Source: an optimization exercise on an open RTL-to-GDS flow (aim: small area and a short achievable clock period). Production flows keep margins and buffers that such runs may drop.
RTL that was checked went through simulation tests only; none was proved equivalent to the original.
The series may have gaps, and a smaller design here may also do less where the tests do not look.
Only the layout flow was run in runs 3 to 6; the RTL was not checked for function there.

`flow/config.mk`:
```
export PLATFORM = sky130hd
export DESIGN_NAME = bfu_dif_top
export DESIGN_NICKNAME = bfu_dif_top
export VERILOG_FILES = /design/flow/design.v
export SDC_FILE = /design/flow/constraint.sdc
export NUM_CORES = 4
export LEC_CHECK = 0
export CAP_MARGIN = 20
export CORE_MARGIN = 2
export CORE_UTILIZATION = 40
export SLEW_MARGIN = 20
```
`flow/constraint.sdc`:
```
create_clock -name core_clock -period 6.5 [get_ports {clk}]
set_input_delay 1.3000 -clock core_clock [delete_from_list [all_inputs] [get_ports {clk}]]
set_output_delay 1.3000 -clock core_clock [all_outputs]
set_load 0.01 [all_outputs]
```
`flow/design.v`:
```
module cmx_add (
    input [31:0] a,
    input [31:0] b,
    input sub_flag,
    output [31:0] c
  );
  wire signed [15:0] a_real = a[15:0];
  wire signed [15:0] a_img = a[31:16];
  wire signed [15:0] b_real = b[15:0];
  wire signed [15:0] b_img = b[31:16];
  wire [15:0] c_real = (sub_flag)? (a_real - b_real):
       a_real + b_real;
  wire [15:0] c_img = (sub_flag)? (a_img - b_img):
       a_img + b_img;
  assign c = {c_img, c_real};     
endmodule
module bfu_internal(
    input [31:0] a,
    input [31:0] b,
    output [31:0] c_plus,
    output [31:0] c_minus
  );
  cmx_add u0_cmx_add_plus(
    .a(a),
    .b(b),
    .sub_flag(1'h0),
    .c(c_plus)
  );
  cmx_add u1_cmx_add_minus(
    .a(a),
    .b(b),
    .sub_flag(1'h1),
    .c(c_minus)
  );
endmodule
module cmx_mult # (parameter AWIDTH = 16, BWIDTH = 16)
  (
    input clk,
    input reset_n,
    input signed [AWIDTH-1:0]      ar, ai,
    input signed [BWIDTH-1:0]      br, bi,
    output signed [AWIDTH+BWIDTH:0] pr, pi
  );
  reg signed [AWIDTH-1:0] ai_d, ai_dd, ai_ddd, ai_dddd   ;
  reg signed [AWIDTH-1:0] ar_d, ar_dd, ar_ddd, ar_dddd   ;
  reg signed [BWIDTH-1:0] bi_d, bi_dd, bi_ddd, br_d, br_dd, br_ddd ;
  reg signed [AWIDTH:0]  addcommon     ;
  reg signed [BWIDTH:0]  addr, addi     ;
  reg signed [AWIDTH+BWIDTH:0] mult0, multr, multi, pr_int, pi_int  ;
  reg signed [AWIDTH+BWIDTH:0] common, commonr1, commonr2   ;
  always @(posedge clk or negedge reset_n)
  begin
    if (!reset_n)
    begin
      ar_d   <= 'h0;
      ar_dd  <= 'h0;
      ai_d   <= 'h0;
      ai_dd  <= 'h0;
      br_d   <= 'h0;
      br_dd  <= 'h0;
      br_ddd <= 'h0;
      bi_d   <= 'h0;
      bi_dd  <= 'h0;
      bi_ddd <= 'h0;
    end
    else
    begin
      ar_d   <= ar;
      ar_dd  <= ar_d;
      ai_d   <= ai;
      ai_dd  <= ai_d;
      br_d   <= br;
      br_dd  <= br_d;
      br_ddd <= br_dd;
      bi_d   <= bi;
      bi_dd  <= bi_d;
      bi_ddd <= bi_dd;
    end
  end
  always @(posedge clk or negedge reset_n)
  begin
    if (!reset_n)
    begin
      addcommon <= 'h0;
      mult0     <= 'h0;
      common    <= 'h0;
    end
    else
    begin
      addcommon <= ar_d - ai_d;
      mult0     <= addcommon * bi_dd;
      common    <= mult0;
    end
  end
  always @(posedge clk or negedge reset_n)
  begin
    if (!reset_n)
    begin
      ar_ddd   <= 'h0;
      ar_dddd  <= 'h0;
      addr     <= 'h0;
      multr    <= 'h0;
      commonr1 <= 'h0;
      pr_int   <= 'h0;
    end
    else
    begin
      ar_ddd   <= ar_dd;
      ar_dddd  <= ar_ddd;
      addr     <= br_ddd - bi_ddd;
      multr    <= addr * ar_dddd;
      commonr1 <= common;
      pr_int   <= multr + commonr1;
    end
  end
  always @(posedge clk or negedge reset_n)
  begin
    if (!reset_n)
    begin
      ai_ddd   <= 'h0;
      ai_dddd  <= 'h0;
      addi     <= 'h0;
      multi    <= 'h0;
      commonr2 <= 'h0;
      pi_int   <= 'h0;
    end
    else
    begin
      ai_ddd   <= ai_dd;
      ai_dddd  <= ai_ddd;
      addi     <= br_ddd + bi_ddd;
      multi    <= addi * ai_dddd;
      commonr2 <= common;
      pi_int   <= multi + commonr2;
    end
  end
  assign pr = pr_int;
  assign pi = pi_int;
endmodule  
module delay_buffer #(
    parameter  BIT_WIDTH = 32,
    parameter  DELAY_STAGES = 6
  ) (
    input clk,
    input reset_n,
    input [BIT_WIDTH-1:0] buf_in,
    output [BIT_WIDTH-1:0] buf_out
  );
  reg [BIT_WIDTH-1:0] r_stages [0:DELAY_STAGES-1];
  integer  i;
  always @(posedge clk or negedge reset_n)
  begin
    if (!reset_n)
    begin
      for (i=0; i<DELAY_STAGES; i=i+1)
      begin
        r_stages[i] <= 'h0;
      end
    end
    else
    begin
      r_stages[0] <= buf_in;
      for (i=0; i<(DELAY_STAGES-1); i=i+1)
      begin
        r_stages[i+1] <= r_stages[i];
      end
    end
  end
  assign buf_out = r_stages[DELAY_STAGES-1];
endmodule
module rom_async (
	addr,
	data
);
	parameter WIDTH = 8;
	parameter DEPTH = 256;
	parameter INIT_F = "";
	localparam ADDRW = $clog2(DEPTH);
	input wire [ADDRW - 1:0] addr;
	output reg [WIDTH - 1:0] data;
	reg [WIDTH - 1:0] memory [0:DEPTH - 1];
	initial begin
		$readmemh("tw_rom_p_8_st_1_q_8.mem", memory);
	end
	always @(*) data = memory[addr];
endmodule
module tw_rom #(parameter ROM_DEPTH = 4,
                  parameter ROM_WIDTH = 32,
                  parameter ROM_FILE = "tw_rom.mem",
                  parameter A_WIDTH = $clog2(ROM_DEPTH)
                 ) (
                   input [A_WIDTH-1:0] addr,
                   output  signed [15:0] tw_real,
                   output  signed [15:0] tw_img
                 );
  rom_async #(
              .WIDTH(ROM_WIDTH),
              .DEPTH(ROM_DEPTH),
              .INIT_F(ROM_FILE)
            ) tw_rom(
              .addr(addr),
              .data({tw_img, tw_real})
            );
endmodule
module bfu_dif_top
  #(parameter  Q_POINT = 8,
    parameter  TW_ROM_DEPTH = 4,
    parameter ADDR_W = $clog2(TW_ROM_DEPTH),
    parameter TW_ROM_FILE = "tw_rom_p_8_st_1_q_8.mem")
   (
     input clk,
     input reset_n,
     input [31:0] a,
     input [31:0] b,
     input [ADDR_W-1:0] tw_addr,
     output [31:0] c_plus,
     output [31:0] c_minus
   );
  reg [31:0] a1, b1;
  reg [1:0]  tw1;
  reg [31:0] p2;
  reg signed [15:0] dr2, di2;
  reg [1:0]  tw2;
  reg [31:0] p3;
  reg signed [16:0] ur3;
  reg signed [17:0] ui3;
  reg k3;
  reg [31:0] p4, p5, p6;
  reg [31:0] m4, m5, m6;
  wire [15:0] sr = a1[15:0] + b1[15:0];
  wire [15:0] si = a1[31:16] + b1[31:16];
  wire [15:0] dr = a1[15:0] - b1[15:0];
  wire [15:0] di = a1[31:16] - b1[31:16];
  reg signed [16:0] ur;
  reg signed [17:0] ui;
  always @(*) begin
    case (tw2)
      2'd0: begin ur = dr2;       ui = di2;        end
      2'd1: begin ur = dr2 + di2; ui = di2 - dr2;  end
      2'd2: begin ur = di2;       ui = -dr2;       end
      default: begin ur = di2 - dr2; ui = -dr2 - di2; end
    endcase
  end
  wire signed [23:0] ur_x = ur3;
  wire signed [23:0] ui_x = ui3;
  wire [23:0] pr = k3 ? (ur_x <<< 8) - (ur_x <<< 6) - (ur_x <<< 4) + (ur_x <<< 2) + ur_x : (ur_x <<< 8);
  wire [23:0] pi = k3 ? (ui_x <<< 8) - (ui_x <<< 6) - (ui_x <<< 4) + (ui_x <<< 2) + ui_x : (ui_x <<< 8);
  always @(posedge clk) begin
    a1 <= a; b1 <= b; tw1 <= tw_addr;
    p2 <= {si, sr}; dr2 <= dr; di2 <= di; tw2 <= tw1;
    p3 <= p2; ur3 <= ur; ui3 <= ui; k3 <= tw2[0];
    p4 <= p3; m4 <= {pi[23:8], pr[23:8]};
    p5 <= p4; m5 <= m4;
    p6 <= p5; m6 <= m5;
  end
  assign c_plus = p6;
  assign c_minus = m6;
endmodule
```
`flow/tw_rom_p_8_st_1_q_8.mem`:
```
00000100
FF4B00B5
FF000000
FF4BFF4B
```
`flow/run.sh`:
```
#!/bin/bash
# synth_recipe.tcl (not shown) runs the flow's synth.tcl, then flattens the netlist and writes it again
# the make line also repeats each setting of config.mk as NAME=value (left out here)
make -C /OpenROAD-flow-scripts/flow DESIGN_CONFIG=/design/flow/config.mk WORK_HOME=/design/flow/orfs CLKGATE_MAP_FILE= SYNTH_SCRIPT=/design/flow/synth_recipe.tcl finish
```
==> run_1/pdn.png <==
Pins as bars on the die edge. Tap cells in grey.
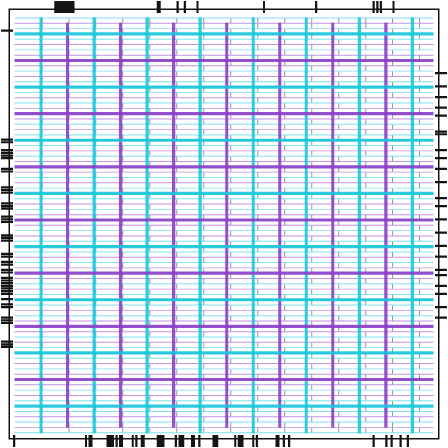
purple -> VDD
cyan -> VSS
rows = 78
met5 straps = 15
met4 straps = 15
signal pins = 132

==> run_1/cell_classes.png <==
Fill, decap, tap and diode cells in grey.
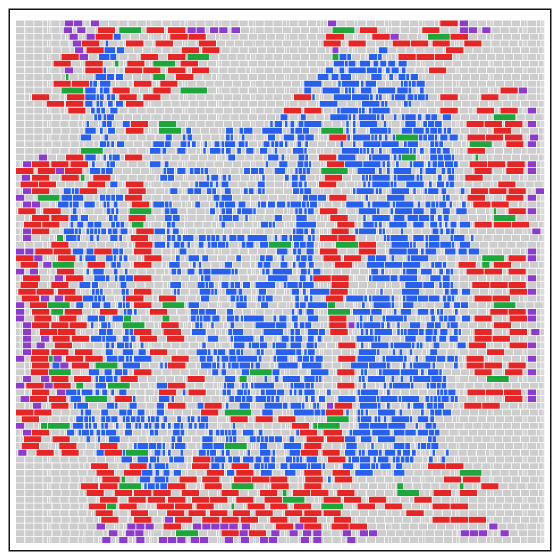
green -> clock drivers and dummy loads  # cells 72, share of their area 6.5%
red -> flip-flops  # cells 390, share of their area 37%
blue -> all other logic  # cells 1358, share of their area 50%
purple -> other buffers and delay cells  # cells 133, share of their area 6.3%
sequential share of cell area: 0.3588
Core Util, Final: 0.4786
core area: 45480 sq um

==> impl_metrics.json, run 1 <==
{
  "initial_core_util": 0.4064,
  "crit_fanout": 4,
  "synth_largest_area_cell": "dfxtp_1",
  "postCtsSetupRepairBufs": 0,
  "grt-ovfl-total": 0,
  "stdcell_count": 2553,
  "synthTopCellsByArea": "dfxtp_1 (42%), ha_1 (12%), fa_1 (10%)",
  "drc": 0,
  "start_kind": "flop",
  "worst_pin_slew_ns": 0.7713,
  "cts_sinks": 390,
  "synth_nets": 2136,
  "cts_root_buffer": "clkbuf_16",
  "num_antenna_cells": 0,
  "fp.dieW_microns": 219.0,
  "avgSynthCellArea_sq_um": 10.33,
  "post_cts_resized": 0,
  "dp.cells": 2481,
  "fmax_ghz": 0.2158,
  "vias": 12060,
  "clk_path_buf_depth": 3,
  "yosys_warnings": 1,
  "fillCellCount": 4250,
  "ys_types": 68,
  "ios": 132,
  "synth_edf_count": 0,
  "drtIter0Drc": 560,
  "endpoint_kind": "flop",
  "antenna_found_initial": 0,
  "min-delay-path-class": "flop to flop",
  "crit_top_cell": "inv_1",
  "routed_wl_microns": 36070,
  "cp.required_ns": 6.91,
  "hpwl_microns": 28120,
  "drive_above_1_share": 0.05120,
  "portBuffers": 130,
  "grtUsageTotal": 0.1562,
  "die_h_microns": 219.0,
  "worst_slack_ns": 1.867,
  "async_flop_share": 0,
  "hold_violations": 0,
  "yosysSeqAreaShare": 0.4224,
  "die_area_sq_um": 47940,
  "max_cap_violations": 0,
  "syn_inst": 1789,
  "yosys-top-cells-count": "dfxtp_1 (390), inv_1 (303), ha_1 (184)",
  "cts_buffers": 41,
  "std_cell_rows": 78,
  "slew_violations": 0,
  "critPathKind": "flop to flop",
  "yosys_register_bits": 390,
  "setup_viol": 0,
  "tns_ns": 0,
  "cp_cell_sequence": "inv_1 -> fa_1 -> inv_1 -> fa_1 -> inv_1 -> fa_1 -> inv_1 -> ha_1 -> a21o_1 -> a21o_1 -> a21oi_1 -> o21ai_0 -> a211oi_1 -> o221ai_1 -> a21oi_1 -> xnor2_1 -> a21oi_1",
  "first_pass_iters": 7,
  "relSlewSlack": 0.4858,
  "grt_pass1_wl_microns": 60170,
  "synthMostInstantiatedCell": "dfxtp_1",
  "wire_per_inst_microns": 14.13,
  "cts_tree": "built",
  "grt_max_degree": 64,
  "slowest_delay_ns": 0.54,
  "nets": 2271,
  "register_area_sq_um": 7810,
  "cp_slowest_cell": "fa_1",
  "post-route-period-util": 0.7128,
  "rsz0062_at_grt": "false",
  "ant_nets": 0,
  "ys.flop_type": "dfxtp_1",
  "place.gp.congestion": 0.8930,
  "worst_ep_arrival_time_ns": 5.05,
  "grt_pass1_vias": 12280,
  "cts_hold_buf": 0,
  "area_growth_pct": 17.77,
  "place_ws_ns": 1.889,
  "clk_pin_slew_ns": 0.06,
  "synth_top_area_frac": 0.4224,
  "syn_area_sq_um": 18480,
  "multi_input_comb_area_sq_um": 9379,
  "post-route-min-period_ns": 4.633,
  "status": "finished clean",
  "viasPerCell": 4.725,
  "htree_levels": 2
}
==> run_1/clock_map.png <==
The bar under the picture is 50 microns long.
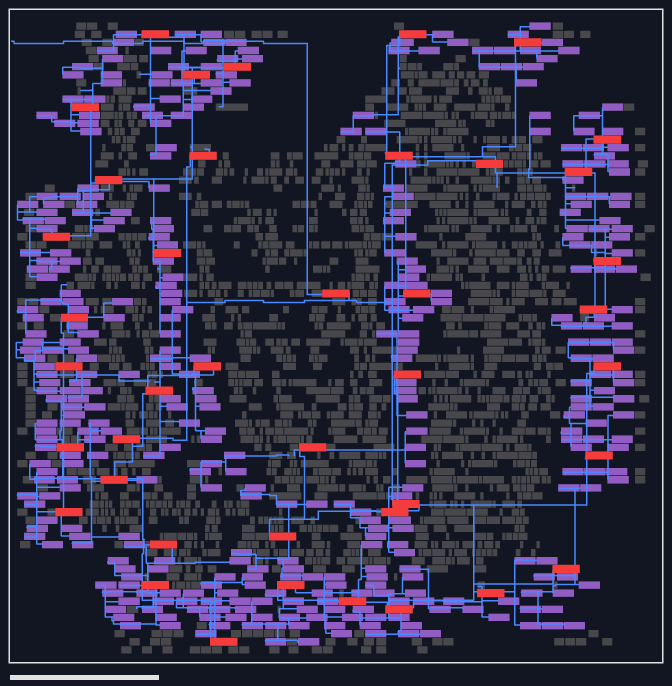
blue -> clock wires  # length 4560 microns
purple -> flip-flops  # count 390
red -> cells driving clock nets  # count 41
routed clock nets = 42
flops lie = all over the die
Clock Latency Late Sink: 0.58 ns
clock skew after layout: 0.02679 ns

==> run 1: critical path, delay by kind of cell (launching register included) <==
kind                       cells  cell delay [ns]
AOI/OAI and AO/OA              8             1.79
xor gates and xnor gates       1             0.13
adders and majority gates      4             1.85
buffers and inverters          4             0.29
DFF                            1             0.39
==> run 1: registers in the layout (all words and copies together), names as in the netlist <==
register  flops
ur3          17
p6           32
a1           32
p5           32
m5           32
ui3          18
p3           32
tw1           2
tw2           2
di2          16
b1           32
p4           32
k3            1
m4           32
m6           32
dr2          16
p2           30
==> run 1: cell families after synthesis <==
| family | Yosys count | share of synthesized area |
|---|---|---|
| fa+ha+maj | 279 | 0.2275 |
| simple gates | 287 | 0.07447 |
| mux | 40 | 0.03452 |
| xor+xnor | 130 | 0.06160 |
| compound gates | 318 | 0.1094 |
| buf+inv | 345 | 0.07013 |
| flops | 390 | 0.4224 |
==> run 1: stage by stage <==
step           cell area (sq um)  hold WS, ns    util
6_report                   21770       0.3150  0.4786
2_1_floorplan              18480       0.3096       -
5_1_grt                    21770       0.3158  0.4786
3_3_place_gp               20400       0.3103  0.4487
4_1_cts                    21770       0.3086  0.4786
3_5_place_dp               20400       0.3121  0.4487
==> run 1: layout by cell type (no fill, tap or decap), drive strengths merged, types with 4 or more instances in the layout <==
cell and n:
xor2 34, a211oi 10, o21bai 24, nor3 33, and3 6, a211o 6
nand2 54, clkbuf 49, a21oi 102, o21a 15, a21o 23, xnor2 96
mux2i 21, o41ai 6, inv 308, ha 184, nand2b 13, nor2b 12
clkinvlp 4, o31a 6, clkdlybuf4s50 130, clkinv 12, nand3 26, mux4 19
a21boi 4, nor4 7, o31ai 5, a22oi 4, o21ai 71, nand4 5
fa 95, or3 12, dfxtp 390, and2 4, a31oi 11, nor2 96
o211ai 6
==> run 1: path summary, 6_finish.rpt <==
kind | start | endpoint | slack, ns | cells after the start
hold reg to reg | p5[9] | p6[9] | 0.32 | 0
setup reg to reg | ur3[1] | m4[15] | 1.87 | 17
hold / removal | p5[9] | p6[9] | 0.32 | 0
setup / recovery | ur3[1] | m4[15] | 1.87 | 17
==> run 1: per-layer routing <==
layer  vias up  routed length (microns)  track usage  share of wire
li1       6114                        -            -              -
met1      5641                    16850       0.2013           0.47
met2       248                    16810       0.2624           0.47
met3        61                     1379      0.02481          0.038
met4         0                     1027      0.06081          0.028
met5         -                        0            0              0
==> run 1: cell type report <==
cell class,count,area share
repair buffers,133,0.06082
clock buffers,49,0.05087
clock inverters,23,0.01173
inverters,304,0.05242
multi-input cells,1054,0.4309
flip-flops and latches,390,0.3588
well taps,600,0.03449
==> run 2: changes to the inputs <==
--- a/flow/config.mk
+++ b/flow/config.mk
@@ -9,3 +9,4 @@
 export CORE_MARGIN = 2
 export CORE_UTILIZATION = 40
+export SETUP_SLACK_MARGIN = 3.8
 export SLEW_MARGIN = 20
==> run_2/pdn.png <==
Pins as bars on the die edge. Tap cells in grey.
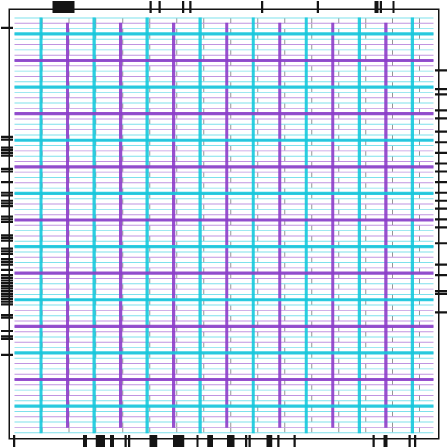
purple -> VDD
cyan -> VSS
met1 rails = 79
met5 straps = 15
rows = 78

==> run_2/final_routing.png <==
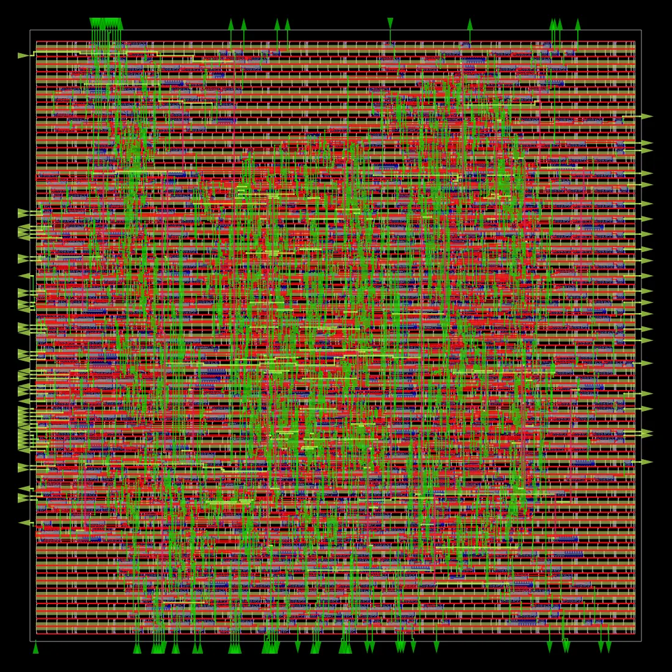
Highest Signal Layer: met4
DR WL/cell: 14.74 microns
gr usage total: 0.1662
routed wl met2: 18910 microns

==> run 2 against run 1 <==
  * Fmax increased by 19%
  * Setup slack improved by 0.74 ns
  * First-iteration DRC count decreased by 11%
  * Clock skew about the same
  * Core utilization increased by 5.3 points
  * Non-clock buffer count increased by 103
  * Clock-buffer cell count increased by 7
  * Critical endpoint is now m4[9]
==> impl_metrics.json, run 2 <==
{
  "synthTopCellsByArea": "dfxtp_1 (42%), ha_1 (12%), fa_1 (10%)",
  "reg2reg_depth": 18,
  "cp_num_cells": 18,
  "cts_root_buffer": "clkbuf_16",
  "critPathKind": "flop to flop",
  "relSlewSlack": 0.4544,
  "finish.utilization": 0.5318,
  "antenna_found_initial": 0,
  "critical_path.top_delay_family": "adder cells",
  "ys.flop_type": "dfxtp_1",
  "avgSynthCellArea_sq_um": 10.33,
  "fmax_ghz": 0.2570,
  "cp.required_ns": 6.93,
  "syn_inst": 1789,
  "die_h_microns": 219.0,
  "yosys_warnings": 1,
  "drc": 0,
  "cts_buffers": 41,
  "yosysSeqAreaShare": 0.4224,
  "synthMostInstantiatedCell": "dfxtp_1",
  "synth_top_area_frac": 0.4224,
  "die_area_sq_um": 47940,
  "status": "finished clean",
  "clk_path_buf_depth": 3,
  "ys_types": 68,
  "place.gp.congestion": 0.9012,
  "cp_slowest_cell": "fa_1",
  "grt-ovfl-total": 0,
  "crit_fanout": 3,
  "grt_pass1_wl_microns": 64360,
  "clk_pin_slew_ns": 0.06,
  "cts_tree": "built",
  "synth_nets": 2136,
  "fin_area_sq_um": 24190,
  "start_kind": "flop",
  "syn_area_sq_um": 18480,
  "max_cap_violations": 0,
  "rsz0062_at_grt": "true",
  "routed_wl_microns": 39190,
  "first_pass_iters": 5,
  "synth_largest_area_cell": "dfxtp_1",
  "std_cell_rows": 78,
  "worst_pin_slew_ns": 0.8184,
  "ios": 132,
  "cts_sinks": 390,
  "endpoint_kind": "flop",
  "grt_max_degree": 64,
  "cts_hold_buf": 0,
  "htree_levels": 2,
  "layout_common_cells": "dfxtp_1 (348), inv_1 (258), ha_1 (140), buf_4 (88), fa_1 (87)",
  "area_growth_pct": 30.86,
  "vias": 12650,
  "post-route-period-util": 0.5985,
  "post-route-min-period_ns": 3.891,
  "viasPerCell": 4.757,
  "async_flop_share": 0,
  "clock-skew-final_ns": 0.02688,
  "hpwl_microns": 28360,
  "tns_ns": 0,
  "yosys-top-cells-count": "dfxtp_1 (390), inv_1 (303), ha_1 (184)",
  "hold_violations": 0,
  "yosys_register_bits": 390,
  "nets": 2374,
  "slowest_delay_ns": 0.55,
  "placed_area_sq_um": 20840,
  "initial_core_util": 0.4064,
  "synth_edf_count": 0,
  "drtIter0Drc": 499,
  "num_antenna_cells": 0,
  "cp_cell_sequence": "fa_1 -> inv_2 -> fa_1 -> inv_2 -> fa_1 -> inv_2 -> ha_4 -> a21o_1 -> a21o_1 -> a21oi_2 -> buf_4 -> o21a_1 -> nand2_2 -> buf_4 -> a21o_1 -> a21oi_2 -> xor2_1 -> mux2i_1",
  "crit_buf_inv": 5,
  "final_common_cell": "dfxtp_1",
  "ant_nets": 0,
  "setup_viol": 0,
  "fp.dieW_microns": 219.0,
  "grt_pass1_vias": 13230,
  "hold_depth": 0,
  "min-delay-path-class": "flop to flop",
  "slew_violations": 0,
  "portBuffers": 130,
  "core_sq_um": 45480,
  "worst_ep_arrival_time_ns": 4.32,
  "clk_latency_ns": 0.57,
  "drive_above_1_share": 0.2380
}
==> run_2/metal_stack.png <==
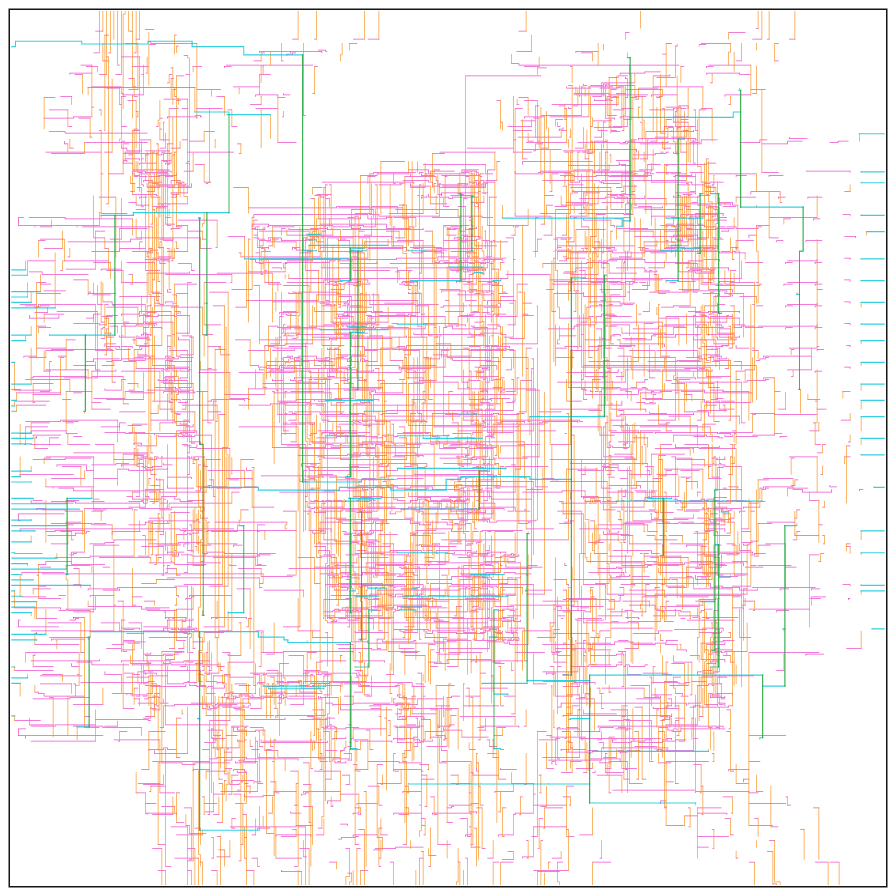
orange -> met2  # wire length 18900 microns
cyan -> met3  # wire length 1510 microns
green -> met4  # wire length 1220 microns
magenta -> met1  # wire length 17500 microns

[run 2: area by class of cell]
cell class                      instances  area, sq um
Tap cell                              600        750.7
Timing Repair Buffer                  236         2085
Multi-Input combinational cell       1054        10830
Inverter                              304         1182
Fill cell                            3978        21290
Clock inverter                         19        242.7
Clock buffer                           56         1164
Sequential cell                       390         7928
[run 2: routing by layer]
metal	vias up	part of all wire	wire length (microns)	global-route usage
li1	6328	-	-	-
met1	5983	0.45	17540	0.2098
met2	249	0.48	18910	0.2873
met3	88	0.039	1511	0.02328
met4	0	0.031	1224	0.06441
met5	-	0	0	0
[run 2: cell families (layout without fill, tap and decap cells)]
logic type,count (synthesis),after routing,share of synthesized area
AND/OR/NAND/NOR,287,287,0.07447
multiplexers,40,40,0.03452
buffers and inverters,345,615,0.07013
adder cells (fa/ha/maj),279,279,0.2275
flip-flops,390,390,0.4224
XOR/XNOR,130,130,0.06160
AO/OA/AOI/OAI,318,318,0.1094
[run 2: final timing paths]
check / start / end / slack (ns)
max: ur3[5] / m4[9] / 2.61
min: m4[16] / m5[16] / 0.32
max reg2reg: ur3[5] / m4[9] / 2.61
min reg2reg: m4[16] / m5[16] / 0.32
[run 2: repair_timing]
| item | 4_1_cts | 5_1_grt |
|---|---|---|
| setup buffers | 66 | 37 |
| gates resized for setup | 237 | 126 |
| pin swaps | 103 | 83 |
| setup endpoints to repair | 125 | 64 |
| gates cloned | 0 | 0 |
[run 2: worst reg2reg max path, cell delays in order, from the launching register on]
cell     delay [ns]
dfxtp_4        0.36
fa_1           0.55
inv_2          0.05
fa_1           0.49
inv_2          0.04
fa_1           0.49
inv_2          0.05
ha_4           0.21
a21o_1         0.16
a21o_1         0.16
a21oi_2        0.17
buf_4          0.14
o21a_1         0.11
nand2_2        0.09
buf_4          0.16
a21o_1         0.18
a21oi_2        0.13
xor2_1         0.14
mux2i_1        0.09
[run 2: stage by stage]
stage / setup WS (ns) / cells / hold slack [ns]
2_1_floorplan: 2.804 / 1789 / 0.3096
3_3_place_gp: 2.580 / 2481 / 0.3108
3_5_place_dp: 2.544 / 2481 / 0.3121
4_1_cts: 2.668 / 2622 / 0.3213
5_1_grt: 2.398 / 2659 / 0.3269
6_report: 2.609 / 2659 / 0.3220
--- run 3 (changed files replaced; the others as in run 2) ---
==> flow/design.v <==
module cmx_add (
    input [31:0] a,
    input [31:0] b,
    input sub_flag,
    output [31:0] c
  );
  wire signed [15:0] a_real = a[15:0];
  wire signed [15:0] a_img = a[31:16];
  wire signed [15:0] b_real = b[15:0];
  wire signed [15:0] b_img = b[31:16];
  wire [15:0] c_real = (sub_flag)? (a_real - b_real):
       a_real + b_real;
  wire [15:0] c_img = (sub_flag)? (a_img - b_img):
       a_img + b_img;
  assign c = {c_img, c_real};     
endmodule
module bfu_internal(
    input [31:0] a,
    input [31:0] b,
    output [31:0] c_plus,
    output [31:0] c_minus
  );
  cmx_add u0_cmx_add_plus(
    .a(a),
    .b(b),
    .sub_flag(1'h0),
    .c(c_plus)
  );
  cmx_add u1_cmx_add_minus(
    .a(a),
    .b(b),
    .sub_flag(1'h1),
    .c(c_minus)
  );
endmodule
module cmx_mult # (parameter AWIDTH = 16, BWIDTH = 16)
  (
    input clk,
    input reset_n,
    input signed [AWIDTH-1:0]      ar, ai,
    input signed [BWIDTH-1:0]      br, bi,
    output signed [AWIDTH+BWIDTH:0] pr, pi
  );
  reg signed [AWIDTH-1:0] ai_d, ai_dd, ai_ddd, ai_dddd   ;
  reg signed [AWIDTH-1:0] ar_d, ar_dd, ar_ddd, ar_dddd   ;
  reg signed [BWIDTH-1:0] bi_d, bi_dd, bi_ddd, br_d, br_dd, br_ddd ;
  reg signed [AWIDTH:0]  addcommon     ;
  reg signed [BWIDTH:0]  addr, addi     ;
  reg signed [AWIDTH+BWIDTH:0] mult0, multr, multi, pr_int, pi_int  ;
  reg signed [AWIDTH+BWIDTH:0] common, commonr1, commonr2   ;
  always @(posedge clk or negedge reset_n)
  begin
    if (!reset_n)
    begin
      ar_d   <= 'h0;
      ar_dd  <= 'h0;
      ai_d   <= 'h0;
      ai_dd  <= 'h0;
      br_d   <= 'h0;
      br_dd  <= 'h0;
      br_ddd <= 'h0;
      bi_d   <= 'h0;
      bi_dd  <= 'h0;
      bi_ddd <= 'h0;
    end
    else
    begin
      ar_d   <= ar;
      ar_dd  <= ar_d;
      ai_d   <= ai;
      ai_dd  <= ai_d;
      br_d   <= br;
      br_dd  <= br_d;
      br_ddd <= br_dd;
      bi_d   <= bi;
      bi_dd  <= bi_d;
      bi_ddd <= bi_dd;
    end
  end
  always @(posedge clk or negedge reset_n)
  begin
    if (!reset_n)
    begin
      addcommon <= 'h0;
      mult0     <= 'h0;
      common    <= 'h0;
    end
    else
    begin
      addcommon <= ar_d - ai_d;
      mult0     <= addcommon * bi_dd;
      common    <= mult0;
    end
  end
  always @(posedge clk or negedge reset_n)
  begin
    if (!reset_n)
    begin
      ar_ddd   <= 'h0;
      ar_dddd  <= 'h0;
      addr     <= 'h0;
      multr    <= 'h0;
      commonr1 <= 'h0;
      pr_int   <= 'h0;
    end
    else
    begin
      ar_ddd   <= ar_dd;
      ar_dddd  <= ar_ddd;
      addr     <= br_ddd - bi_ddd;
      multr    <= addr * ar_dddd;
      commonr1 <= common;
      pr_int   <= multr + commonr1;
    end
  end
  always @(posedge clk or negedge reset_n)
  begin
    if (!reset_n)
    begin
      ai_ddd   <= 'h0;
      ai_dddd  <= 'h0;
      addi     <= 'h0;
      multi    <= 'h0;
      commonr2 <= 'h0;
      pi_int   <= 'h0;
    end
    else
    begin
      ai_ddd   <= ai_dd;
      ai_dddd  <= ai_ddd;
      addi     <= br_ddd + bi_ddd;
      multi    <= addi * ai_dddd;
      commonr2 <= common;
      pi_int   <= multi + commonr2;
    end
  end
  assign pr = pr_int;
  assign pi = pi_int;
endmodule  
module delay_buffer #(
    parameter  BIT_WIDTH = 32,
    parameter  DELAY_STAGES = 6
  ) (
    input clk,
    input reset_n,
    input [BIT_WIDTH-1:0] buf_in,
    output [BIT_WIDTH-1:0] buf_out
  );
  reg [BIT_WIDTH-1:0] r_stages [0:DELAY_STAGES-1];
  integer  i;
  always @(posedge clk or negedge reset_n)
  begin
    if (!reset_n)
    begin
      for (i=0; i<DELAY_STAGES; i=i+1)
      begin
        r_stages[i] <= 'h0;
      end
    end
    else
    begin
      r_stages[0] <= buf_in;
      for (i=0; i<(DELAY_STAGES-1); i=i+1)
      begin
        r_stages[i+1] <= r_stages[i];
      end
    end
  end
  assign buf_out = r_stages[DELAY_STAGES-1];
endmodule
module rom_async (
	addr,
	data
);
	parameter WIDTH = 8;
	parameter DEPTH = 256;
	parameter INIT_F = "";
	localparam ADDRW = $clog2(DEPTH);
	input wire [ADDRW - 1:0] addr;
	output reg [WIDTH - 1:0] data;
	reg [WIDTH - 1:0] memory [0:DEPTH - 1];
	initial begin
		$readmemh("tw_rom_p_8_st_1_q_8.mem", memory);
	end
	always @(*) data = memory[addr];
endmodule
module tw_rom #(parameter ROM_DEPTH = 4,
                  parameter ROM_WIDTH = 32,
                  parameter ROM_FILE = "tw_rom.mem",
                  parameter A_WIDTH = $clog2(ROM_DEPTH)
                 ) (
                   input [A_WIDTH-1:0] addr,
                   output  signed [15:0] tw_real,
                   output  signed [15:0] tw_img
                 );
  rom_async #(
              .WIDTH(ROM_WIDTH),
              .DEPTH(ROM_DEPTH),
              .INIT_F(ROM_FILE)
            ) tw_rom(
              .addr(addr),
              .data({tw_img, tw_real})
            );
endmodule
module bfu_dif_top
  #(parameter  Q_POINT = 8,
    parameter  TW_ROM_DEPTH = 4,
    parameter ADDR_W = $clog2(TW_ROM_DEPTH),
    parameter TW_ROM_FILE = "tw_rom_p_8_st_1_q_8.mem")
   (
     input clk,
     input reset_n,
     input [31:0] a,
     input [31:0] b,
     input [ADDR_W-1:0] tw_addr,
     output [31:0] c_plus,
     output [31:0] c_minus
   );
  function [11:0] kmul;
    input k;
    input [3:0] n;
    begin
      kmul[0] = (k & ~n[3] & ~n[2] & ~n[1] & n[0]) | (k & ~n[3] & ~n[2] & n[1] & n[0]) | (k & ~n[3] & n[2] & ~n[1] & n[0]) | (k & ~n[3] & n[2] & n[1] & n[0]) | (k & n[3] & ~n[2] & ~n[1] & n[0]) | (k & n[3] & ~n[2] & n[1] & n[0]) | (k & n[3] & n[2] & ~n[1] & n[0]) | (k & n[3] & n[2] & n[1] & n[0]);
      kmul[1] = (k & ~n[3] & ~n[2] & n[1] & ~n[0]) | (k & ~n[3] & ~n[2] & n[1] & n[0]) | (k & ~n[3] & n[2] & n[1] & ~n[0]) | (k & ~n[3] & n[2] & n[1] & n[0]) | (k & n[3] & ~n[2] & n[1] & ~n[0]) | (k & n[3] & ~n[2] & n[1] & n[0]) | (k & n[3] & n[2] & n[1] & ~n[0]) | (k & n[3] & n[2] & n[1] & n[0]);
      kmul[2] = (k & ~n[3] & ~n[2] & ~n[1] & n[0]) | (k & ~n[3] & ~n[2] & n[1] & n[0]) | (k & ~n[3] & n[2] & ~n[1] & ~n[0]) | (k & ~n[3] & n[2] & n[1] & ~n[0]) | (k & n[3] & ~n[2] & ~n[1] & n[0]) | (k & n[3] & ~n[2] & n[1] & n[0]) | (k & n[3] & n[2] & ~n[1] & ~n[0]) | (k & n[3] & n[2] & n[1] & ~n[0]);
      kmul[3] = (k & ~n[3] & ~n[2] & n[1] & ~n[0]) | (k & ~n[3] & ~n[2] & n[1] & n[0]) | (k & ~n[3] & n[2] & ~n[1] & n[0]) | (k & ~n[3] & n[2] & n[1] & ~n[0]) | (k & n[3] & ~n[2] & ~n[1] & ~n[0]) | (k & n[3] & ~n[2] & ~n[1] & n[0]) | (k & n[3] & n[2] & ~n[1] & ~n[0]) | (k & n[3] & n[2] & n[1] & n[0]);
      kmul[4] = (k & ~n[3] & ~n[2] & ~n[1] & n[0]) | (k & ~n[3] & ~n[2] & n[1] & n[0]) | (k & ~n[3] & n[2] & ~n[1] & ~n[0]) | (k & ~n[3] & n[2] & n[1] & ~n[0]) | (k & ~n[3] & n[2] & n[1] & n[0]) | (k & n[3] & ~n[2] & ~n[1] & n[0]) | (k & n[3] & ~n[2] & n[1] & ~n[0]) | (k & n[3] & n[2] & ~n[1] & ~n[0]) | (k & n[3] & n[2] & ~n[1] & n[0]) | (k & n[3] & n[2] & n[1] & n[0]);
      kmul[5] = (k & ~n[3] & ~n[2] & ~n[1] & n[0]) | (k & ~n[3] & ~n[2] & n[1] & ~n[0]) | (k & ~n[3] & n[2] & n[1] & ~n[0]) | (k & ~n[3] & n[2] & n[1] & n[0]) | (k & n[3] & ~n[2] & ~n[1] & ~n[0]) | (k & n[3] & n[2] & ~n[1] & ~n[0]) | (k & n[3] & n[2] & ~n[1] & n[0]) | (k & n[3] & n[2] & n[1] & ~n[0]);
      kmul[6] = (k & ~n[3] & ~n[2] & n[1] & ~n[0]) | (k & ~n[3] & n[2] & ~n[1] & ~n[0]) | (k & ~n[3] & n[2] & n[1] & n[0]) | (k & n[3] & ~n[2] & ~n[1] & n[0]) | (k & n[3] & ~n[2] & n[1] & n[0]) | (k & n[3] & n[2] & ~n[1] & ~n[0]) | (k & n[3] & n[2] & n[1] & ~n[0]);
      kmul[7] = (k & ~n[3] & ~n[2] & ~n[1] & n[0]) | (k & ~n[3] & n[2] & ~n[1] & ~n[0]) | (k & ~n[3] & n[2] & ~n[1] & n[0]) | (k & ~n[3] & n[2] & n[1] & n[0]) | (k & n[3] & ~n[2] & ~n[1] & ~n[0]) | (k & n[3] & ~n[2] & n[1] & n[0]) | (k & n[3] & n[2] & n[1] & ~n[0]) | (k & n[3] & n[2] & n[1] & n[0]);
      kmul[8] = (~k & ~n[3] & ~n[2] & ~n[1] & n[0]) | (~k & ~n[3] & ~n[2] & n[1] & n[0]) | (~k & ~n[3] & n[2] & ~n[1] & n[0]) | (~k & ~n[3] & n[2] & n[1] & n[0]) | (~k & n[3] & ~n[2] & ~n[1] & n[0]) | (~k & n[3] & ~n[2] & n[1] & n[0]) | (~k & n[3] & n[2] & ~n[1] & n[0]) | (~k & n[3] & n[2] & n[1] & n[0]) | (k & ~n[3] & ~n[2] & n[1] & ~n[0]) | (k & ~n[3] & n[2] & ~n[1] & n[0]) | (k & n[3] & ~n[2] & ~n[1] & ~n[0]) | (k & n[3] & ~n[2] & n[1] & ~n[0]) | (k & n[3] & ~n[2] & n[1] & n[0]) | (k & n[3] & n[2] & ~n[1] & n[0]) | (k & n[3] & n[2] & n[1] & ~n[0]);
      kmul[9] = (~k & ~n[3] & ~n[2] & n[1] & ~n[0]) | (~k & ~n[3] & ~n[2] & n[1] & n[0]) | (~k & ~n[3] & n[2] & n[1] & ~n[0]) | (~k & ~n[3] & n[2] & n[1] & n[0]) | (~k & n[3] & ~n[2] & n[1] & ~n[0]) | (~k & n[3] & ~n[2] & n[1] & n[0]) | (~k & n[3] & n[2] & n[1] & ~n[0]) | (~k & n[3] & n[2] & n[1] & n[0]) | (k & ~n[3] & ~n[2] & n[1] & n[0]) | (k & ~n[3] & n[2] & ~n[1] & ~n[0]) | (k & ~n[3] & n[2] & ~n[1] & n[0]) | (k & n[3] & ~n[2] & ~n[1] & n[0]) | (k & n[3] & ~n[2] & n[1] & ~n[0]) | (k & n[3] & ~n[2] & n[1] & n[0]) | (k & n[3] & n[2] & n[1] & n[0]);
      kmul[10] = (~k & ~n[3] & n[2] & ~n[1] & ~n[0]) | (~k & ~n[3] & n[2] & ~n[1] & n[0]) | (~k & ~n[3] & n[2] & n[1] & ~n[0]) | (~k & ~n[3] & n[2] & n[1] & n[0]) | (~k & n[3] & n[2] & ~n[1] & ~n[0]) | (~k & n[3] & n[2] & ~n[1] & n[0]) | (~k & n[3] & n[2] & n[1] & ~n[0]) | (~k & n[3] & n[2] & n[1] & n[0]) | (k & ~n[3] & n[2] & n[1] & ~n[0]) | (k & ~n[3] & n[2] & n[1] & n[0]) | (k & n[3] & ~n[2] & ~n[1] & ~n[0]) | (k & n[3] & ~n[2] & ~n[1] & n[0]) | (k & n[3] & ~n[2] & n[1] & ~n[0]) | (k & n[3] & ~n[2] & n[1] & n[0]);
      kmul[11] = (~k & n[3] & ~n[2] & ~n[1] & ~n[0]) | (~k & n[3] & ~n[2] & ~n[1] & n[0]) | (~k & n[3] & ~n[2] & n[1] & ~n[0]) | (~k & n[3] & ~n[2] & n[1] & n[0]) | (~k & n[3] & n[2] & ~n[1] & ~n[0]) | (~k & n[3] & n[2] & ~n[1] & n[0]) | (~k & n[3] & n[2] & n[1] & ~n[0]) | (~k & n[3] & n[2] & n[1] & n[0]) | (k & n[3] & n[2] & ~n[1] & ~n[0]) | (k & n[3] & n[2] & ~n[1] & n[0]) | (k & n[3] & n[2] & n[1] & ~n[0]) | (k & n[3] & n[2] & n[1] & n[0]);
    end
  endfunction
  function [7:0] kmul_top;
    input k;
    input [1:0] n;
    begin
      kmul_top[0] = (k & ~n[1] & n[0]) | (k & n[1] & n[0]);
      kmul_top[1] = (k & n[1] & ~n[0]) | (k & n[1] & n[0]);
      kmul_top[2] = (k & ~n[1] & n[0]) | (k & n[1] & ~n[0]);
      kmul_top[3] = (k & n[1] & n[0]);
      kmul_top[4] = (k & ~n[1] & n[0]) | (k & n[1] & ~n[0]);
      kmul_top[5] = (k & ~n[1] & n[0]);
      kmul_top[6] = (k & n[1] & n[0]);
      kmul_top[7] = (k & ~n[1] & n[0]) | (k & n[1] & ~n[0]);
    end
  endfunction
  function [7:0] kmul_lo;
    input k;
    input [7:0] n;
    reg [11:0] t0, t1;
    reg [12:0] s;
    begin
      t0 = kmul(k, n[3:0]);
      t1 = kmul(k, n[7:4]);
      s = {1'b0, t1} + {5'd0, t0[11:4]};
      kmul_lo = s[11:4];
    end
  endfunction
  wire [8:0] srL = {1'b0, a[7:0]} + {1'b0, b[7:0]};
  wire [8:0] siL = {1'b0, a[23:16]} + {1'b0, b[23:16]};
  wire [8:0] ndL = {1'b0, b[7:0]} + {1'b0, ~a[7:0]} + {1'b1};
  wire [8:0] diL = {1'b0, a[23:16]} + {1'b0, ~b[23:16]} + {1'b1};
  reg [7:0] sr1, si1, nd1, di1;
  reg csr1, csi1, cnd1, cdi1;
  reg [7:0] arh1, aih1, brh1, bih1;
  reg r1_z2, r1_t3, r1_z0, r1_c;
  reg i1_nz0, i1_nz2, i1_nt3;
  reg k1;
  always @(posedge clk) begin
    sr1 <= srL[7:0]; si1 <= siL[7:0]; nd1 <= ndL[7:0]; di1 <= diL[7:0];
    csr1 <= srL[8]; csi1 <= siL[8]; cnd1 <= ndL[8]; cdi1 <= diL[8];
    arh1 <= a[15:8]; aih1 <= a[31:24]; brh1 <= b[15:8]; bih1 <= b[31:24];
    r1_z2 <= tw_addr == 2'd2; r1_t3 <= tw_addr == 2'd3; r1_z0 <= tw_addr == 2'd0; r1_c <= ~tw_addr[1];
    i1_nz0 <= tw_addr != 2'd0; i1_nz2 <= tw_addr != 2'd2; i1_nt3 <= tw_addr != 2'd3;
    k1 <= tw_addr[0];
  end
  wire [8:0] srH = {1'b0, arh1} + {1'b0, brh1} + {csr1};
  wire [8:0] siH = {1'b0, aih1} + {1'b0, bih1} + {csi1};
  wire [8:0] ndH = {1'b0, brh1} + {1'b0, ~arh1} + {cnd1};
  wire [8:0] diH = {1'b0, aih1} + {1'b0, ~bih1} + {cdi1};
  wire [7:0] xrL = r1_z2 ? 8'd0 : (r1_t3 ? nd1 : ~nd1);
  wire [7:0] yrL = r1_z0 ? 8'd0 : di1;
  wire [7:0] xiL = i1_nz0 ? nd1 : 8'd0;
  wire [7:0] yiL = i1_nz2 ? (i1_nt3 ? di1 : ~di1) : 8'd0;
  wire [8:0] urL = {1'b0, xrL} + {1'b0, yrL} + {r1_c};
  wire [8:0] uiL = {1'b0, xiL} + {1'b0, yiL} + {~i1_nt3};
  reg [31:0] p2;
  reg [7:0] ndh2, dih2, url2, uil2;
  reg cur2, cui2, ndz2;
  reg r2_z2, r2_t3, r2_z0;
  reg i2_nz0, i2_nz2, i2_nt3;
  reg k2, nk2;
  always @(posedge clk) begin
    p2 <= {siH[7:0], si1, srH[7:0], sr1};
    ndh2 <= ndH[7:0]; dih2 <= diH[7:0];
    url2 <= urL[7:0]; uil2 <= uiL[7:0]; cur2 <= urL[8]; cui2 <= uiL[8];
    ndz2 <= nd1 != 8'd0;
    r2_z2 <= r1_z2; r2_t3 <= r1_t3; r2_z0 <= r1_z0;
    i2_nz0 <= i1_nz0; i2_nz2 <= i1_nz2; i2_nt3 <= i1_nt3;
    k2 <= k1; nk2 <= ~k1;
  end
  wire nd_neg = ndh2[7] & (ndh2[6:0] != 7'd0 | ndz2);
  wire [9:0] ndxH = {{2{nd_neg}}, ndh2};
  wire [9:0] dixH = {{2{dih2[7]}}, dih2};
  wire [9:0] xrH = r2_z2 ? 10'd0 : (r2_t3 ? ndxH : ~ndxH);
  wire [9:0] yrH = r2_z0 ? 10'd0 : dixH;
  wire [9:0] xiH = i2_nz0 ? ndxH : 10'd0;
  wire [9:0] yiH = i2_nz2 ? (i2_nt3 ? dixH : ~dixH) : 10'd0;
  wire [10:0] urH = {1'b0, xrH} + {1'b0, yrH} + {cur2};
  wire [10:0] uiH = {1'b0, xiH} + {1'b0, yiH} + {cui2};
  reg [31:0] p3;
  reg [9:0] urh3, uih3;
  reg [7:0] rq3, iq3;
  reg k3, nk3;
  always @(posedge clk) begin
    p3 <= p2;
    urh3 <= urH[9:0]; uih3 <= uiH[9:0];
    rq3 <= kmul_lo(k2, url2); iq3 <= kmul_lo(~nk2, uil2);
    k3 <= k2; nk3 <= nk2;
  end
  wire [11:0] rT2 = kmul(k3, urh3[3:0]), rT3 = kmul(k3, urh3[7:4]);
  wire [7:0] rT4 = kmul_top(k3, urh3[9:8]);
  wire rb_cs0 = rq3[0] ^ rT2[0] ^ 1'b0;
  wire rb_cc0 = (rq3[0] & rT2[0]) | (rq3[0] & 1'b0) | (rT2[0] & 1'b0);
  wire rb_cs1 = rq3[1] ^ rT2[1] ^ 1'b0;
  wire rb_cc1 = (rq3[1] & rT2[1]) | (rq3[1] & 1'b0) | (rT2[1] & 1'b0);
  wire rb_cs2 = rq3[2] ^ rT2[2] ^ 1'b0;
  wire rb_cc2 = (rq3[2] & rT2[2]) | (rq3[2] & 1'b0) | (rT2[2] & 1'b0);
  wire rb_cs3 = rq3[3] ^ rT2[3] ^ 1'b0;
  wire rb_cc3 = (rq3[3] & rT2[3]) | (rq3[3] & 1'b0) | (rT2[3] & 1'b0);
  wire rb_cs4 = rq3[4] ^ rT2[4] ^ rT3[0];
  wire rb_cc4 = (rq3[4] & rT2[4]) | (rq3[4] & rT3[0]) | (rT2[4] & rT3[0]);
  wire rb_cs5 = rq3[5] ^ rT2[5] ^ rT3[1];
  wire rb_cc5 = (rq3[5] & rT2[5]) | (rq3[5] & rT3[1]) | (rT2[5] & rT3[1]);
  wire rb_cs6 = rq3[6] ^ rT2[6] ^ rT3[2];
  wire rb_cc6 = (rq3[6] & rT2[6]) | (rq3[6] & rT3[2]) | (rT2[6] & rT3[2]);
  wire rb_cs7 = rq3[7] ^ rT2[7] ^ rT3[3];
  wire rb_cc7 = (rq3[7] & rT2[7]) | (rq3[7] & rT3[3]) | (rT2[7] & rT3[3]);
  wire [7:0] rbS = {rb_cs7, rb_cs6, rb_cs5, rb_cs4, rb_cs3, rb_cs2, rb_cs1, rb_cs0};
  wire [7:0] rbC = {rb_cc6, rb_cc5, rb_cc4, rb_cc3, rb_cc2, rb_cc1, rb_cc0, 1'b0};
  wire [8:0] rsb = {1'b0, rbS} + {1'b0, rbC};
  wire [7:0] rsbv = rsb[7:0];
  wire rcba = rsb[8], rcbb = rb_cc7;
  wire rc_cs0 = rT2[8] ^ rT3[4] ^ rT4[0];
  wire rc_cc0 = (rT2[8] & rT3[4]) | (rT2[8] & rT4[0]) | (rT3[4] & rT4[0]);
  wire rc_cs1 = rT2[9] ^ rT3[5] ^ rT4[1];
  wire rc_cc1 = (rT2[9] & rT3[5]) | (rT2[9] & rT4[1]) | (rT3[5] & rT4[1]);
  wire rc_cs2 = rT2[10] ^ rT3[6] ^ rT4[2];
  wire rc_cc2 = (rT2[10] & rT3[6]) | (rT2[10] & rT4[2]) | (rT3[6] & rT4[2]);
  wire rc_cs3 = rT2[11] ^ rT3[7] ^ rT4[3];
  wire rc_cc3 = (rT2[11] & rT3[7]) | (rT2[11] & rT4[3]) | (rT3[7] & rT4[3]);
  wire rc_cs4 = 1'b0 ^ rT3[8] ^ rT4[4];
  wire rc_cc4 = (1'b0 & rT3[8]) | (1'b0 & rT4[4]) | (rT3[8] & rT4[4]);
  wire rc_cs5 = 1'b0 ^ rT3[9] ^ rT4[5];
  wire rc_cc5 = (1'b0 & rT3[9]) | (1'b0 & rT4[5]) | (rT3[9] & rT4[5]);
  wire rc_cs6 = 1'b0 ^ rT3[10] ^ rT4[6];
  wire rc_cc6 = (1'b0 & rT3[10]) | (1'b0 & rT4[6]) | (rT3[10] & rT4[6]);
  wire rc_cs7 = 1'b0 ^ rT3[11] ^ rT4[7];
  wire rc_cc7 = (1'b0 & rT3[11]) | (1'b0 & rT4[7]) | (rT3[11] & rT4[7]);
  wire [7:0] rcS = {rc_cs7, rc_cs6, rc_cs5, rc_cs4, rc_cs3, rc_cs2, rc_cs1, rc_cs0};
  wire [7:0] rcC = {rc_cc6, rc_cc5, rc_cc4, rc_cc3, rc_cc2, rc_cc1, rc_cc0, 1'b0};
  wire [8:0] rsc = {1'b0, rcS} + {1'b0, rcC};
  wire [7:0] rscv = rsc[7:0];
  wire [11:0] iT2 = kmul(~nk3, uih3[3:0]), iT3 = kmul(~nk3, uih3[7:4]);
  wire [7:0] iT4 = kmul_top(~nk3, uih3[9:8]);
  wire ib_cs0 = iq3[0] ^ iT2[0] ^ 1'b0;
  wire ib_cc0 = (iq3[0] & iT2[0]) | (iq3[0] & 1'b0) | (iT2[0] & 1'b0);
  wire ib_cs1 = iq3[1] ^ iT2[1] ^ 1'b0;
  wire ib_cc1 = (iq3[1] & iT2[1]) | (iq3[1] & 1'b0) | (iT2[1] & 1'b0);
  wire ib_cs2 = iq3[2] ^ iT2[2] ^ 1'b0;
  wire ib_cc2 = (iq3[2] & iT2[2]) | (iq3[2] & 1'b0) | (iT2[2] & 1'b0);
  wire ib_cs3 = iq3[3] ^ iT2[3] ^ 1'b0;
  wire ib_cc3 = (iq3[3] & iT2[3]) | (iq3[3] & 1'b0) | (iT2[3] & 1'b0);
  wire ib_cs4 = iq3[4] ^ iT2[4] ^ iT3[0];
  wire ib_cc4 = (iq3[4] & iT2[4]) | (iq3[4] & iT3[0]) | (iT2[4] & iT3[0]);
  wire ib_cs5 = iq3[5] ^ iT2[5] ^ iT3[1];
  wire ib_cc5 = (iq3[5] & iT2[5]) | (iq3[5] & iT3[1]) | (iT2[5] & iT3[1]);
  wire ib_cs6 = iq3[6] ^ iT2[6] ^ iT3[2];
  wire ib_cc6 = (iq3[6] & iT2[6]) | (iq3[6] & iT3[2]) | (iT2[6] & iT3[2]);
  wire ib_cs7 = iq3[7] ^ iT2[7] ^ iT3[3];
  wire ib_cc7 = (iq3[7] & iT2[7]) | (iq3[7] & iT3[3]) | (iT2[7] & iT3[3]);
  wire [7:0] ibS = {ib_cs7, ib_cs6, ib_cs5, ib_cs4, ib_cs3, ib_cs2, ib_cs1, ib_cs0};
  wire [7:0] ibC = {ib_cc6, ib_cc5, ib_cc4, ib_cc3, ib_cc2, ib_cc1, ib_cc0, 1'b0};
  wire [8:0] isb = {1'b0, ibS} + {1'b0, ibC};
  wire [7:0] isbv = isb[7:0];
  wire icba = isb[8], icbb = ib_cc7;
  wire ic_cs0 = iT2[8] ^ iT3[4] ^ iT4[0];
  wire ic_cc0 = (iT2[8] & iT3[4]) | (iT2[8] & iT4[0]) | (iT3[4] & iT4[0]);
  wire ic_cs1 = iT2[9] ^ iT3[5] ^ iT4[1];
  wire ic_cc1 = (iT2[9] & iT3[5]) | (iT2[9] & iT4[1]) | (iT3[5] & iT4[1]);
  wire ic_cs2 = iT2[10] ^ iT3[6] ^ iT4[2];
  wire ic_cc2 = (iT2[10] & iT3[6]) | (iT2[10] & iT4[2]) | (iT3[6] & iT4[2]);
  wire ic_cs3 = iT2[11] ^ iT3[7] ^ iT4[3];
  wire ic_cc3 = (iT2[11] & iT3[7]) | (iT2[11] & iT4[3]) | (iT3[7] & iT4[3]);
  wire ic_cs4 = 1'b0 ^ iT3[8] ^ iT4[4];
  wire ic_cc4 = (1'b0 & iT3[8]) | (1'b0 & iT4[4]) | (iT3[8] & iT4[4]);
  wire ic_cs5 = 1'b0 ^ iT3[9] ^ iT4[5];
  wire ic_cc5 = (1'b0 & iT3[9]) | (1'b0 & iT4[5]) | (iT3[9] & iT4[5]);
  wire ic_cs6 = 1'b0 ^ iT3[10] ^ iT4[6];
  wire ic_cc6 = (1'b0 & iT3[10]) | (1'b0 & iT4[6]) | (iT3[10] & iT4[6]);
  wire ic_cs7 = 1'b0 ^ iT3[11] ^ iT4[7];
  wire ic_cc7 = (1'b0 & iT3[11]) | (1'b0 & iT4[7]) | (iT3[11] & iT4[7]);
  wire [7:0] icS = {ic_cs7, ic_cs6, ic_cs5, ic_cs4, ic_cs3, ic_cs2, ic_cs1, ic_cs0};
  wire [7:0] icC = {ic_cc6, ic_cc5, ic_cc4, ic_cc3, ic_cc2, ic_cc1, ic_cc0, 1'b0};
  wire [8:0] isc = {1'b0, icS} + {1'b0, icC};
  wire [7:0] iscv = isc[7:0];
  reg [31:0] p4;
  reg [7:0] rb4, ib4, rr4, ir4;
  reg rc4a, rc4b, ic4a, ic4b;
  always @(posedge clk) begin
    p4 <= p3;
    rb4 <= rsbv; ib4 <= isbv; rr4 <= rscv; ir4 <= iscv;
    rc4a <= rcba; rc4b <= rcbb; ic4a <= icba; ic4b <= icbb;
  end
  reg [31:0] p5, m5;
  always @(posedge clk) begin
    p5 <= p4;
    m5 <= {ir4 + {6'd0, ic4a} + {6'd0, ic4b}, ib4, rr4 + {6'd0, rc4a} + {6'd0, rc4b}, rb4};
  end
  reg [31:0] p6, m6;
  always @(posedge clk) begin
    p6 <= p5;
    m6 <= m5;
  end
  assign c_plus = p6;
  assign c_minus = m6;
endmodule
==> flow/config.mk <==
export PLATFORM = sky130hd
export DESIGN_NAME = bfu_dif_top
export DESIGN_NICKNAME = bfu_dif_top
export VERILOG_FILES = /design/flow/design.v
export SDC_FILE = /design/flow/constraint.sdc
export NUM_CORES = 4
export LEC_CHECK = 0
export CAP_MARGIN = 20
export CORE_MARGIN = 2
export CORE_UTILIZATION = 40
export SLEW_MARGIN = 20
==> run_3/pdn.png <==
Pins as bars on the die edge. Tap cells in grey.
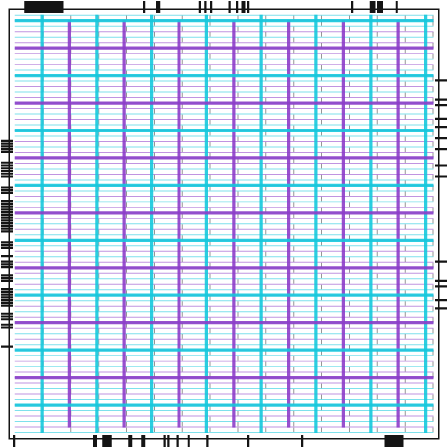
cyan -> VSS
purple -> VDD
rows = 76
tap cells = 585

==> run_3/final_routing.png <==
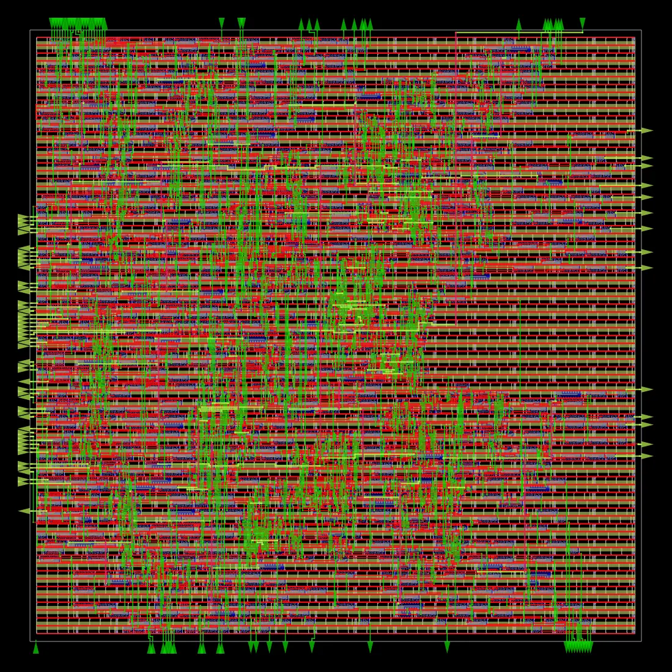
DR WL/cell: 12.47 microns
gr usage total: 0.1388
met3 WL: 1445 microns
via count: 11100
routed wl met2: 13870 microns

==> run_3/clock_map.png <==
The bar under the picture is 50 microns long.
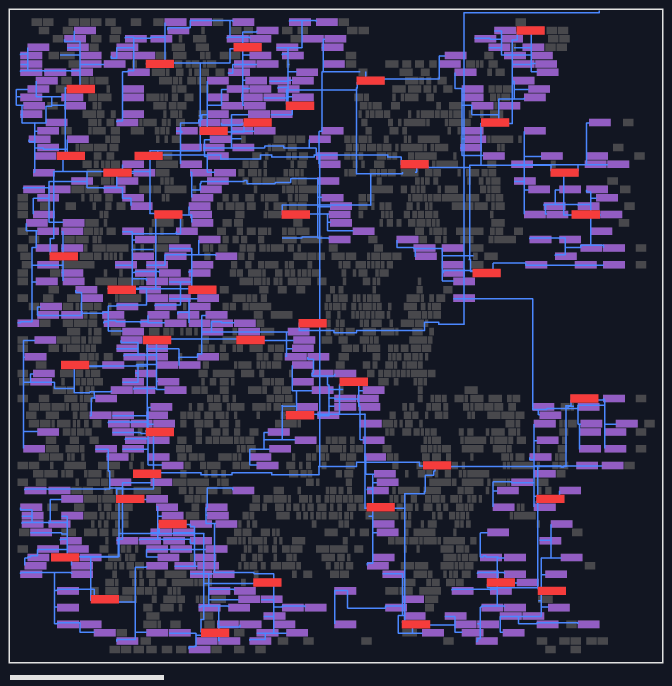
red -> cells driving clock nets  # count 42
purple -> flip-flops  # count 415
blue -> clock wires  # length 4860 microns
routed clock nets = 43
flops lie = all over the die
Clock Latency Late Sink: 0.56 ns

==> run 3 against run 2 <==
  * Still clean on timing, DRC and antenna
  * Setup slack better by 0.31 ns
  * Die area down 6.2%
  * Via count down 12%
  * Synthesized cell count down 5.2%
  * Clock-buffer cell count up 1
  * Critical path depth down 6
  * Sequential share of layout area up 7.8 points
  * Sequential cell count up 25
  * Core utilization down 5.4 points
  * Non-clock buffer count down 106
  * Cell count down 8.6%
  * Critical endpoint is now rq3[5]
==> impl_metrics.json, run 3 <==
{
  "status": "finished clean",
  "core_sq_um": 42890,
  "post-route-period-util": 0.5506,
  "antenna_found_initial": 0,
  "crit_buf_inv": 1,
  "dp.cells": 2353,
  "cp_cell_sequence": "inv_1 -> a21oi_1 -> o31ai_1 -> a21oi_1 -> ha_1 -> nand4_1 -> a311o_1 -> nor4bb_2 -> o31a_2 -> or2_1 -> o31ai_2 -> a222oi_1",
  "drtIter0Drc": 461,
  "yosys_register_bits": 415,
  "grt_max_degree": 33,
  "grt_pass1_wl_microns": 51230,
  "ant_nets": 0,
  "yosysSeqAreaShare": 0.4800,
  "cp_slowest_cell": "dfxtp_1",
  "crit_fanout": 22,
  "critPathKind": "flop to flop",
  "initial_core_util": 0.4036,
  "first_pass_iters": 5,
  "post_cts_resized": 0,
  "place.gp.congestion": 0.8319,
  "endpoint_kind": "flop",
  "placed_area_sq_um": 19100,
  "clk_pin_slew_ns": 0.06,
  "finish.utilization": 0.4778,
  "nets": 2064,
  "clk_path_buf_depth": 3,
  "synth_top_area_frac": 0.4800,
  "hold_violations": 0,
  "rsz0062_at_grt": "false",
  "stdcell_count": 2429,
  "setup_viol": 0,
  "start_kind": "flop",
  "critical_path.top_delay_family": "compound AO/OA/AOI/OAI gates",
  "drive_above_1_share": 0.04501,
  "worst_ep_arrival_time_ns": 4.00,
  "htree_levels": 2,
  "synth_nets": 1948,
  "max_cap_violations": 0,
  "synth_edf_count": 0,
  "layout_common_cells": "dfxtp_1 (415), inv_1 (169), ha_1 (142), clkdlybuf4s50_1 (130), a21oi_1 (126)",
  "avgSynthCellArea_sq_um": 10.21,
  "postCtsSetupRepairBufs": 0,
  "slew_violations": 0,
  "ios": 132,
  "portBuffers": 130,
  "area_growth_pct": 18.39,
  "crit_top_cell": "a21oi_1",
  "die_area_sq_um": 44950,
  "fp.dieW_microns": 212.0,
  "grt-ovfl-total": 0,
  "drc": 0,
  "clock-skew-final_ns": 0.01474,
  "synth_largest_area_cell": "dfxtp_1",
  "min-delay-path-class": "flop to flop",
  "yosys_warnings": 1,
  "viasPerCell": 4.571,
  "num_antenna_cells": 0,
  "cp.required_ns": 6.92,
  "post-route-min-period_ns": 3.579,
  "slowest_delay_ns": 0.76,
  "grt_pass1_vias": 10960,
  "std_cell_rows": 76,
  "async_flop_share": 0,
  "final_common_cell": "dfxtp_1",
  "routed_wl_microns": 30290,
  "ys.flop_type": "dfxtp_1",
  "die_h_microns": 212.0,
  "syn_inst": 1696,
  "cts_buffers": 42,
  "yosys-top-cells-count": "dfxtp_1 (415), inv_1 (169), ha_1 (142)",
  "ys_types": 68,
  "relSlewSlack": 0.3491,
  "holdWs_ns": 0.3200,
  "worst_slack_ns": 2.921,
  "fillCellCount": 3986,
  "fmax_ghz": 0.2794,
  "place_ws_ns": 2.987,
  "syn_area_sq_um": 17310,
  "hpwl_microns": 22650,
  "cts_tree": "built",
  "cts_hold_buf": 0,
  "tns_ns": 0,
  "cts_root_buffer": "clkbuf_16",
  "synthMostInstantiatedCell": "dfxtp_1",
  "synthTopCellsByArea": "dfxtp_1 (48%), ha_1 (10%), xnor2_1 (6.3%)",
  "worst_pin_slew_ns": 0.9751,
  "cts_sinks": 415,
  "fin_area_sq_um": 20490
}
run 3: changes by cell type in the layout (fill, tap and decap cells not counted), sizes merged, moves of 21 or more:
cell           previous run  this run
a21oi                   102       126
dlygate4sd2              64         0
and2                      4        38
inv                     306       170
nor3                     33        12
xnor2                    96       124
fa                       95        42
buf                     106         0
dfxtp                   390       415
clkdlybuf4s50            66       130
nor2b                    12        44
ha                      184       142
run 3: logic make-up (layout without fill, tap and decap cells):
family,Yosys count,in the layout,synth area share
compound gates,349,349,0.1270
simple gates,334,334,0.09593
buf+inv,228,376,0.05097
mux,4,4,0.002313
flops,415,415,0.4800
xor+xnor,176,176,0.08906
fa+ha+maj,190,190,0.1547
run 3: worst register-to-register path: stages, from the launching register on:
cell and delay, ns:
dfxtp_1 0.76, inv_1 0.35, a21oi_1 0.19, o31ai_1 0.08
a21oi_1 0.14, ha_1 0.15, nand4_1 0.06, a311o_1 0.35
nor4bb_2 0.36, o31a_2 0.25, or2_1 0.23, o31ai_2 0.09
a222oi_1 0.43
run 3: per-layer routing:
metal	GRT usage	share of wire	up-vias
met5	0	0	-
met4	0.04614	0.023	0
met3	0.03397	0.048	53
met2	0.2256	0.46	182
met1	0.1808	0.47	5046
li1	-	-	5823
run 3: area by class of cell:
type | instances | area [sq um] | area share
clock inverter | 19 | 185.2 | 0.009037
timing repair buffer | 130 | 1301 | 0.06350
tap | 585 | 732.0 | 0.03572
inverter | 170 | 638.1 | 0.03114
multi-input combinational | 1053 | 8118 | 0.3962
sequential | 415 | 8308 | 0.4054
clock buffer | 57 | 1209 | 0.05899
run 3: final timing paths:
kind	startpoint	endpoint	slack (ns)	cells after the start
max reg2reg	k2	rq3[5]	2.92	12
max	k2	rq3[5]	2.92	12
min reg2reg	p3[27]	p4[27]	0.32	0
min	p3[27]	p4[27]	0.32	0
==> run 4: changes to the inputs <==
--- a/flow/config.mk
+++ b/flow/config.mk
@@ -9,3 +9,4 @@
 export CORE_MARGIN = 2
 export CORE_UTILIZATION = 40
+export SETUP_SLACK_MARGIN = 3.7
 export SLEW_MARGIN = 20
==> run_4/metal_stack.png <==
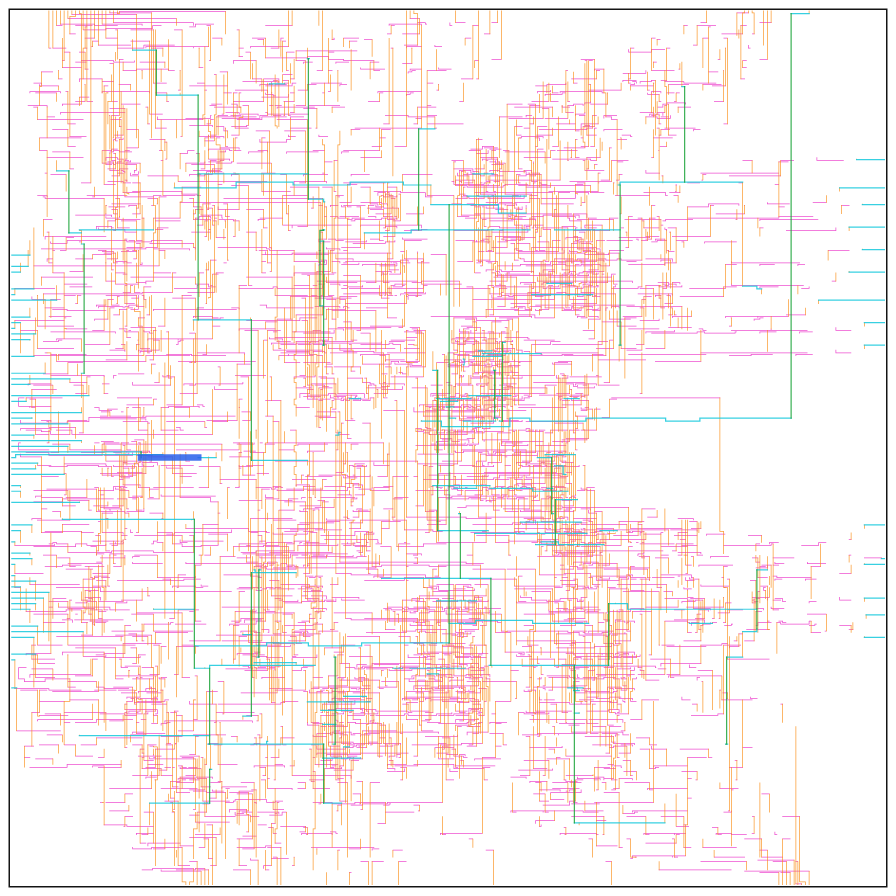
magenta -> met1  # wire length 14900 microns
green -> met4  # wire length 888 microns
orange -> met2  # wire length 15400 microns
blue -> met5  # wire length 13.8 microns
cyan -> met3  # wire length 1600 microns

==> run_4/cell_classes.png <==
Fill, decap, tap and diode cells in grey.
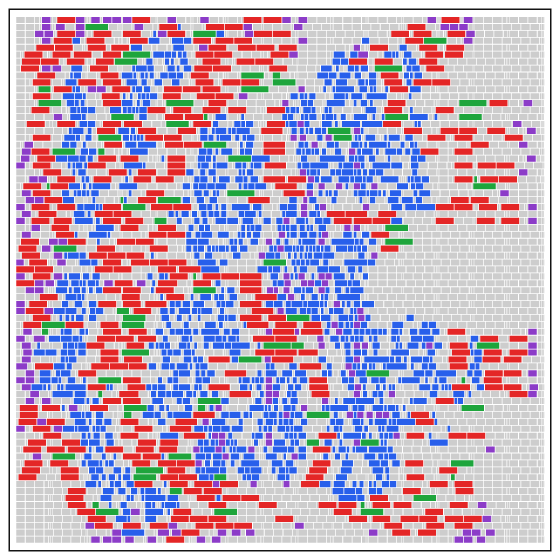
purple -> other buffers and delay cells  # cells 229, share of their area 9.6%
green -> clock drivers and dummy loads  # cells 77, share of their area 7.5%
red -> flip-flops  # cells 415, share of their area 40%
blue -> all other logic  # cells 1224, share of their area 43%
Core Util, Final: 0.5147
core area: 42890 sq um
# rows: 76
sequential share of cell area: 0.3828
Post-Layout Inst Area: 22070 sq um

==> run_4/clock_map.png <==
The bar under the picture is 50 microns long.
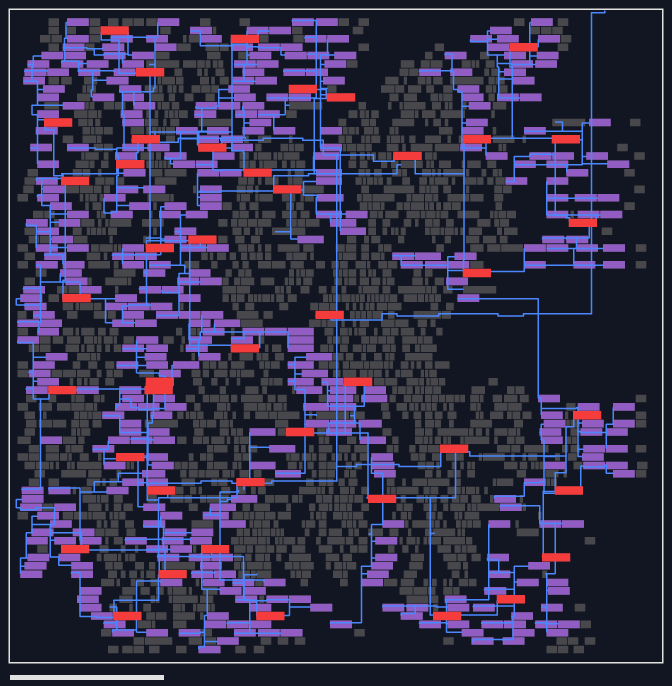
blue -> clock wires  # length 4840 microns
purple -> flip-flops  # count 415
red -> cells driving clock nets  # count 43
flops lie = all over the die
clock skew after layout: 0.01825 ns
Clock Latency Late Sink: 0.57 ns

==> run 4 against run 3 <==
  * Sequential cell count unchanged
  * Synthesized cell count unchanged
  * Cell count up 4.2%
  * Worst hold slack better by 0.0018 ns
==> impl_metrics.json, run 4 <==
{
  "ys.flop_type": "dfxtp_1",
  "setup_viol": 0,
  "synth_largest_area_cell": "dfxtp_1",
  "drive_above_1_share": 0.1728,
  "async_flop_share": 0,
  "synth_edf_count": 0,
  "hold_violations": 0,
  "crit_top_cell": "a211oi_2",
  "worst_pin_slew_ns": 0.5458,
  "ys_types": 68,
  "clk_pin_slew_ns": 0.06,
  "htree_levels": 2,
  "ios": 132,
  "drtIter0Drc": 441,
  "stdcell_count": 2530,
  "wire_per_inst_microns": 13.00,
  "first_pass_iters": 5,
  "cp_cell_sequence": "inv_4 -> nor2_4 -> nor2_1 -> a211oi_2 -> a211oi_2 -> ha_1 -> nand4_1 -> a311o_1 -> nor4bb_4 -> o31a_2 -> a311oi_1 -> a211o_1 -> a222oi_1",
  "post-route-period-util": 0.4491,
  "crit_fanout": 5,
  "cts_hold_buf": 0,
  "grt_pass1_vias": 11450,
  "grt_max_degree": 33,
  "cts_buffers": 43,
  "antenna_found_initial": 1,
  "die_area_sq_um": 44950,
  "syn_area_sq_um": 17310,
  "vias": 11670,
  "synth_nets": 1948,
  "multi_input_comb_area_sq_um": 8582,
  "post-route-min-period_ns": 2.919,
  "yosys-top-cells-count": "dfxtp_1 (415), inv_1 (169), ha_1 (142)",
  "endpoint_kind": "flop",
  "initial_core_util": 0.4036,
  "tns_ns": 0,
  "cp_slowest_cell": "dfxtp_4",
  "fp.dieW_microns": 212.0,
  "drc": 0,
  "cts_sinks": 415,
  "cts_tree": "built",
  "dp.cells": 2353,
  "yosys_warnings": 1,
  "critical_path.top_delay_family": "compound AO/OA/AOI/OAI gates",
  "synthTopCellsByArea": "dfxtp_1 (48%), ha_1 (10%), xnor2_1 (6.3%)",
  "register_area_sq_um": 8449,
  "viasPerCell": 4.611,
  "grt_pass1_wl_microns": 53290,
  "routed_wl_microns": 32900,
  "final_common_cell": "dfxtp_1",
  "yosysSeqAreaShare": 0.4800,
  "synthMostInstantiatedCell": "dfxtp_1",
  "avgSynthCellArea_sq_um": 10.21,
  "grtUsageTotal": 0.1439,
  "slowest_delay_ns": 0.37,
  "grt-ovfl-total": 0,
  "ant_nets": 0,
  "portBuffers": 130,
  "max_cap_violations": 0,
  "syn_inst": 1696,
  "num_antenna_cells": 0,
  "relSlewSlack": 0.6361,
  "critPathKind": "flop to flop",
  "layout_common_cells": "dfxtp_1 (374), inv_1 (154), ha_1 (137), clkdlybuf4s50_1 (126), xnor2_1 (123)",
  "die_h_microns": 212.0,
  "cts_root_buffer": "clkbuf_16",
  "cp.required_ns": 6.95,
  "crit_buf_inv": 1,
  "area_growth_pct": 27.54,
  "slew_violations": 0,
  "worst_ep_arrival_time_ns": 3.36,
  "rsz0062_at_grt": "true",
  "nets": 2165,
  "place.gp.congestion": 0.8306,
  "fmax_ghz": 0.3425,
  "yosys_register_bits": 415,
  "hpwl_microns": 22880,
  "start_kind": "flop",
  "min-delay-path-class": "flop to flop",
  "clk_path_buf_depth": 3,
  "synth_top_area_frac": 0.4800,
  "fillCellCount": 3852,
  "status": "finished clean"
}
==> run 4: final cells by class <==
type,count,area share
multi-input cells,1054,0.3888
well taps,585,0.03316
clock inverters,23,0.01876
inverters,170,0.02999
flip-flops and latches,415,0.3828
repair buffers,229,0.09273
clock buffers,54,0.05379
==> run 4: layer usage <==
| layer | track usage | up-vias | share of wire |
|---|---|---|---|
| met5 | 0 | - | 0.00040 |
| met4 | 0.04954 | 2 | 0.027 |
| met3 | 0.03412 | 74 | 0.049 |
| met2 | 0.2405 | 238 | 0.47 |
| met1 | 0.1819 | 5327 | 0.45 |
| li1 | - | 6024 | - |
==> run 4: path summary, 6_finish.rpt <==
path | start | endpoint | slack, ns | cells past startpoint
setup reg to reg | url2[1] | rq3[5] | 3.58 | 13
setup / recovery | url2[1] | rq3[5] | 3.58 | 13
hold reg to reg | p5[16] | p6[16] | 0.32 | 0
hold / removal | p5[16] | p6[16] | 0.32 | 0
==> run 4: cell families after synthesis <==
kind of cell    synth area share
flops                     0.4800
compound gates            0.1270
simple gates             0.09593
buf+inv                  0.05097
fa+ha+maj                 0.1547
xor+xnor                 0.08906
mux                     0.002313
==> run 4: what timing repair did <==
item                                    4_1_cts  5_1_grt
endpoints found under the setup margin       32       34
cloned                                        1        0
endpoints found under the hold margin         0        0
resized for setup                            91      100
buffers inserted                             43       56
pin swaps                                    21       62
==> run 4: through the flow <==
step	area [sq um]	setup WS [ns]	hold WS [ns]
6_report	22070	3.581	0.3218
5_1_grt	22070	3.440	0.3287
4_1_cts	21330	3.573	0.3218
3_5_place_dp	19190	3.099	0.3121
3_3_place_gp	19190	3.121	0.3098
2_1_floorplan	17490	3.657	0.3096
==> run 5: changes to the inputs <==
--- a/flow/config.mk
+++ b/flow/config.mk
@@ -8,5 +8,6 @@
 export CAP_MARGIN = 20
 export CORE_MARGIN = 2
-export CORE_UTILIZATION = 40
+export CORE_UTILIZATION = 55
+export CTS_BUF_LIST = sky130_fd_sc_hd__clkbuf_8
 export SETUP_SLACK_MARGIN = 3.7
 export SLEW_MARGIN = 20
==> run 5 against run 4 <==
  * Sequential share of layout area up 0.76 points
  * First-iteration DRC count down 11%
  * Routed wire length down 5.0%
  * Fmax down 1.6%
  * Critical endpoint unchanged
  * Critical path type unchanged
  * Area after synthesis unchanged
==> impl_metrics.json, run 5 <==
{
  "grt_pass1_wl_microns": 52360,
  "cts_root_buffer": "clkbuf_8",
  "drtIter0Drc": 391,
  "cts_tree": "built",
  "synth_top_area_frac": 0.4800,
  "synthTopCellsByArea": "dfxtp_1 (48%), ha_1 (10%), xnor2_1 (6.3%)",
  "post-route-period-util": 0.4563,
  "ios": 132,
  "min-delay-path-class": "flop to flop",
  "avgSynthCellArea_sq_um": 10.21,
  "synth_largest_area_cell": "dfxtp_1",
  "crit_fanout": 5,
  "ys_types": 68,
  "die_h_microns": 181.4,
  "drc": 0,
  "fp.dieW_microns": 181.4,
  "synthMostInstantiatedCell": "dfxtp_1",
  "hpwl_microns": 21510,
  "synth_edf_count": 0,
  "num_antenna_cells": 0,
  "first_pass_iters": 4,
  "drive_above_1_share": 0.1786,
  "worst_ep_arrival_time_ns": 3.41,
  "yosys-top-cells-count": "dfxtp_1 (415), inv_1 (169), ha_1 (142)",
  "rsz0062_at_grt": "true",
  "grt_use_met1": 0.2416,
  "worst_slack_ns": 3.534,
  "setup_viol": 0,
  "endpoint_kind": "flop",
  "grt_pass1_vias": 11500,
  "cts_buffers": 66,
  "yosys_register_bits": 415,
  "tns_ns": 0,
  "yosys_warnings": 1,
  "grtUsageTotal": 0.1905,
  "busiest_layer": "met2",
  "slowest_delay_ns": 0.39,
  "crit_top_cell": "a211oi_1",
  "place_ws_ns": 3.070,
  "clk_path_buf_depth": 3,
  "wire_per_inst_microns": 13.18,
  "viasPerCell": 4.929,
  "yosysSeqAreaShare": 0.4800,
  "cts_hold_buf": 0,
  "nets": 2177,
  "cp_slowest_cell": "dfxtp_4",
  "critPathKind": "flop to flop",
  "post-route-min-period_ns": 2.966,
  "clock-skew-final_ns": 0.04128,
  "worst_pin_slew_ns": 0.5653,
  "clk_latency_ns": 0.59,
  "synth_nets": 1948,
  "portBuffers": 130,
  "syn_area_sq_um": 17310,
  "async_flop_share": 0,
  "slew_violations": 0,
  "antenna_found_initial": 1,
  "final_common_cell": "dfxtp_1",
  "initial_core_util": 0.5629,
  "fmax_ghz": 0.3372,
  "cp.required_ns": 6.94,
  "fillCellCount": 2392,
  "layout_common_cells": "dfxtp_1 (375), inv_1 (168), ha_1 (135), xnor2_1 (122), clkdlybuf4s50_1 (120)",
  "std_cell_rows": 64,
  "dp.cells": 2164,
  "area_growth_pct": 25.08,
  "grt-ovfl-total": 0,
  "core_sq_um": 30750,
  "place.gp.congestion": 0.8535,
  "max_cap_violations": 0,
  "grt_use_met2": 0.3188,
  "syn_inst": 1696,
  "status": "finished clean",
  "die_area_sq_um": 32900,
  "clk_pin_slew_ns": 0.07,
  "grt_max_degree": 33,
  "stdcell_count": 2372,
  "ant_nets": 0,
  "start_kind": "flop",
  "ys.flop_type": "dfxtp_1",
  "hold_violations": 0,
  "cts_sinks": 415,
  "met3_usage": 0.04793,
  "ff2ff_setup_slack_ns": 3.53,
  "cp_cell_sequence": "inv_6 -> nor2_4 -> nor2_1 -> a211oi_1 -> a211oi_1 -> ha_1 -> nand4_1 -> a311o_1 -> nor4bb_2 -> o31a_2 -> or2_4 -> o31ai_2 -> a222oi_1",
  "htree_levels": 3,
  "relSlewSlack": 0.6232,
  "vias": 11690
}
==> run 5: cell types whose count changed in the layout (fill, tap and decap cells not counted), moves of 5 or more <==
| cell | previous run | this run |
|---|---|---|
| clkbuf_8 | 7 | 77 |
| clkbuf_16 | 43 | 0 |
| buf_4 | 95 | 78 |
| inv_1 | 154 | 168 |
| o21ai_1 | 6 | 13 |
| clkdlybuf4s50_1 | 126 | 120 |
| buf_6 | 1 | 6 |
| clkinv_2 | 5 | 10 |
| dlymetal6s2s_1 | 3 | 8 |
| o21ai_2 | 6 | 1 |
==> run 5: final cells by class <==
class,count,area [sq um],share of cell area
clock buffers,77,1060,0.04895
clock inverters,42,410.4,0.01896
inverters,170,658.1,0.03040
multi-input cells,1054,8584,0.3965
flip-flops and latches,415,8451,0.3903
well taps,396,495.5,0.02289
repair buffers,218,1991,0.09195
==> run 5: logic make-up (layout without fill, tap and decap cells) <==
group                    Yosys count  after routing  synth area share
AO/OA/AOI/OAI                    349            350            0.1270
multiplexers                       4              4          0.002313
buffers and inverters            228            507           0.05097
AND/OR/NAND/NOR                  334            334           0.09593
flip-flops                       415            415            0.4800
XOR/XNOR                         176            176           0.08906
adder cells (fa/ha/maj)          190            190            0.1547
==> run 5: what timing repair did <==
item                       4_1_cts  5_1_grt
setup endpoints to repair       28       40
pin swaps                       36       53
setup buffers                   53       35
gates resized for setup        106      101
gates cloned                     1        0
==> run 5: metrics by stage <==
step / hold WS (ns) / util / area (sq um)
final: 0.3021 / 0.7041 / 21650
after detailed placement: 0.3121 / 0.6165 / 18960
after CTS: 0.3043 / 0.6858 / 21090
after floorplan: 0.3096 / - / 17490
after global placement: 0.3097 / 0.6165 / 18960
after global routing: 0.3066 / 0.7041 / 21650
==> run 5: routing by layer <==
layer	share of wire	vias up
li1	-	6062
met1	0.46	5329
met2	0.47	235
met3	0.051	65
met4	0.022	0
met5	0	-
==> run 5: critical path, delay by kind of cell, from the launching register on <==
kind	cells	cell delay [ns]
AOI/OAI and AO/OA	6	1.30
DFF	1	0.39
adders and majority gates	1	0.31
and+or+nand+nor	5	0.79
buffers and inverters	1	0.05
==> run 5: worst paths after layout <==
| check | startpoint | end | cells after the start |
|---|---|---|---|
| setup / recovery | url2[1] | rq3[5] | 13 |
| hold / removal | p2[0] | p3[0] | 0 |
| setup reg to reg | url2[1] | rq3[5] | 13 |
| hold reg to reg | p2[0] | p3[0] | 0 |
==> run_5/clock_map.png <==
The bar under the picture is 50 microns long.
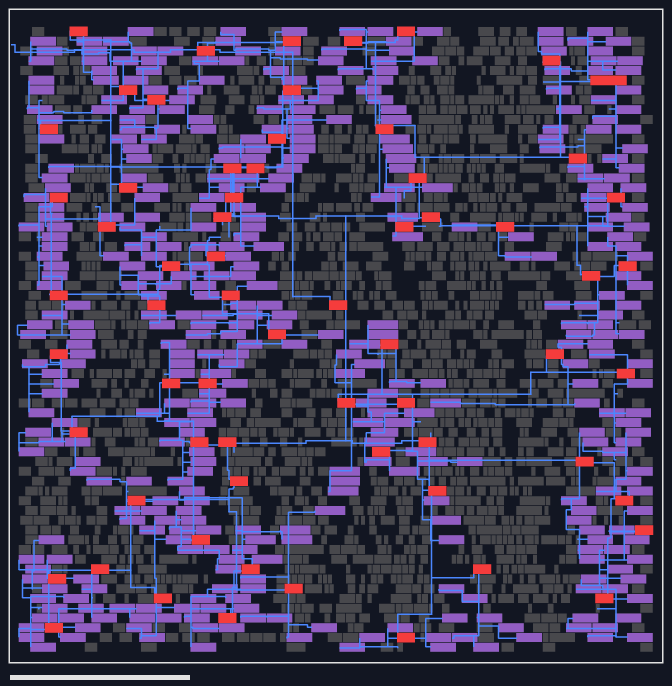
blue -> clock wires  # length 4600 microns
purple -> flip-flops  # count 415
red -> cells driving clock nets  # count 66
flops lie = all over the die
routed clock nets = 67

==> run_5/final_routing.png <==
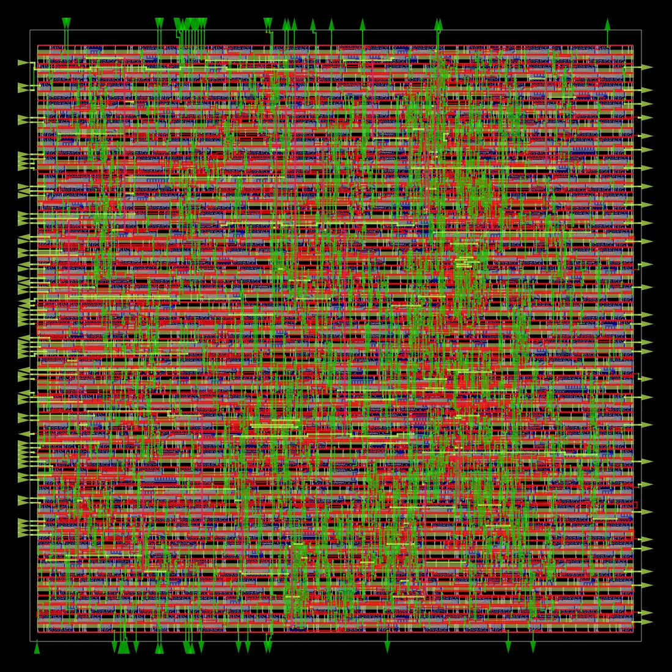
met3 WL: 1598 microns
drt total wl: 31250 microns

==> run_5/cell_classes.png <==
Fill, decap, tap and diode cells in grey.
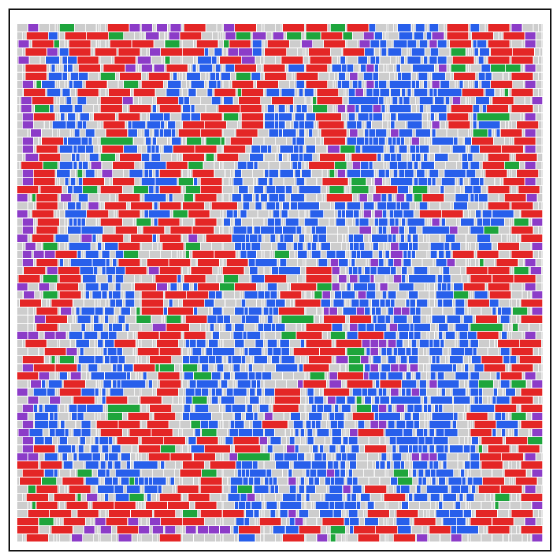
blue -> all other logic  # cells 1224, share of their area 44%
red -> flip-flops  # cells 415, share of their area 40%
green -> clock drivers and dummy loads  # cells 119, share of their area 6.9%
purple -> other buffers and delay cells  # cells 218, share of their area 9.4%

==> run 6: changes to the inputs <==
==> flow/flow/run.sh (new file) <==
#!/bin/bash
# Standard layout, with the ports buffered by buf_2 cells instead of the
# cell buffer_ports picks by default. Each ORFS step logs under orfs/logs/.
set -euo pipefail
bash standard.sh BUFFER_PORTS_ARGS="-buffer_cell sky130_fd_sc_hd__buf_2" finish > standard.log 2>&1
==> flow/standard.sh (new file) <==
#!/bin/bash
# synth_recipe.tcl (not shown) runs the flow's synth.tcl, then flattens the netlist and writes it again
# the make line also repeats each setting of config.mk as NAME=value (left out here)
make -C /OpenROAD-flow-scripts/flow DESIGN_CONFIG=/design/flow/config.mk WORK_HOME=/design/flow/orfs CLKGATE_MAP_FILE= SYNTH_SCRIPT=/design/flow/synth_recipe.tcl "${@:-finish}"
--- a/flow/config.mk
+++ b/flow/config.mk
@@ -8,6 +8,5 @@
 export CAP_MARGIN = 20
 export CORE_MARGIN = 2
-export CORE_UTILIZATION = 55
-export CTS_BUF_LIST = sky130_fd_sc_hd__clkbuf_8
+export CORE_UTILIZATION = 40
 export SETUP_SLACK_MARGIN = 3.7
 export SLEW_MARGIN = 20
removed: flow/run.sh
==> run_6/pdn.png <==
Pins as bars on the die edge. Tap cells in grey.
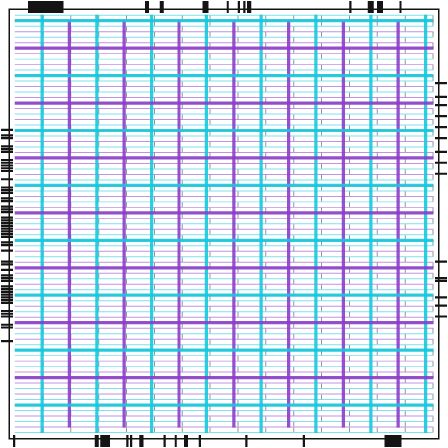
cyan -> VSS
purple -> VDD
tap cells = 585
signal pins = 132

==> run_6/clock_map.png <==
The bar under the picture is 50 microns long.
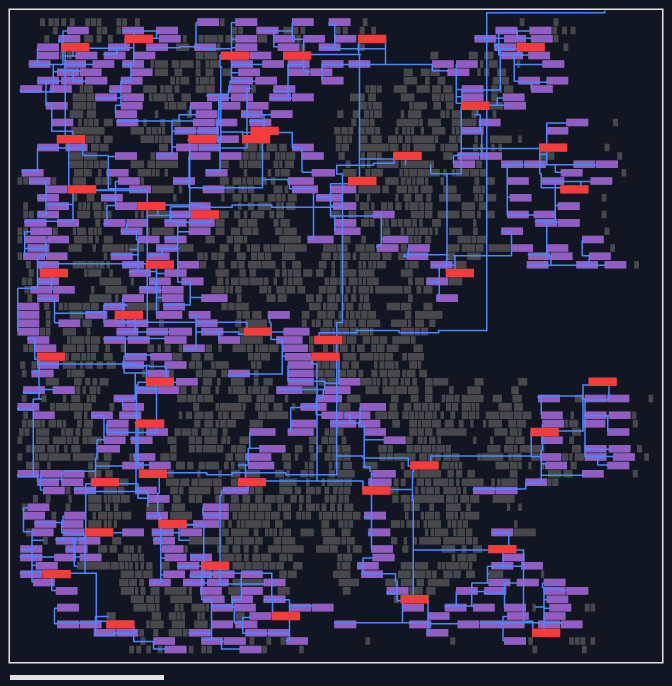
red -> cells driving clock nets  # count 44
purple -> flip-flops  # count 415
blue -> clock wires  # length 4840 microns
routed clock nets = 45
flops lie = all over the die

==> run_6/metal_stack.png <==
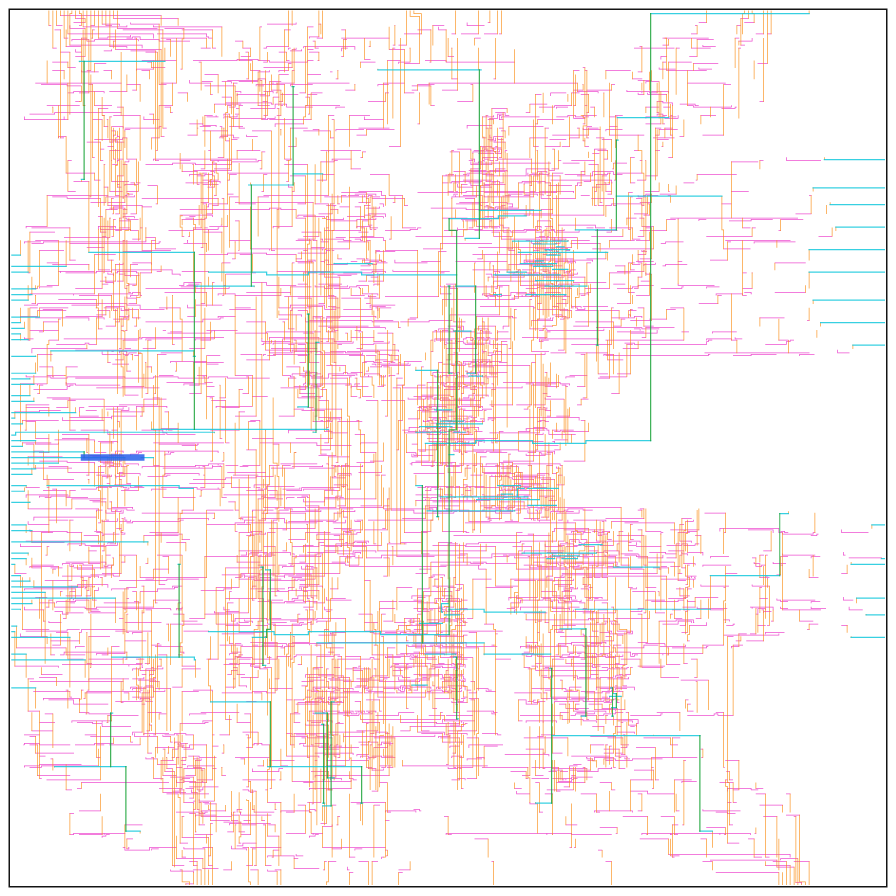
blue -> met5  # wire length 13.8 microns
green -> met4  # wire length 872 microns
magenta -> met1  # wire length 14800 microns
cyan -> met3  # wire length 1710 microns
orange -> met2  # wire length 15100 microns
DR WL/cell: 12.93 microns
drt total wl: 32480 microns

==> run 6 against run 5 <==
  * Register-to-register slack about the same
  * Non-clock buffer count down 8
  * First-iteration DRC count up 18%
  * Design area down 2.0%
  * Area after synthesis unchanged
  * Clock skew down 0.020 ns
==> impl_metrics.json, run 6 <==
{
  "critPathKind": "flop to flop",
  "synth_nets": 1948,
  "synthSimpleGateAreaFrac": 0.09593,
  "synth_largest_area_cell": "dfxtp_1",
  "grt_pass1_wl_microns": 53300,
  "viasPerCell": 4.632,
  "initial_core_util": 0.4036,
  "clock-skew-final_ns": 0.02166,
  "hpwl_microns": 22620,
  "worst_pin_slew_ns": 0.4069,
  "multi_input_comb_area_sq_um": 8601,
  "status": "finished clean",
  "drive_above_1_share": 0.2251,
  "min-delay-path-class": "flop to flop",
  "place_ws_ns": 3.127,
  "grtUsageTotal": 0.1433,
  "placed_area_sq_um": 18550,
  "grt_pass1_vias": 11370,
  "syn_inst": 1696,
  "cts_tree": "built",
  "core_sq_um": 42890,
  "stdcell_count": 2513,
  "start_kind": "flop",
  "grt_max_degree": 33,
  "fmax_ghz": 0.3387,
  "relSlewSlack": 0.7251,
  "cts_hold_buf": 0,
  "yosys_warnings": 1,
  "synth_top_area_frac": 0.4800,
  "clk_latency_ns": 0.58,
  "register_area_sq_um": 8442,
  "ant_nets": 0,
  "yosysSeqAreaShare": 0.4800,
  "syn_area_sq_um": 17310,
  "layout_common_cells": "dfxtp_1 (376), inv_1 (157), ha_1 (139), buf_2 (133), xnor2_1 (123)",
  "synthTopCellsByArea": "dfxtp_1 (48%), ha_1 (10%), xnor2_1 (6.3%)",
  "die_h_microns": 212.0,
  "clk_path_buf_depth": 3,
  "std_cell_rows": 76,
  "endpoint_kind": "flop",
  "ys.flop_type": "dfxtp_1",
  "post-route-min-period_ns": 2.952,
  "fillCellCount": 3897,
  "final_common_cell": "dfxtp_1",
  "synth_top_family_by_area": "adder cells",
  "die_area_sq_um": 44950,
  "nets": 2147,
  "worst_ep_arrival_time_ns": 3.39,
  "num_antenna_cells": 0,
  "max_cap_violations": 0,
  "antenna_found_initial": 1,
  "cp.required_ns": 6.94,
  "crit_fanout": 5,
  "hold_violations": 0,
  "synthMostInstantiatedCell": "dfxtp_1",
  "avgSynthCellArea_sq_um": 10.21,
  "yosys_register_bits": 415,
  "first_pass_iters": 5
}
-- run 6: cell count changes in the layout (fill, tap and decap cells not counted), sizes merged --
cell           before  now
buf                87  210
clkdlybuf4s50     120    0
clkbuf             78   56
inv               188  168
dlymetal6s2s        8    0
bufinv              6    4
clkinvlp            6    8
dlygate4sd2         2    0
clkinv             12   13
-- run 6: worst paths after layout --
path         startpoint      to  slack [ns]  cells past startpoint
min              p2[16]  p3[16]        0.32                      0
min reg2reg      p2[16]  p3[16]        0.32                      0
max             url2[1]  rq3[5]        3.55                     13
max reg2reg     url2[1]  rq3[5]        3.55                     13
-- run 6: critical path: stages (launching register included) --
cell	delay (ns)
dfxtp_4	0.39
inv_6	0.05
nor2_4	0.13
nor2_2	0.05
a211oi_2	0.17
a211oi_2	0.07
ha_1	0.31
nand4_1	0.10
a311o_1	0.34
nor4bb_2	0.34
o31a_2	0.25
a311oi_1	0.06
a211o_1	0.23
a222oi_1	0.33
-- run 6: layout make-up --
class | instances | area share
clock buffer | 56 | 0.05779
clock inverter | 23 | 0.01415
inverter | 170 | 0.03119
multi-input combinational | 1054 | 0.4054
sequential | 415 | 0.3979
tap | 585 | 0.03450
timing repair buffer | 210 | 0.05915
-- run 6: kinds of logic (layout without fill, tap and decap cells) --
| family | Yosys count | count (layout) |
|---|---|---|
| flops | 415 | 415 |
| compound gates | 349 | 350 |
| simple gates | 334 | 334 |
| buf+inv | 228 | 459 |
| fa+ha+maj | 190 | 190 |
| xor+xnor | 176 | 176 |
| mux | 4 | 4 |
-- run 6: what timing repair did --
| action | CTS | global route |
|---|---|---|
| resized for setup | 78 | 108 |
| gates cloned | 1 | 0 |
| pin swaps | 25 | 55 |
| hold endpoints to repair | 0 | 0 |
| endpoints found under the setup margin | 27 | 28 |
| setup buffers | 42 | 37 |
-- run 6: metal layers --
layer	vias up	global-route usage	share of wire
met5	-	0	0.00040
met4	2	0.04784	0.027
met3	75	0.03575	0.053
met2	242	0.2373	0.47
met1	5342	0.1825	0.45
li1	5979	-	-
==> run 7: changes to the inputs <==
--- a/flow/design.v
+++ b/flow/design.v
@@ -249,14 +249,25 @@
     end
   endfunction
-  function [7:0] kmul_lo;
+  function kmul_c;
     input k;
     input [7:0] n;
     reg [11:0] t0, t1;
-    reg [12:0] s;
+    reg [4:0] s;
     begin
       t0 = kmul(k, n[3:0]);
       t1 = kmul(k, n[7:4]);
-      s = {1'b0, t1} + {5'd0, t0[11:4]};
-      kmul_lo = s[11:4];
+      s = {1'b0, t1[3:0]} + {1'b0, t0[7:4]};
+      kmul_c = s[4];
+    end
+  endfunction
+  function [7:0] kmul_q;
+    input k;
+    input [7:0] n;
+    input c;
+    reg [11:0] t0, t1;
+    begin
+      t0 = kmul(k, n[3:0]);
+      t1 = kmul(k, n[7:4]);
+      kmul_q = t1[11:4] + {4'd0, t0[11:8]} + {7'd0, c};
     end
   endfunction
@@ -315,30 +326,42 @@
   reg [31:0] p3;
   reg [9:0] urh3, uih3;
-  reg [7:0] rq3, iq3;
+  reg [7:0] url3, uil3;
+  reg rqc3, iqc3;
   reg k3, nk3;
   always @(posedge clk) begin
     p3 <= p2;
     urh3 <= urH[9:0]; uih3 <= uiH[9:0];
-    rq3 <= kmul_lo(k2, url2); iq3 <= kmul_lo(~nk2, uil2);
+    url3 <= url2; uil3 <= uil2;
+    rqc3 <= kmul_c(k2, url2); iqc3 <= kmul_c(~nk2, uil2);
     k3 <= k2; nk3 <= nk2;
   end
-  wire [11:0] rT2 = kmul(k3, urh3[3:0]), rT3 = kmul(k3, urh3[7:4]);
-  wire [7:0] rT4 = kmul_top(k3, urh3[9:8]);
-  wire rb_cs0 = rq3[0] ^ rT2[0] ^ 1'b0;
-  wire rb_cc0 = (rq3[0] & rT2[0]) | (rq3[0] & 1'b0) | (rT2[0] & 1'b0);
-  wire rb_cs1 = rq3[1] ^ rT2[1] ^ 1'b0;
-  wire rb_cc1 = (rq3[1] & rT2[1]) | (rq3[1] & 1'b0) | (rT2[1] & 1'b0);
-  wire rb_cs2 = rq3[2] ^ rT2[2] ^ 1'b0;
-  wire rb_cc2 = (rq3[2] & rT2[2]) | (rq3[2] & 1'b0) | (rT2[2] & 1'b0);
-  wire rb_cs3 = rq3[3] ^ rT2[3] ^ 1'b0;
-  wire rb_cc3 = (rq3[3] & rT2[3]) | (rq3[3] & 1'b0) | (rT2[3] & 1'b0);
-  wire rb_cs4 = rq3[4] ^ rT2[4] ^ rT3[0];
-  wire rb_cc4 = (rq3[4] & rT2[4]) | (rq3[4] & rT3[0]) | (rT2[4] & rT3[0]);
-  wire rb_cs5 = rq3[5] ^ rT2[5] ^ rT3[1];
-  wire rb_cc5 = (rq3[5] & rT2[5]) | (rq3[5] & rT3[1]) | (rT2[5] & rT3[1]);
-  wire rb_cs6 = rq3[6] ^ rT2[6] ^ rT3[2];
-  wire rb_cc6 = (rq3[6] & rT2[6]) | (rq3[6] & rT3[2]) | (rT2[6] & rT3[2]);
-  wire rb_cs7 = rq3[7] ^ rT2[7] ^ rT3[3];
-  wire rb_cc7 = (rq3[7] & rT2[7]) | (rq3[7] & rT3[3]) | (rT2[7] & rT3[3]);
+  reg [31:0] p4;
+  reg [9:0] urh4, uih4;
+  reg [7:0] rq4, iq4;
+  reg k4, nk4;
+  always @(posedge clk) begin
+    p4 <= p3;
+    urh4 <= urh3; uih4 <= uih3;
+    rq4 <= kmul_q(k3, url3, rqc3); iq4 <= kmul_q(~nk3, uil3, iqc3);
+    k4 <= k3; nk4 <= nk3;
+  end
+  wire [11:0] rT2 = kmul(k4, urh4[3:0]), rT3 = kmul(k4, urh4[7:4]);
+  wire [7:0] rT4 = kmul_top(k4, urh4[9:8]);
+  wire rb_cs0 = rq4[0] ^ rT2[0] ^ 1'b0;
+  wire rb_cc0 = (rq4[0] & rT2[0]) | (rq4[0] & 1'b0) | (rT2[0] & 1'b0);
+  wire rb_cs1 = rq4[1] ^ rT2[1] ^ 1'b0;
+  wire rb_cc1 = (rq4[1] & rT2[1]) | (rq4[1] & 1'b0) | (rT2[1] & 1'b0);
+  wire rb_cs2 = rq4[2] ^ rT2[2] ^ 1'b0;
+  wire rb_cc2 = (rq4[2] & rT2[2]) | (rq4[2] & 1'b0) | (rT2[2] & 1'b0);
+  wire rb_cs3 = rq4[3] ^ rT2[3] ^ 1'b0;
+  wire rb_cc3 = (rq4[3] & rT2[3]) | (rq4[3] & 1'b0) | (rT2[3] & 1'b0);
+  wire rb_cs4 = rq4[4] ^ rT2[4] ^ rT3[0];
+  wire rb_cc4 = (rq4[4] & rT2[4]) | (rq4[4] & rT3[0]) | (rT2[4] & rT3[0]);
+  wire rb_cs5 = rq4[5] ^ rT2[5] ^ rT3[1];
+  wire rb_cc5 = (rq4[5] & rT2[5]) | (rq4[5] & rT3[1]) | (rT2[5] & rT3[1]);
+  wire rb_cs6 = rq4[6] ^ rT2[6] ^ rT3[2];
+  wire rb_cc6 = (rq4[6] & rT2[6]) | (rq4[6] & rT3[2]) | (rT2[6] & rT3[2]);
+  wire rb_cs7 = rq4[7] ^ rT2[7] ^ rT3[3];
+  wire rb_cc7 = (rq4[7] & rT2[7]) | (rq4[7] & rT3[3]) | (rT2[7] & rT3[3]);
   wire [7:0] rbS = {rb_cs7, rb_cs6, rb_cs5, rb_cs4, rb_cs3, rb_cs2, rb_cs1, rb_cs0};
   wire [7:0] rbC = {rb_cc6, rb_cc5, rb_cc4, rb_cc3, rb_cc2, rb_cc1, rb_cc0, 1'b0};
@@ -363,25 +386,23 @@
   wire rc_cc7 = (1'b0 & rT3[11]) | (1'b0 & rT4[7]) | (rT3[11] & rT4[7]);
   wire [7:0] rcS = {rc_cs7, rc_cs6, rc_cs5, rc_cs4, rc_cs3, rc_cs2, rc_cs1, rc_cs0};
-  wire [7:0] rcC = {rc_cc6, rc_cc5, rc_cc4, rc_cc3, rc_cc2, rc_cc1, rc_cc0, 1'b0};
-  wire [8:0] rsc = {1'b0, rcS} + {1'b0, rcC};
-  wire [7:0] rscv = rsc[7:0];
-  wire [11:0] iT2 = kmul(~nk3, uih3[3:0]), iT3 = kmul(~nk3, uih3[7:4]);
-  wire [7:0] iT4 = kmul_top(~nk3, uih3[9:8]);
-  wire ib_cs0 = iq3[0] ^ iT2[0] ^ 1'b0;
-  wire ib_cc0 = (iq3[0] & iT2[0]) | (iq3[0] & 1'b0) | (iT2[0] & 1'b0);
-  wire ib_cs1 = iq3[1] ^ iT2[1] ^ 1'b0;
-  wire ib_cc1 = (iq3[1] & iT2[1]) | (iq3[1] & 1'b0) | (iT2[1] & 1'b0);
-  wire ib_cs2 = iq3[2] ^ iT2[2] ^ 1'b0;
-  wire ib_cc2 = (iq3[2] & iT2[2]) | (iq3[2] & 1'b0) | (iT2[2] & 1'b0);
-  wire ib_cs3 = iq3[3] ^ iT2[3] ^ 1'b0;
-  wire ib_cc3 = (iq3[3] & iT2[3]) | (iq3[3] & 1'b0) | (iT2[3] & 1'b0);
-  wire ib_cs4 = iq3[4] ^ iT2[4] ^ iT3[0];
-  wire ib_cc4 = (iq3[4] & iT2[4]) | (iq3[4] & iT3[0]) | (iT2[4] & iT3[0]);
-  wire ib_cs5 = iq3[5] ^ iT2[5] ^ iT3[1];
-  wire ib_cc5 = (iq3[5] & iT2[5]) | (iq3[5] & iT3[1]) | (iT2[5] & iT3[1]);
-  wire ib_cs6 = iq3[6] ^ iT2[6] ^ iT3[2];
-  wire ib_cc6 = (iq3[6] & iT2[6]) | (iq3[6] & iT3[2]) | (iT2[6] & iT3[2]);
-  wire ib_cs7 = iq3[7] ^ iT2[7] ^ iT3[3];
-  wire ib_cc7 = (iq3[7] & iT2[7]) | (iq3[7] & iT3[3]) | (iT2[7] & iT3[3]);
+  wire [6:0] rcC = {rc_cc6, rc_cc5, rc_cc4, rc_cc3, rc_cc2, rc_cc1, rc_cc0};
+  wire [11:0] iT2 = kmul(~nk4, uih4[3:0]), iT3 = kmul(~nk4, uih4[7:4]);
+  wire [7:0] iT4 = kmul_top(~nk4, uih4[9:8]);
+  wire ib_cs0 = iq4[0] ^ iT2[0] ^ 1'b0;
+  wire ib_cc0 = (iq4[0] & iT2[0]) | (iq4[0] & 1'b0) | (iT2[0] & 1'b0);
+  wire ib_cs1 = iq4[1] ^ iT2[1] ^ 1'b0;
+  wire ib_cc1 = (iq4[1] & iT2[1]) | (iq4[1] & 1'b0) | (iT2[1] & 1'b0);
+  wire ib_cs2 = iq4[2] ^ iT2[2] ^ 1'b0;
+  wire ib_cc2 = (iq4[2] & iT2[2]) | (iq4[2] & 1'b0) | (iT2[2] & 1'b0);
+  wire ib_cs3 = iq4[3] ^ iT2[3] ^ 1'b0;
+  wire ib_cc3 = (iq4[3] & iT2[3]) | (iq4[3] & 1'b0) | (iT2[3] & 1'b0);
+  wire ib_cs4 = iq4[4] ^ iT2[4] ^ iT3[0];
+  wire ib_cc4 = (iq4[4] & iT2[4]) | (iq4[4] & iT3[0]) | (iT2[4] & iT3[0]);
+  wire ib_cs5 = iq4[5] ^ iT2[5] ^ iT3[1];
+  wire ib_cc5 = (iq4[5] & iT2[5]) | (iq4[5] & iT3[1]) | (iT2[5] & iT3[1]);
+  wire ib_cs6 = iq4[6] ^ iT2[6] ^ iT3[2];
+  wire ib_cc6 = (iq4[6] & iT2[6]) | (iq4[6] & iT3[2]) | (iT2[6] & iT3[2]);
+  wire ib_cs7 = iq4[7] ^ iT2[7] ^ iT3[3];
+  wire ib_cc7 = (iq4[7] & iT2[7]) | (iq4[7] & iT3[3]) | (iT2[7] & iT3[3]);
   wire [7:0] ibS = {ib_cs7, ib_cs6, ib_cs5, ib_cs4, ib_cs3, ib_cs2, ib_cs1, ib_cs0};
   wire [7:0] ibC = {ib_cc6, ib_cc5, ib_cc4, ib_cc3, ib_cc2, ib_cc1, ib_cc0, 1'b0};
@@ -406,24 +427,18 @@
   wire ic_cc7 = (1'b0 & iT3[11]) | (1'b0 & iT4[7]) | (iT3[11] & iT4[7]);
   wire [7:0] icS = {ic_cs7, ic_cs6, ic_cs5, ic_cs4, ic_cs3, ic_cs2, ic_cs1, ic_cs0};
-  wire [7:0] icC = {ic_cc6, ic_cc5, ic_cc4, ic_cc3, ic_cc2, ic_cc1, ic_cc0, 1'b0};
-  wire [8:0] isc = {1'b0, icS} + {1'b0, icC};
-  wire [7:0] iscv = isc[7:0];
-  reg [31:0] p4;
-  reg [7:0] rb4, ib4, rr4, ir4;
-  reg rc4a, rc4b, ic4a, ic4b;
-  always @(posedge clk) begin
-    p4 <= p3;
-    rb4 <= rsbv; ib4 <= isbv; rr4 <= rscv; ir4 <= iscv;
-    rc4a <= rcba; rc4b <= rcbb; ic4a <= icba; ic4b <= icbb;
-  end
-  reg [31:0] p5, m5;
+  wire [6:0] icC = {ic_cc6, ic_cc5, ic_cc4, ic_cc3, ic_cc2, ic_cc1, ic_cc0};
+  reg [31:0] p5;
+  reg [7:0] rb5, ib5, rs5, is5;
+  reg [6:0] rk5, ik5;
+  reg rc5a, rc5b, ic5a, ic5b;
   always @(posedge clk) begin
     p5 <= p4;
-    m5 <= {ir4 + {6'd0, ic4a} + {6'd0, ic4b}, ib4, rr4 + {6'd0, rc4a} + {6'd0, rc4b}, rb4};
+    rb5 <= rsbv; ib5 <= isbv; rs5 <= rcS; is5 <= icS; rk5 <= rcC; ik5 <= icC;
+    rc5a <= rcba; rc5b <= rcbb; ic5a <= icba; ic5b <= icbb;
   end
   reg [31:0] p6, m6;
   always @(posedge clk) begin
     p6 <= p5;
-    m6 <= m5;
+    m6 <= {is5 + {ik5, ic5a} + {7'd0, ic5b}, ib5, rs5 + {rk5, rc5a} + {7'd0, rc5b}, rb5};
   end
   assign c_plus = p6;
==> run_7/cell_classes.png <==
Fill, decap, tap and diode cells in grey.
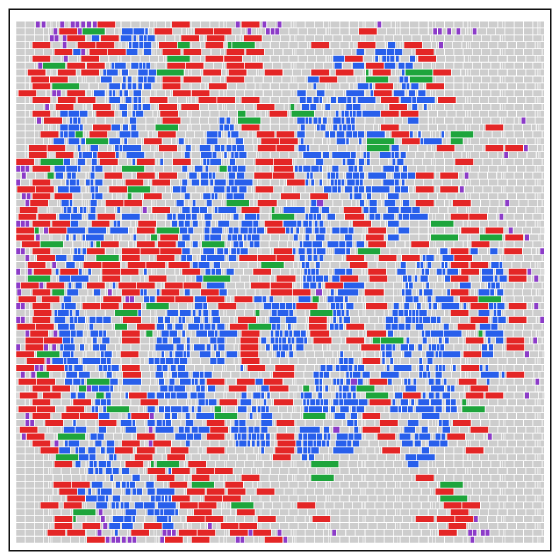
purple -> other buffers and delay cells  # cells 134, share of their area 3.4%
blue -> all other logic  # cells 1204, share of their area 44%
red -> flip-flops  # cells 437, share of their area 44%
green -> clock drivers and dummy loads  # cells 85, share of their area 8.4%

==> run_7/metal_stack.png <==
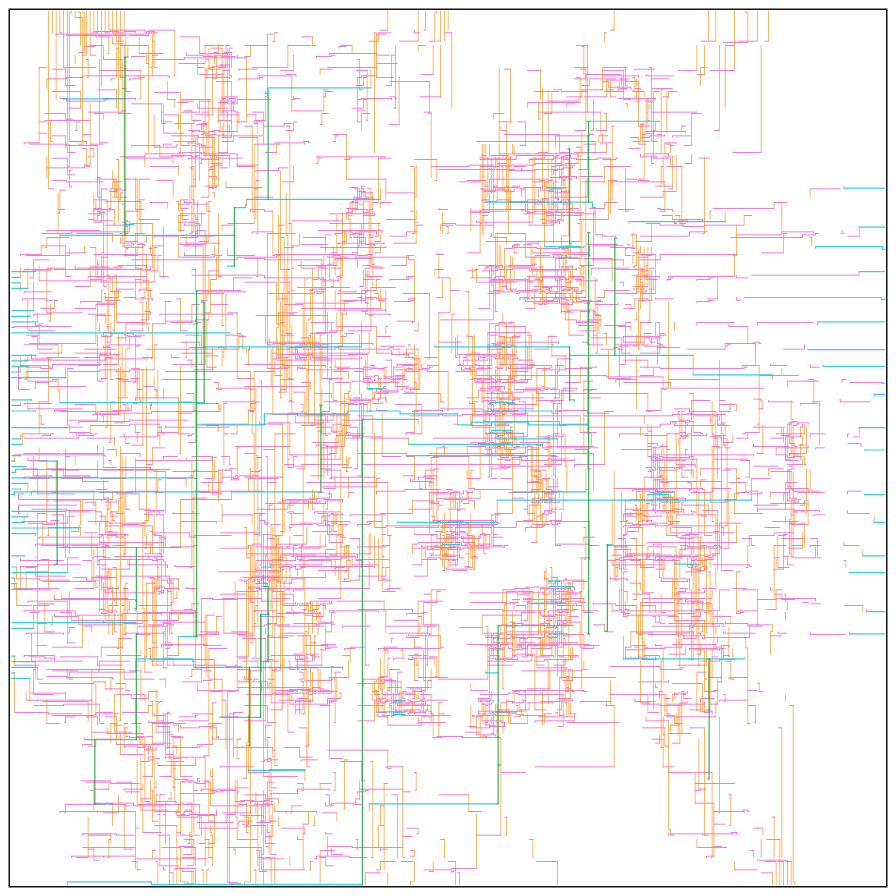
orange -> met2  # wire length 13900 microns
cyan -> met3  # wire length 1650 microns
green -> met4  # wire length 748 microns
magenta -> met1  # wire length 14200 microns
drt total wl: 30500 microns
DR WL/cell: 12.47 microns

==> run 7 against run 6 <==
  * Global-route usage down 0.65 points
  * Clock-buffer cell count down 1
  * Non-clock buffer count down 76
  * Via count down 4.5%
  * Highest routed layer is now met4
  * Worst hold slack about the same
==> impl_metrics.json, run 7 <==
{
  "status": "finished clean",
  "cp_slowest_cell": "fa_1",
  "cp_cell_sequence": "nor2b_1 -> xor2_1 -> nor2_1 -> a211o_1 -> fa_1 -> inv_1 -> ha_1 -> or2_2 -> o21a_1",
  "core_sq_um": 43270,
  "multi_input_comb_area_sq_um": 8227,
  "synthTopCellsByArea": "dfxtp_1 (50%), ha_1 (9.8%), xnor2_1 (5.3%)",
  "initial_core_util": 0.4070,
  "fillCellCount": 3940,
  "grt_max_degree": 34,
  "grt-ovfl-total": 0,
  "ff2ff_setup_slack_ns": 3.83,
  "max_cap_violations": 0,
  "synthMostInstantiatedCell": "dfxtp_1",
  "worst_pin_slew_ns": 0.5803,
  "stdcell_count": 2446,
  "fmax_ghz": 0.3744,
  "htree_levels": 2,
  "synth_nets": 1940,
  "synth_largest_area_cell": "dfxtp_1",
  "std_cell_rows": 76,
  "portBuffers": 130,
  "post-route-period-util": 0.4110,
  "fp.dieW_microns": 213.8,
  "cts_buffers": 46,
  "cts_sinks": 437,
  "grt_pass1_wl_microns": 51000,
  "layout_common_cells": "dfxtp_1 (411), ha_1 (138), buf_2 (130), inv_1 (127), nor2_1 (122)",
  "slowest_delay_ns": 0.51,
  "critPathKind": "flop to flop",
  "first_pass_iters": 5,
  "reg2reg_depth": 9,
  "dp.cells": 2356,
  "grt_pass1_vias": 11010,
  "register_area_sq_um": 8803,
  "wl_met3_microns": 1651,
  "vias": 11110,
  "die_area_sq_um": 45720,
  "ys_types": 60,
  "min-delay-path-class": "flop to flop",
  "ant_nets": 0,
  "hold_violations": 0,
  "cts_root_buffer": "clkbuf_16",
  "drtIter0Drc": 374,
  "grtUsageTotal": 0.1369,
  "crit_fanout": 13,
  "yosys-top-cells-count": "dfxtp_1 (437), ha_1 (138), inv_1 (129)",
  "cts_tree": "built",
  "relSlewSlack": 0.6031,
  "syn_area_sq_um": 17610,
  "slew_violations": 0,
  "syn_inst": 1688,
  "clk_path_buf_depth": 3,
  "nets": 2075,
  "final_common_cell": "dfxtp_1",
  "place.gp.congestion": 0.8129,
  "tns_ns": 0,
  "worst_ep_arrival_time_ns": 3.15,
  "async_flop_share": 0,
  "viasPerCell": 4.543,
  "post-route-min-period_ns": 2.671,
  "r2r-end": "ib5[6]",
  "ys.flop_type": "dfxtp_1",
  "drc": 0,
  "start_kind": "flop",
  "drive_above_1_share": 0.1430,
  "yosys_register_bits": 437,
  "holdPathEnd": "uih4[3]",
  "ios": 132,
  "maxUsedRoutingLayer": "met4",
  "synth_edf_count": 0,
  "cp.required_ns": 6.98,
  "yosys_warnings": 1,
  "finish.utilization": 0.4761,
  "wl_met1_microns": 14240,
  "yosysSeqAreaShare": 0.4968,
  "endpoint_kind": "flop",
  "hpwl_microns": 22470,
  "avgSynthCellArea_sq_um": 10.43,
  "die_h_microns": 213.8,
  "r2r-start": "uih4[1]",
  "clock-skew-final_ns": 0.02578,
  "hold_depth": 0,
  "wl_met2_microns": 13870,
  "clk_pin_slew_ns": 0.06,
  "antenna_found_initial": 1,
  "area_growth_pct": 16.97
}
==> run_7/clock_map.png <==
The bar under the picture is 50 microns long.
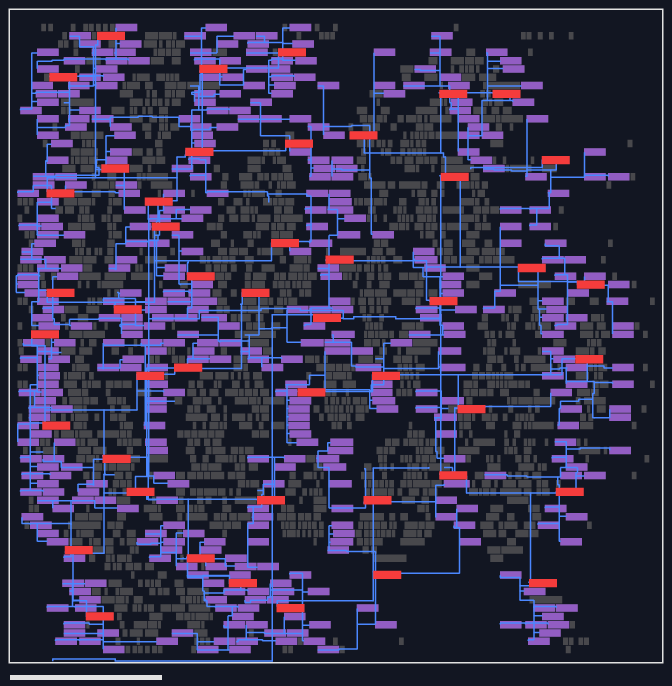
blue -> clock wires  # length 5320 microns
red -> cells driving clock nets  # count 46
purple -> flip-flops  # count 437
flops lie = all over the die
Clock Latency Late Sink: 0.59 ns

-- run 7: cell types whose count changed after synthesis, moves of 8 or more --
cell,change
nor2b_1,+25
o21a_1,+12
and2_1,+8
dfxtp_1,+22
nor2_1,+23
o31ai_1,-9
o21bai_1,-17
nor3_1,+10
a21oi_1,-24
xnor2_1,-17
inv_1,-40
-- run 7: final cells by class --
type / instances / area share
sequential: 437 / 0.4274
multi-input combinational: 1074 / 0.3994
clock buffer: 55 / 0.05995
tap: 585 / 0.03553
timing repair buffer: 134 / 0.03304
inverter: 130 / 0.02381
clock inverter: 30 / 0.02077
antenna: 1 / 0.0001215
-- run 7: timing repair --
| item | CTS | global route |
|---|---|---|
| pin swaps | 0 | 4 |
| hold buffers | 0 | 0 |
| buffers inserted | 0 | 4 |
| resized for setup | 27 | 27 |
| setup endpoints to repair | 13 | 16 |
-- run 7: worst max-delay path by stage --
stage | startpoint | slack, ns | to
3_3_place_gp | uil3[6] | 3.21 | iq4[7]
3_5_place_dp | uil3[6] | 3.17 | iq4[7]
6_report | uih4[1] | 3.83 | ib5[6]
4_1_cts | uil3[4] | 3.66 | iq4[7]
2_1_floorplan | uil3[6] | 3.69 | iq4[7]
5_1_grt | uil3[4] | 3.68 | iq4[7]
-- run 7: cell families (layout without fill, tap and decap cells) --
logic type,Yosys count,count (layout),share of synthesized area
flip-flops,437,437,0.4968
AND/OR/NAND/NOR,404,404,0.1145
AO/OA/AOI/OAI,315,315,0.1142
adder cells (fa/ha/maj),188,188,0.1527
buffers and inverters,177,349,0.03851
XOR/XNOR,163,163,0.08107
multiplexers,4,4,0.002274
other,0,1,0
-- run 7: through the flow --
stage	hold WS [ns]	setup slack [ns]	cell area, sq um
finish	0.3157	3.829	20600
global route	0.3212	3.682	20600
global placement	0.3095	3.211	18810
detailed placement	0.3121	3.175	18810
floorplan	0.3096	3.691	17610
CTS	0.3134	3.664	20510
-- run 7: worst max-delay path: cells and delay by family (launching register included) --
kind                       cells  cell delay [ns]
adders and majority gates      2             0.80
DFF                            1             0.47
and+or+nand+nor                3             0.62
xor gates and xnor gates       1             0.18
buffers and inverters          1             0.05
AOI/OAI and AO/OA              2             0.45
-- run 7: layer usage --
metal	up-vias	track usage
met2	197	0.2255
met1	5014	0.1735
li1	5847	-
met5	-	0
met4	0	0.05484
met3	55	0.03178

==> layout pictures side by side <==
Placed cells, one colour a class.
Fill, decap, tap and diode cells in grey.
panel A
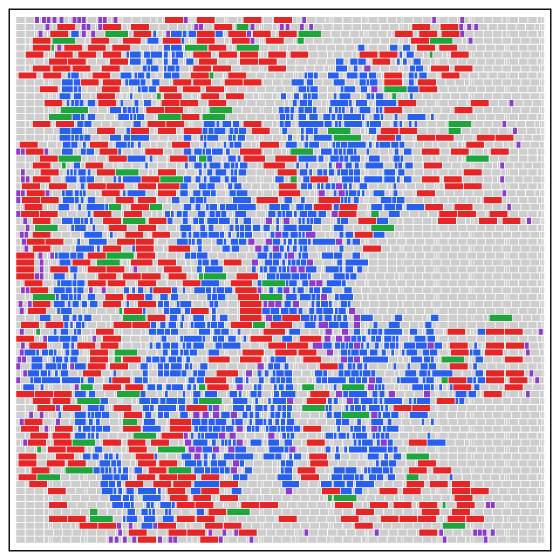
panel B
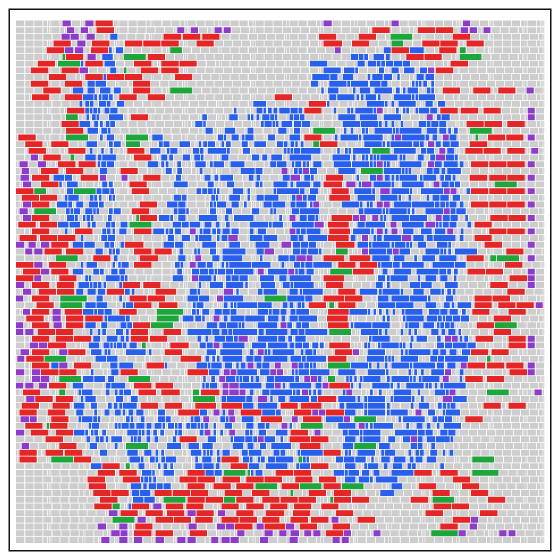
| from | picture |
|---|---|
| run 2 | panel B |
| run 6 | panel A |


==> notes/layouts.md <==
Pictures saved along the way, in no particular order.

Signal wires by layer.
image #1
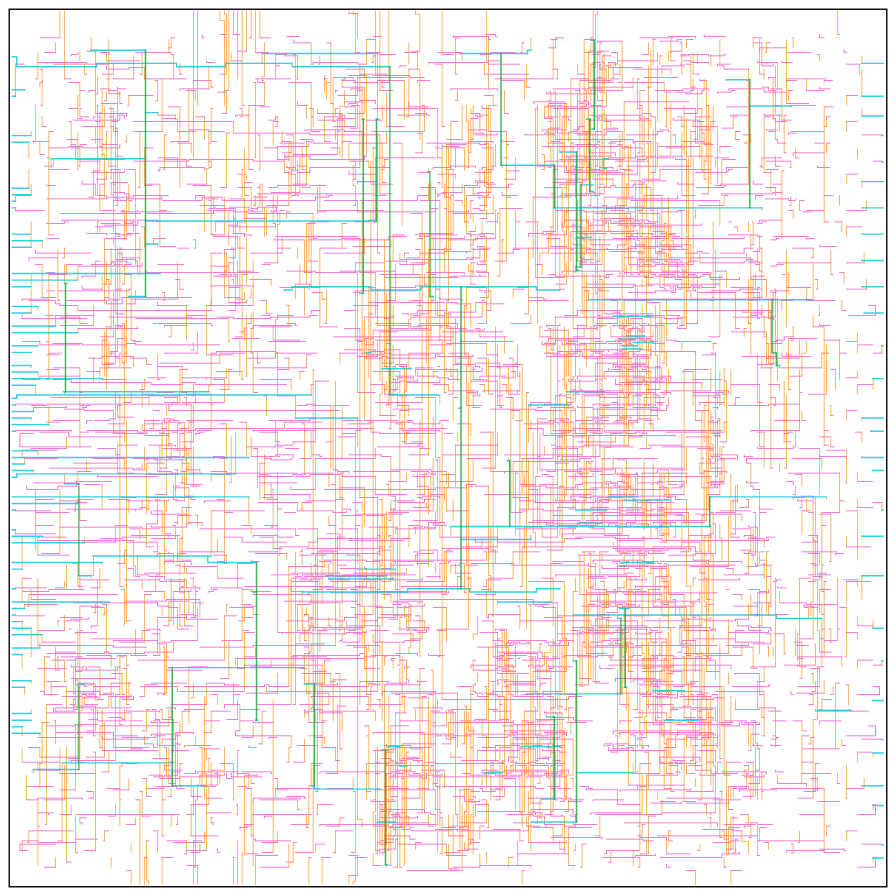
image #2
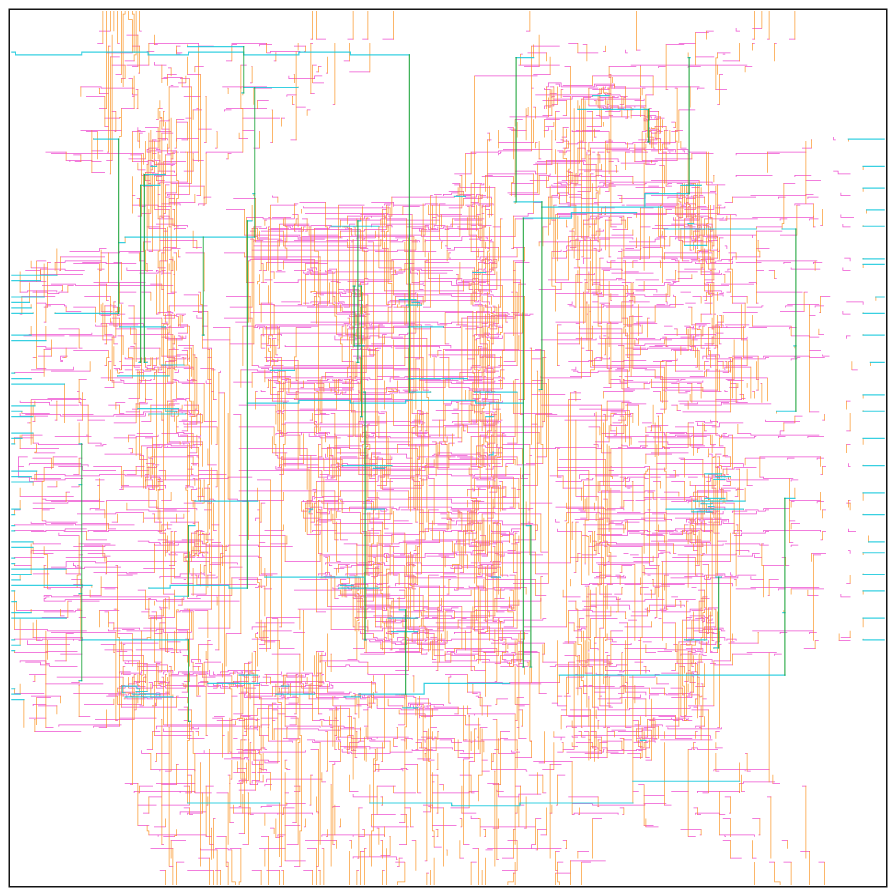
image #3
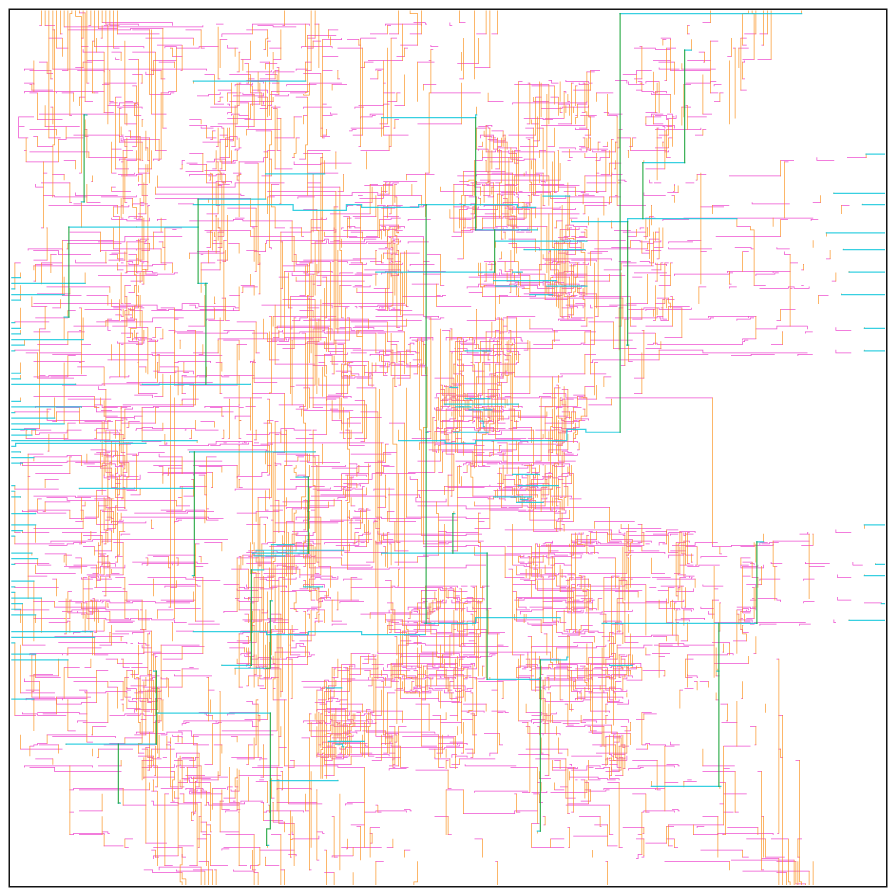
| picture | from |
|---|---|
| image #1 | run 5 |
| image #3 | run 3 |
| image #2 | run 1 |
Of these, most wire: image #2

Key to image #2:
magenta -> met1  # wire length 16800 microns
green -> met4  # wire length 1030 microns
orange -> met2  # wire length 16800 microns
cyan -> met3  # wire length 1380 microns

[re-timing with driven ports]
The results above use ideal ports. As a check the final layouts listed here were re-extracted and re-timed, cells and wires unchanged.
Step 1, drivers: a clkbuf_16 drives clk and a buf_2 each remaining input, both assumed.
Step 2, shift: input delay + t, output delay - t, t = (earliest + latest rising clock arrival at the registers) / 2. This alone moves slack from input paths to output paths.
Three values: ideal ports, drivers, drivers and shift; two values: the first two.
run	shift t [ns]	setup WS [ns]	worst setup path at the end	cell pins on the clock port's net
run 1	0.618	1.867 / 1.867 / 1.867	register to register	1
run 2	0.619	2.609 / 2.609 / 2.609	register to register	1
run 3	0.605	2.921 / 2.921 / 2.921	register to register	1
run 4	0.617	3.581 / 3.581 / 3.201	input to register	1
run 5	0.617	3.534 / 3.534 / 3.188	input to register	1
run 6	0.622	3.548 / 3.548 / 3.484	input to register	1
run 7	0.625	3.829 / 3.829 / 3.418	input to register	1
After both steps setup and hold are still met in every run listed. The setup slack of run 7, which loses most, moves by 0.000 ns with the drivers and by -0.411 ns with both steps.
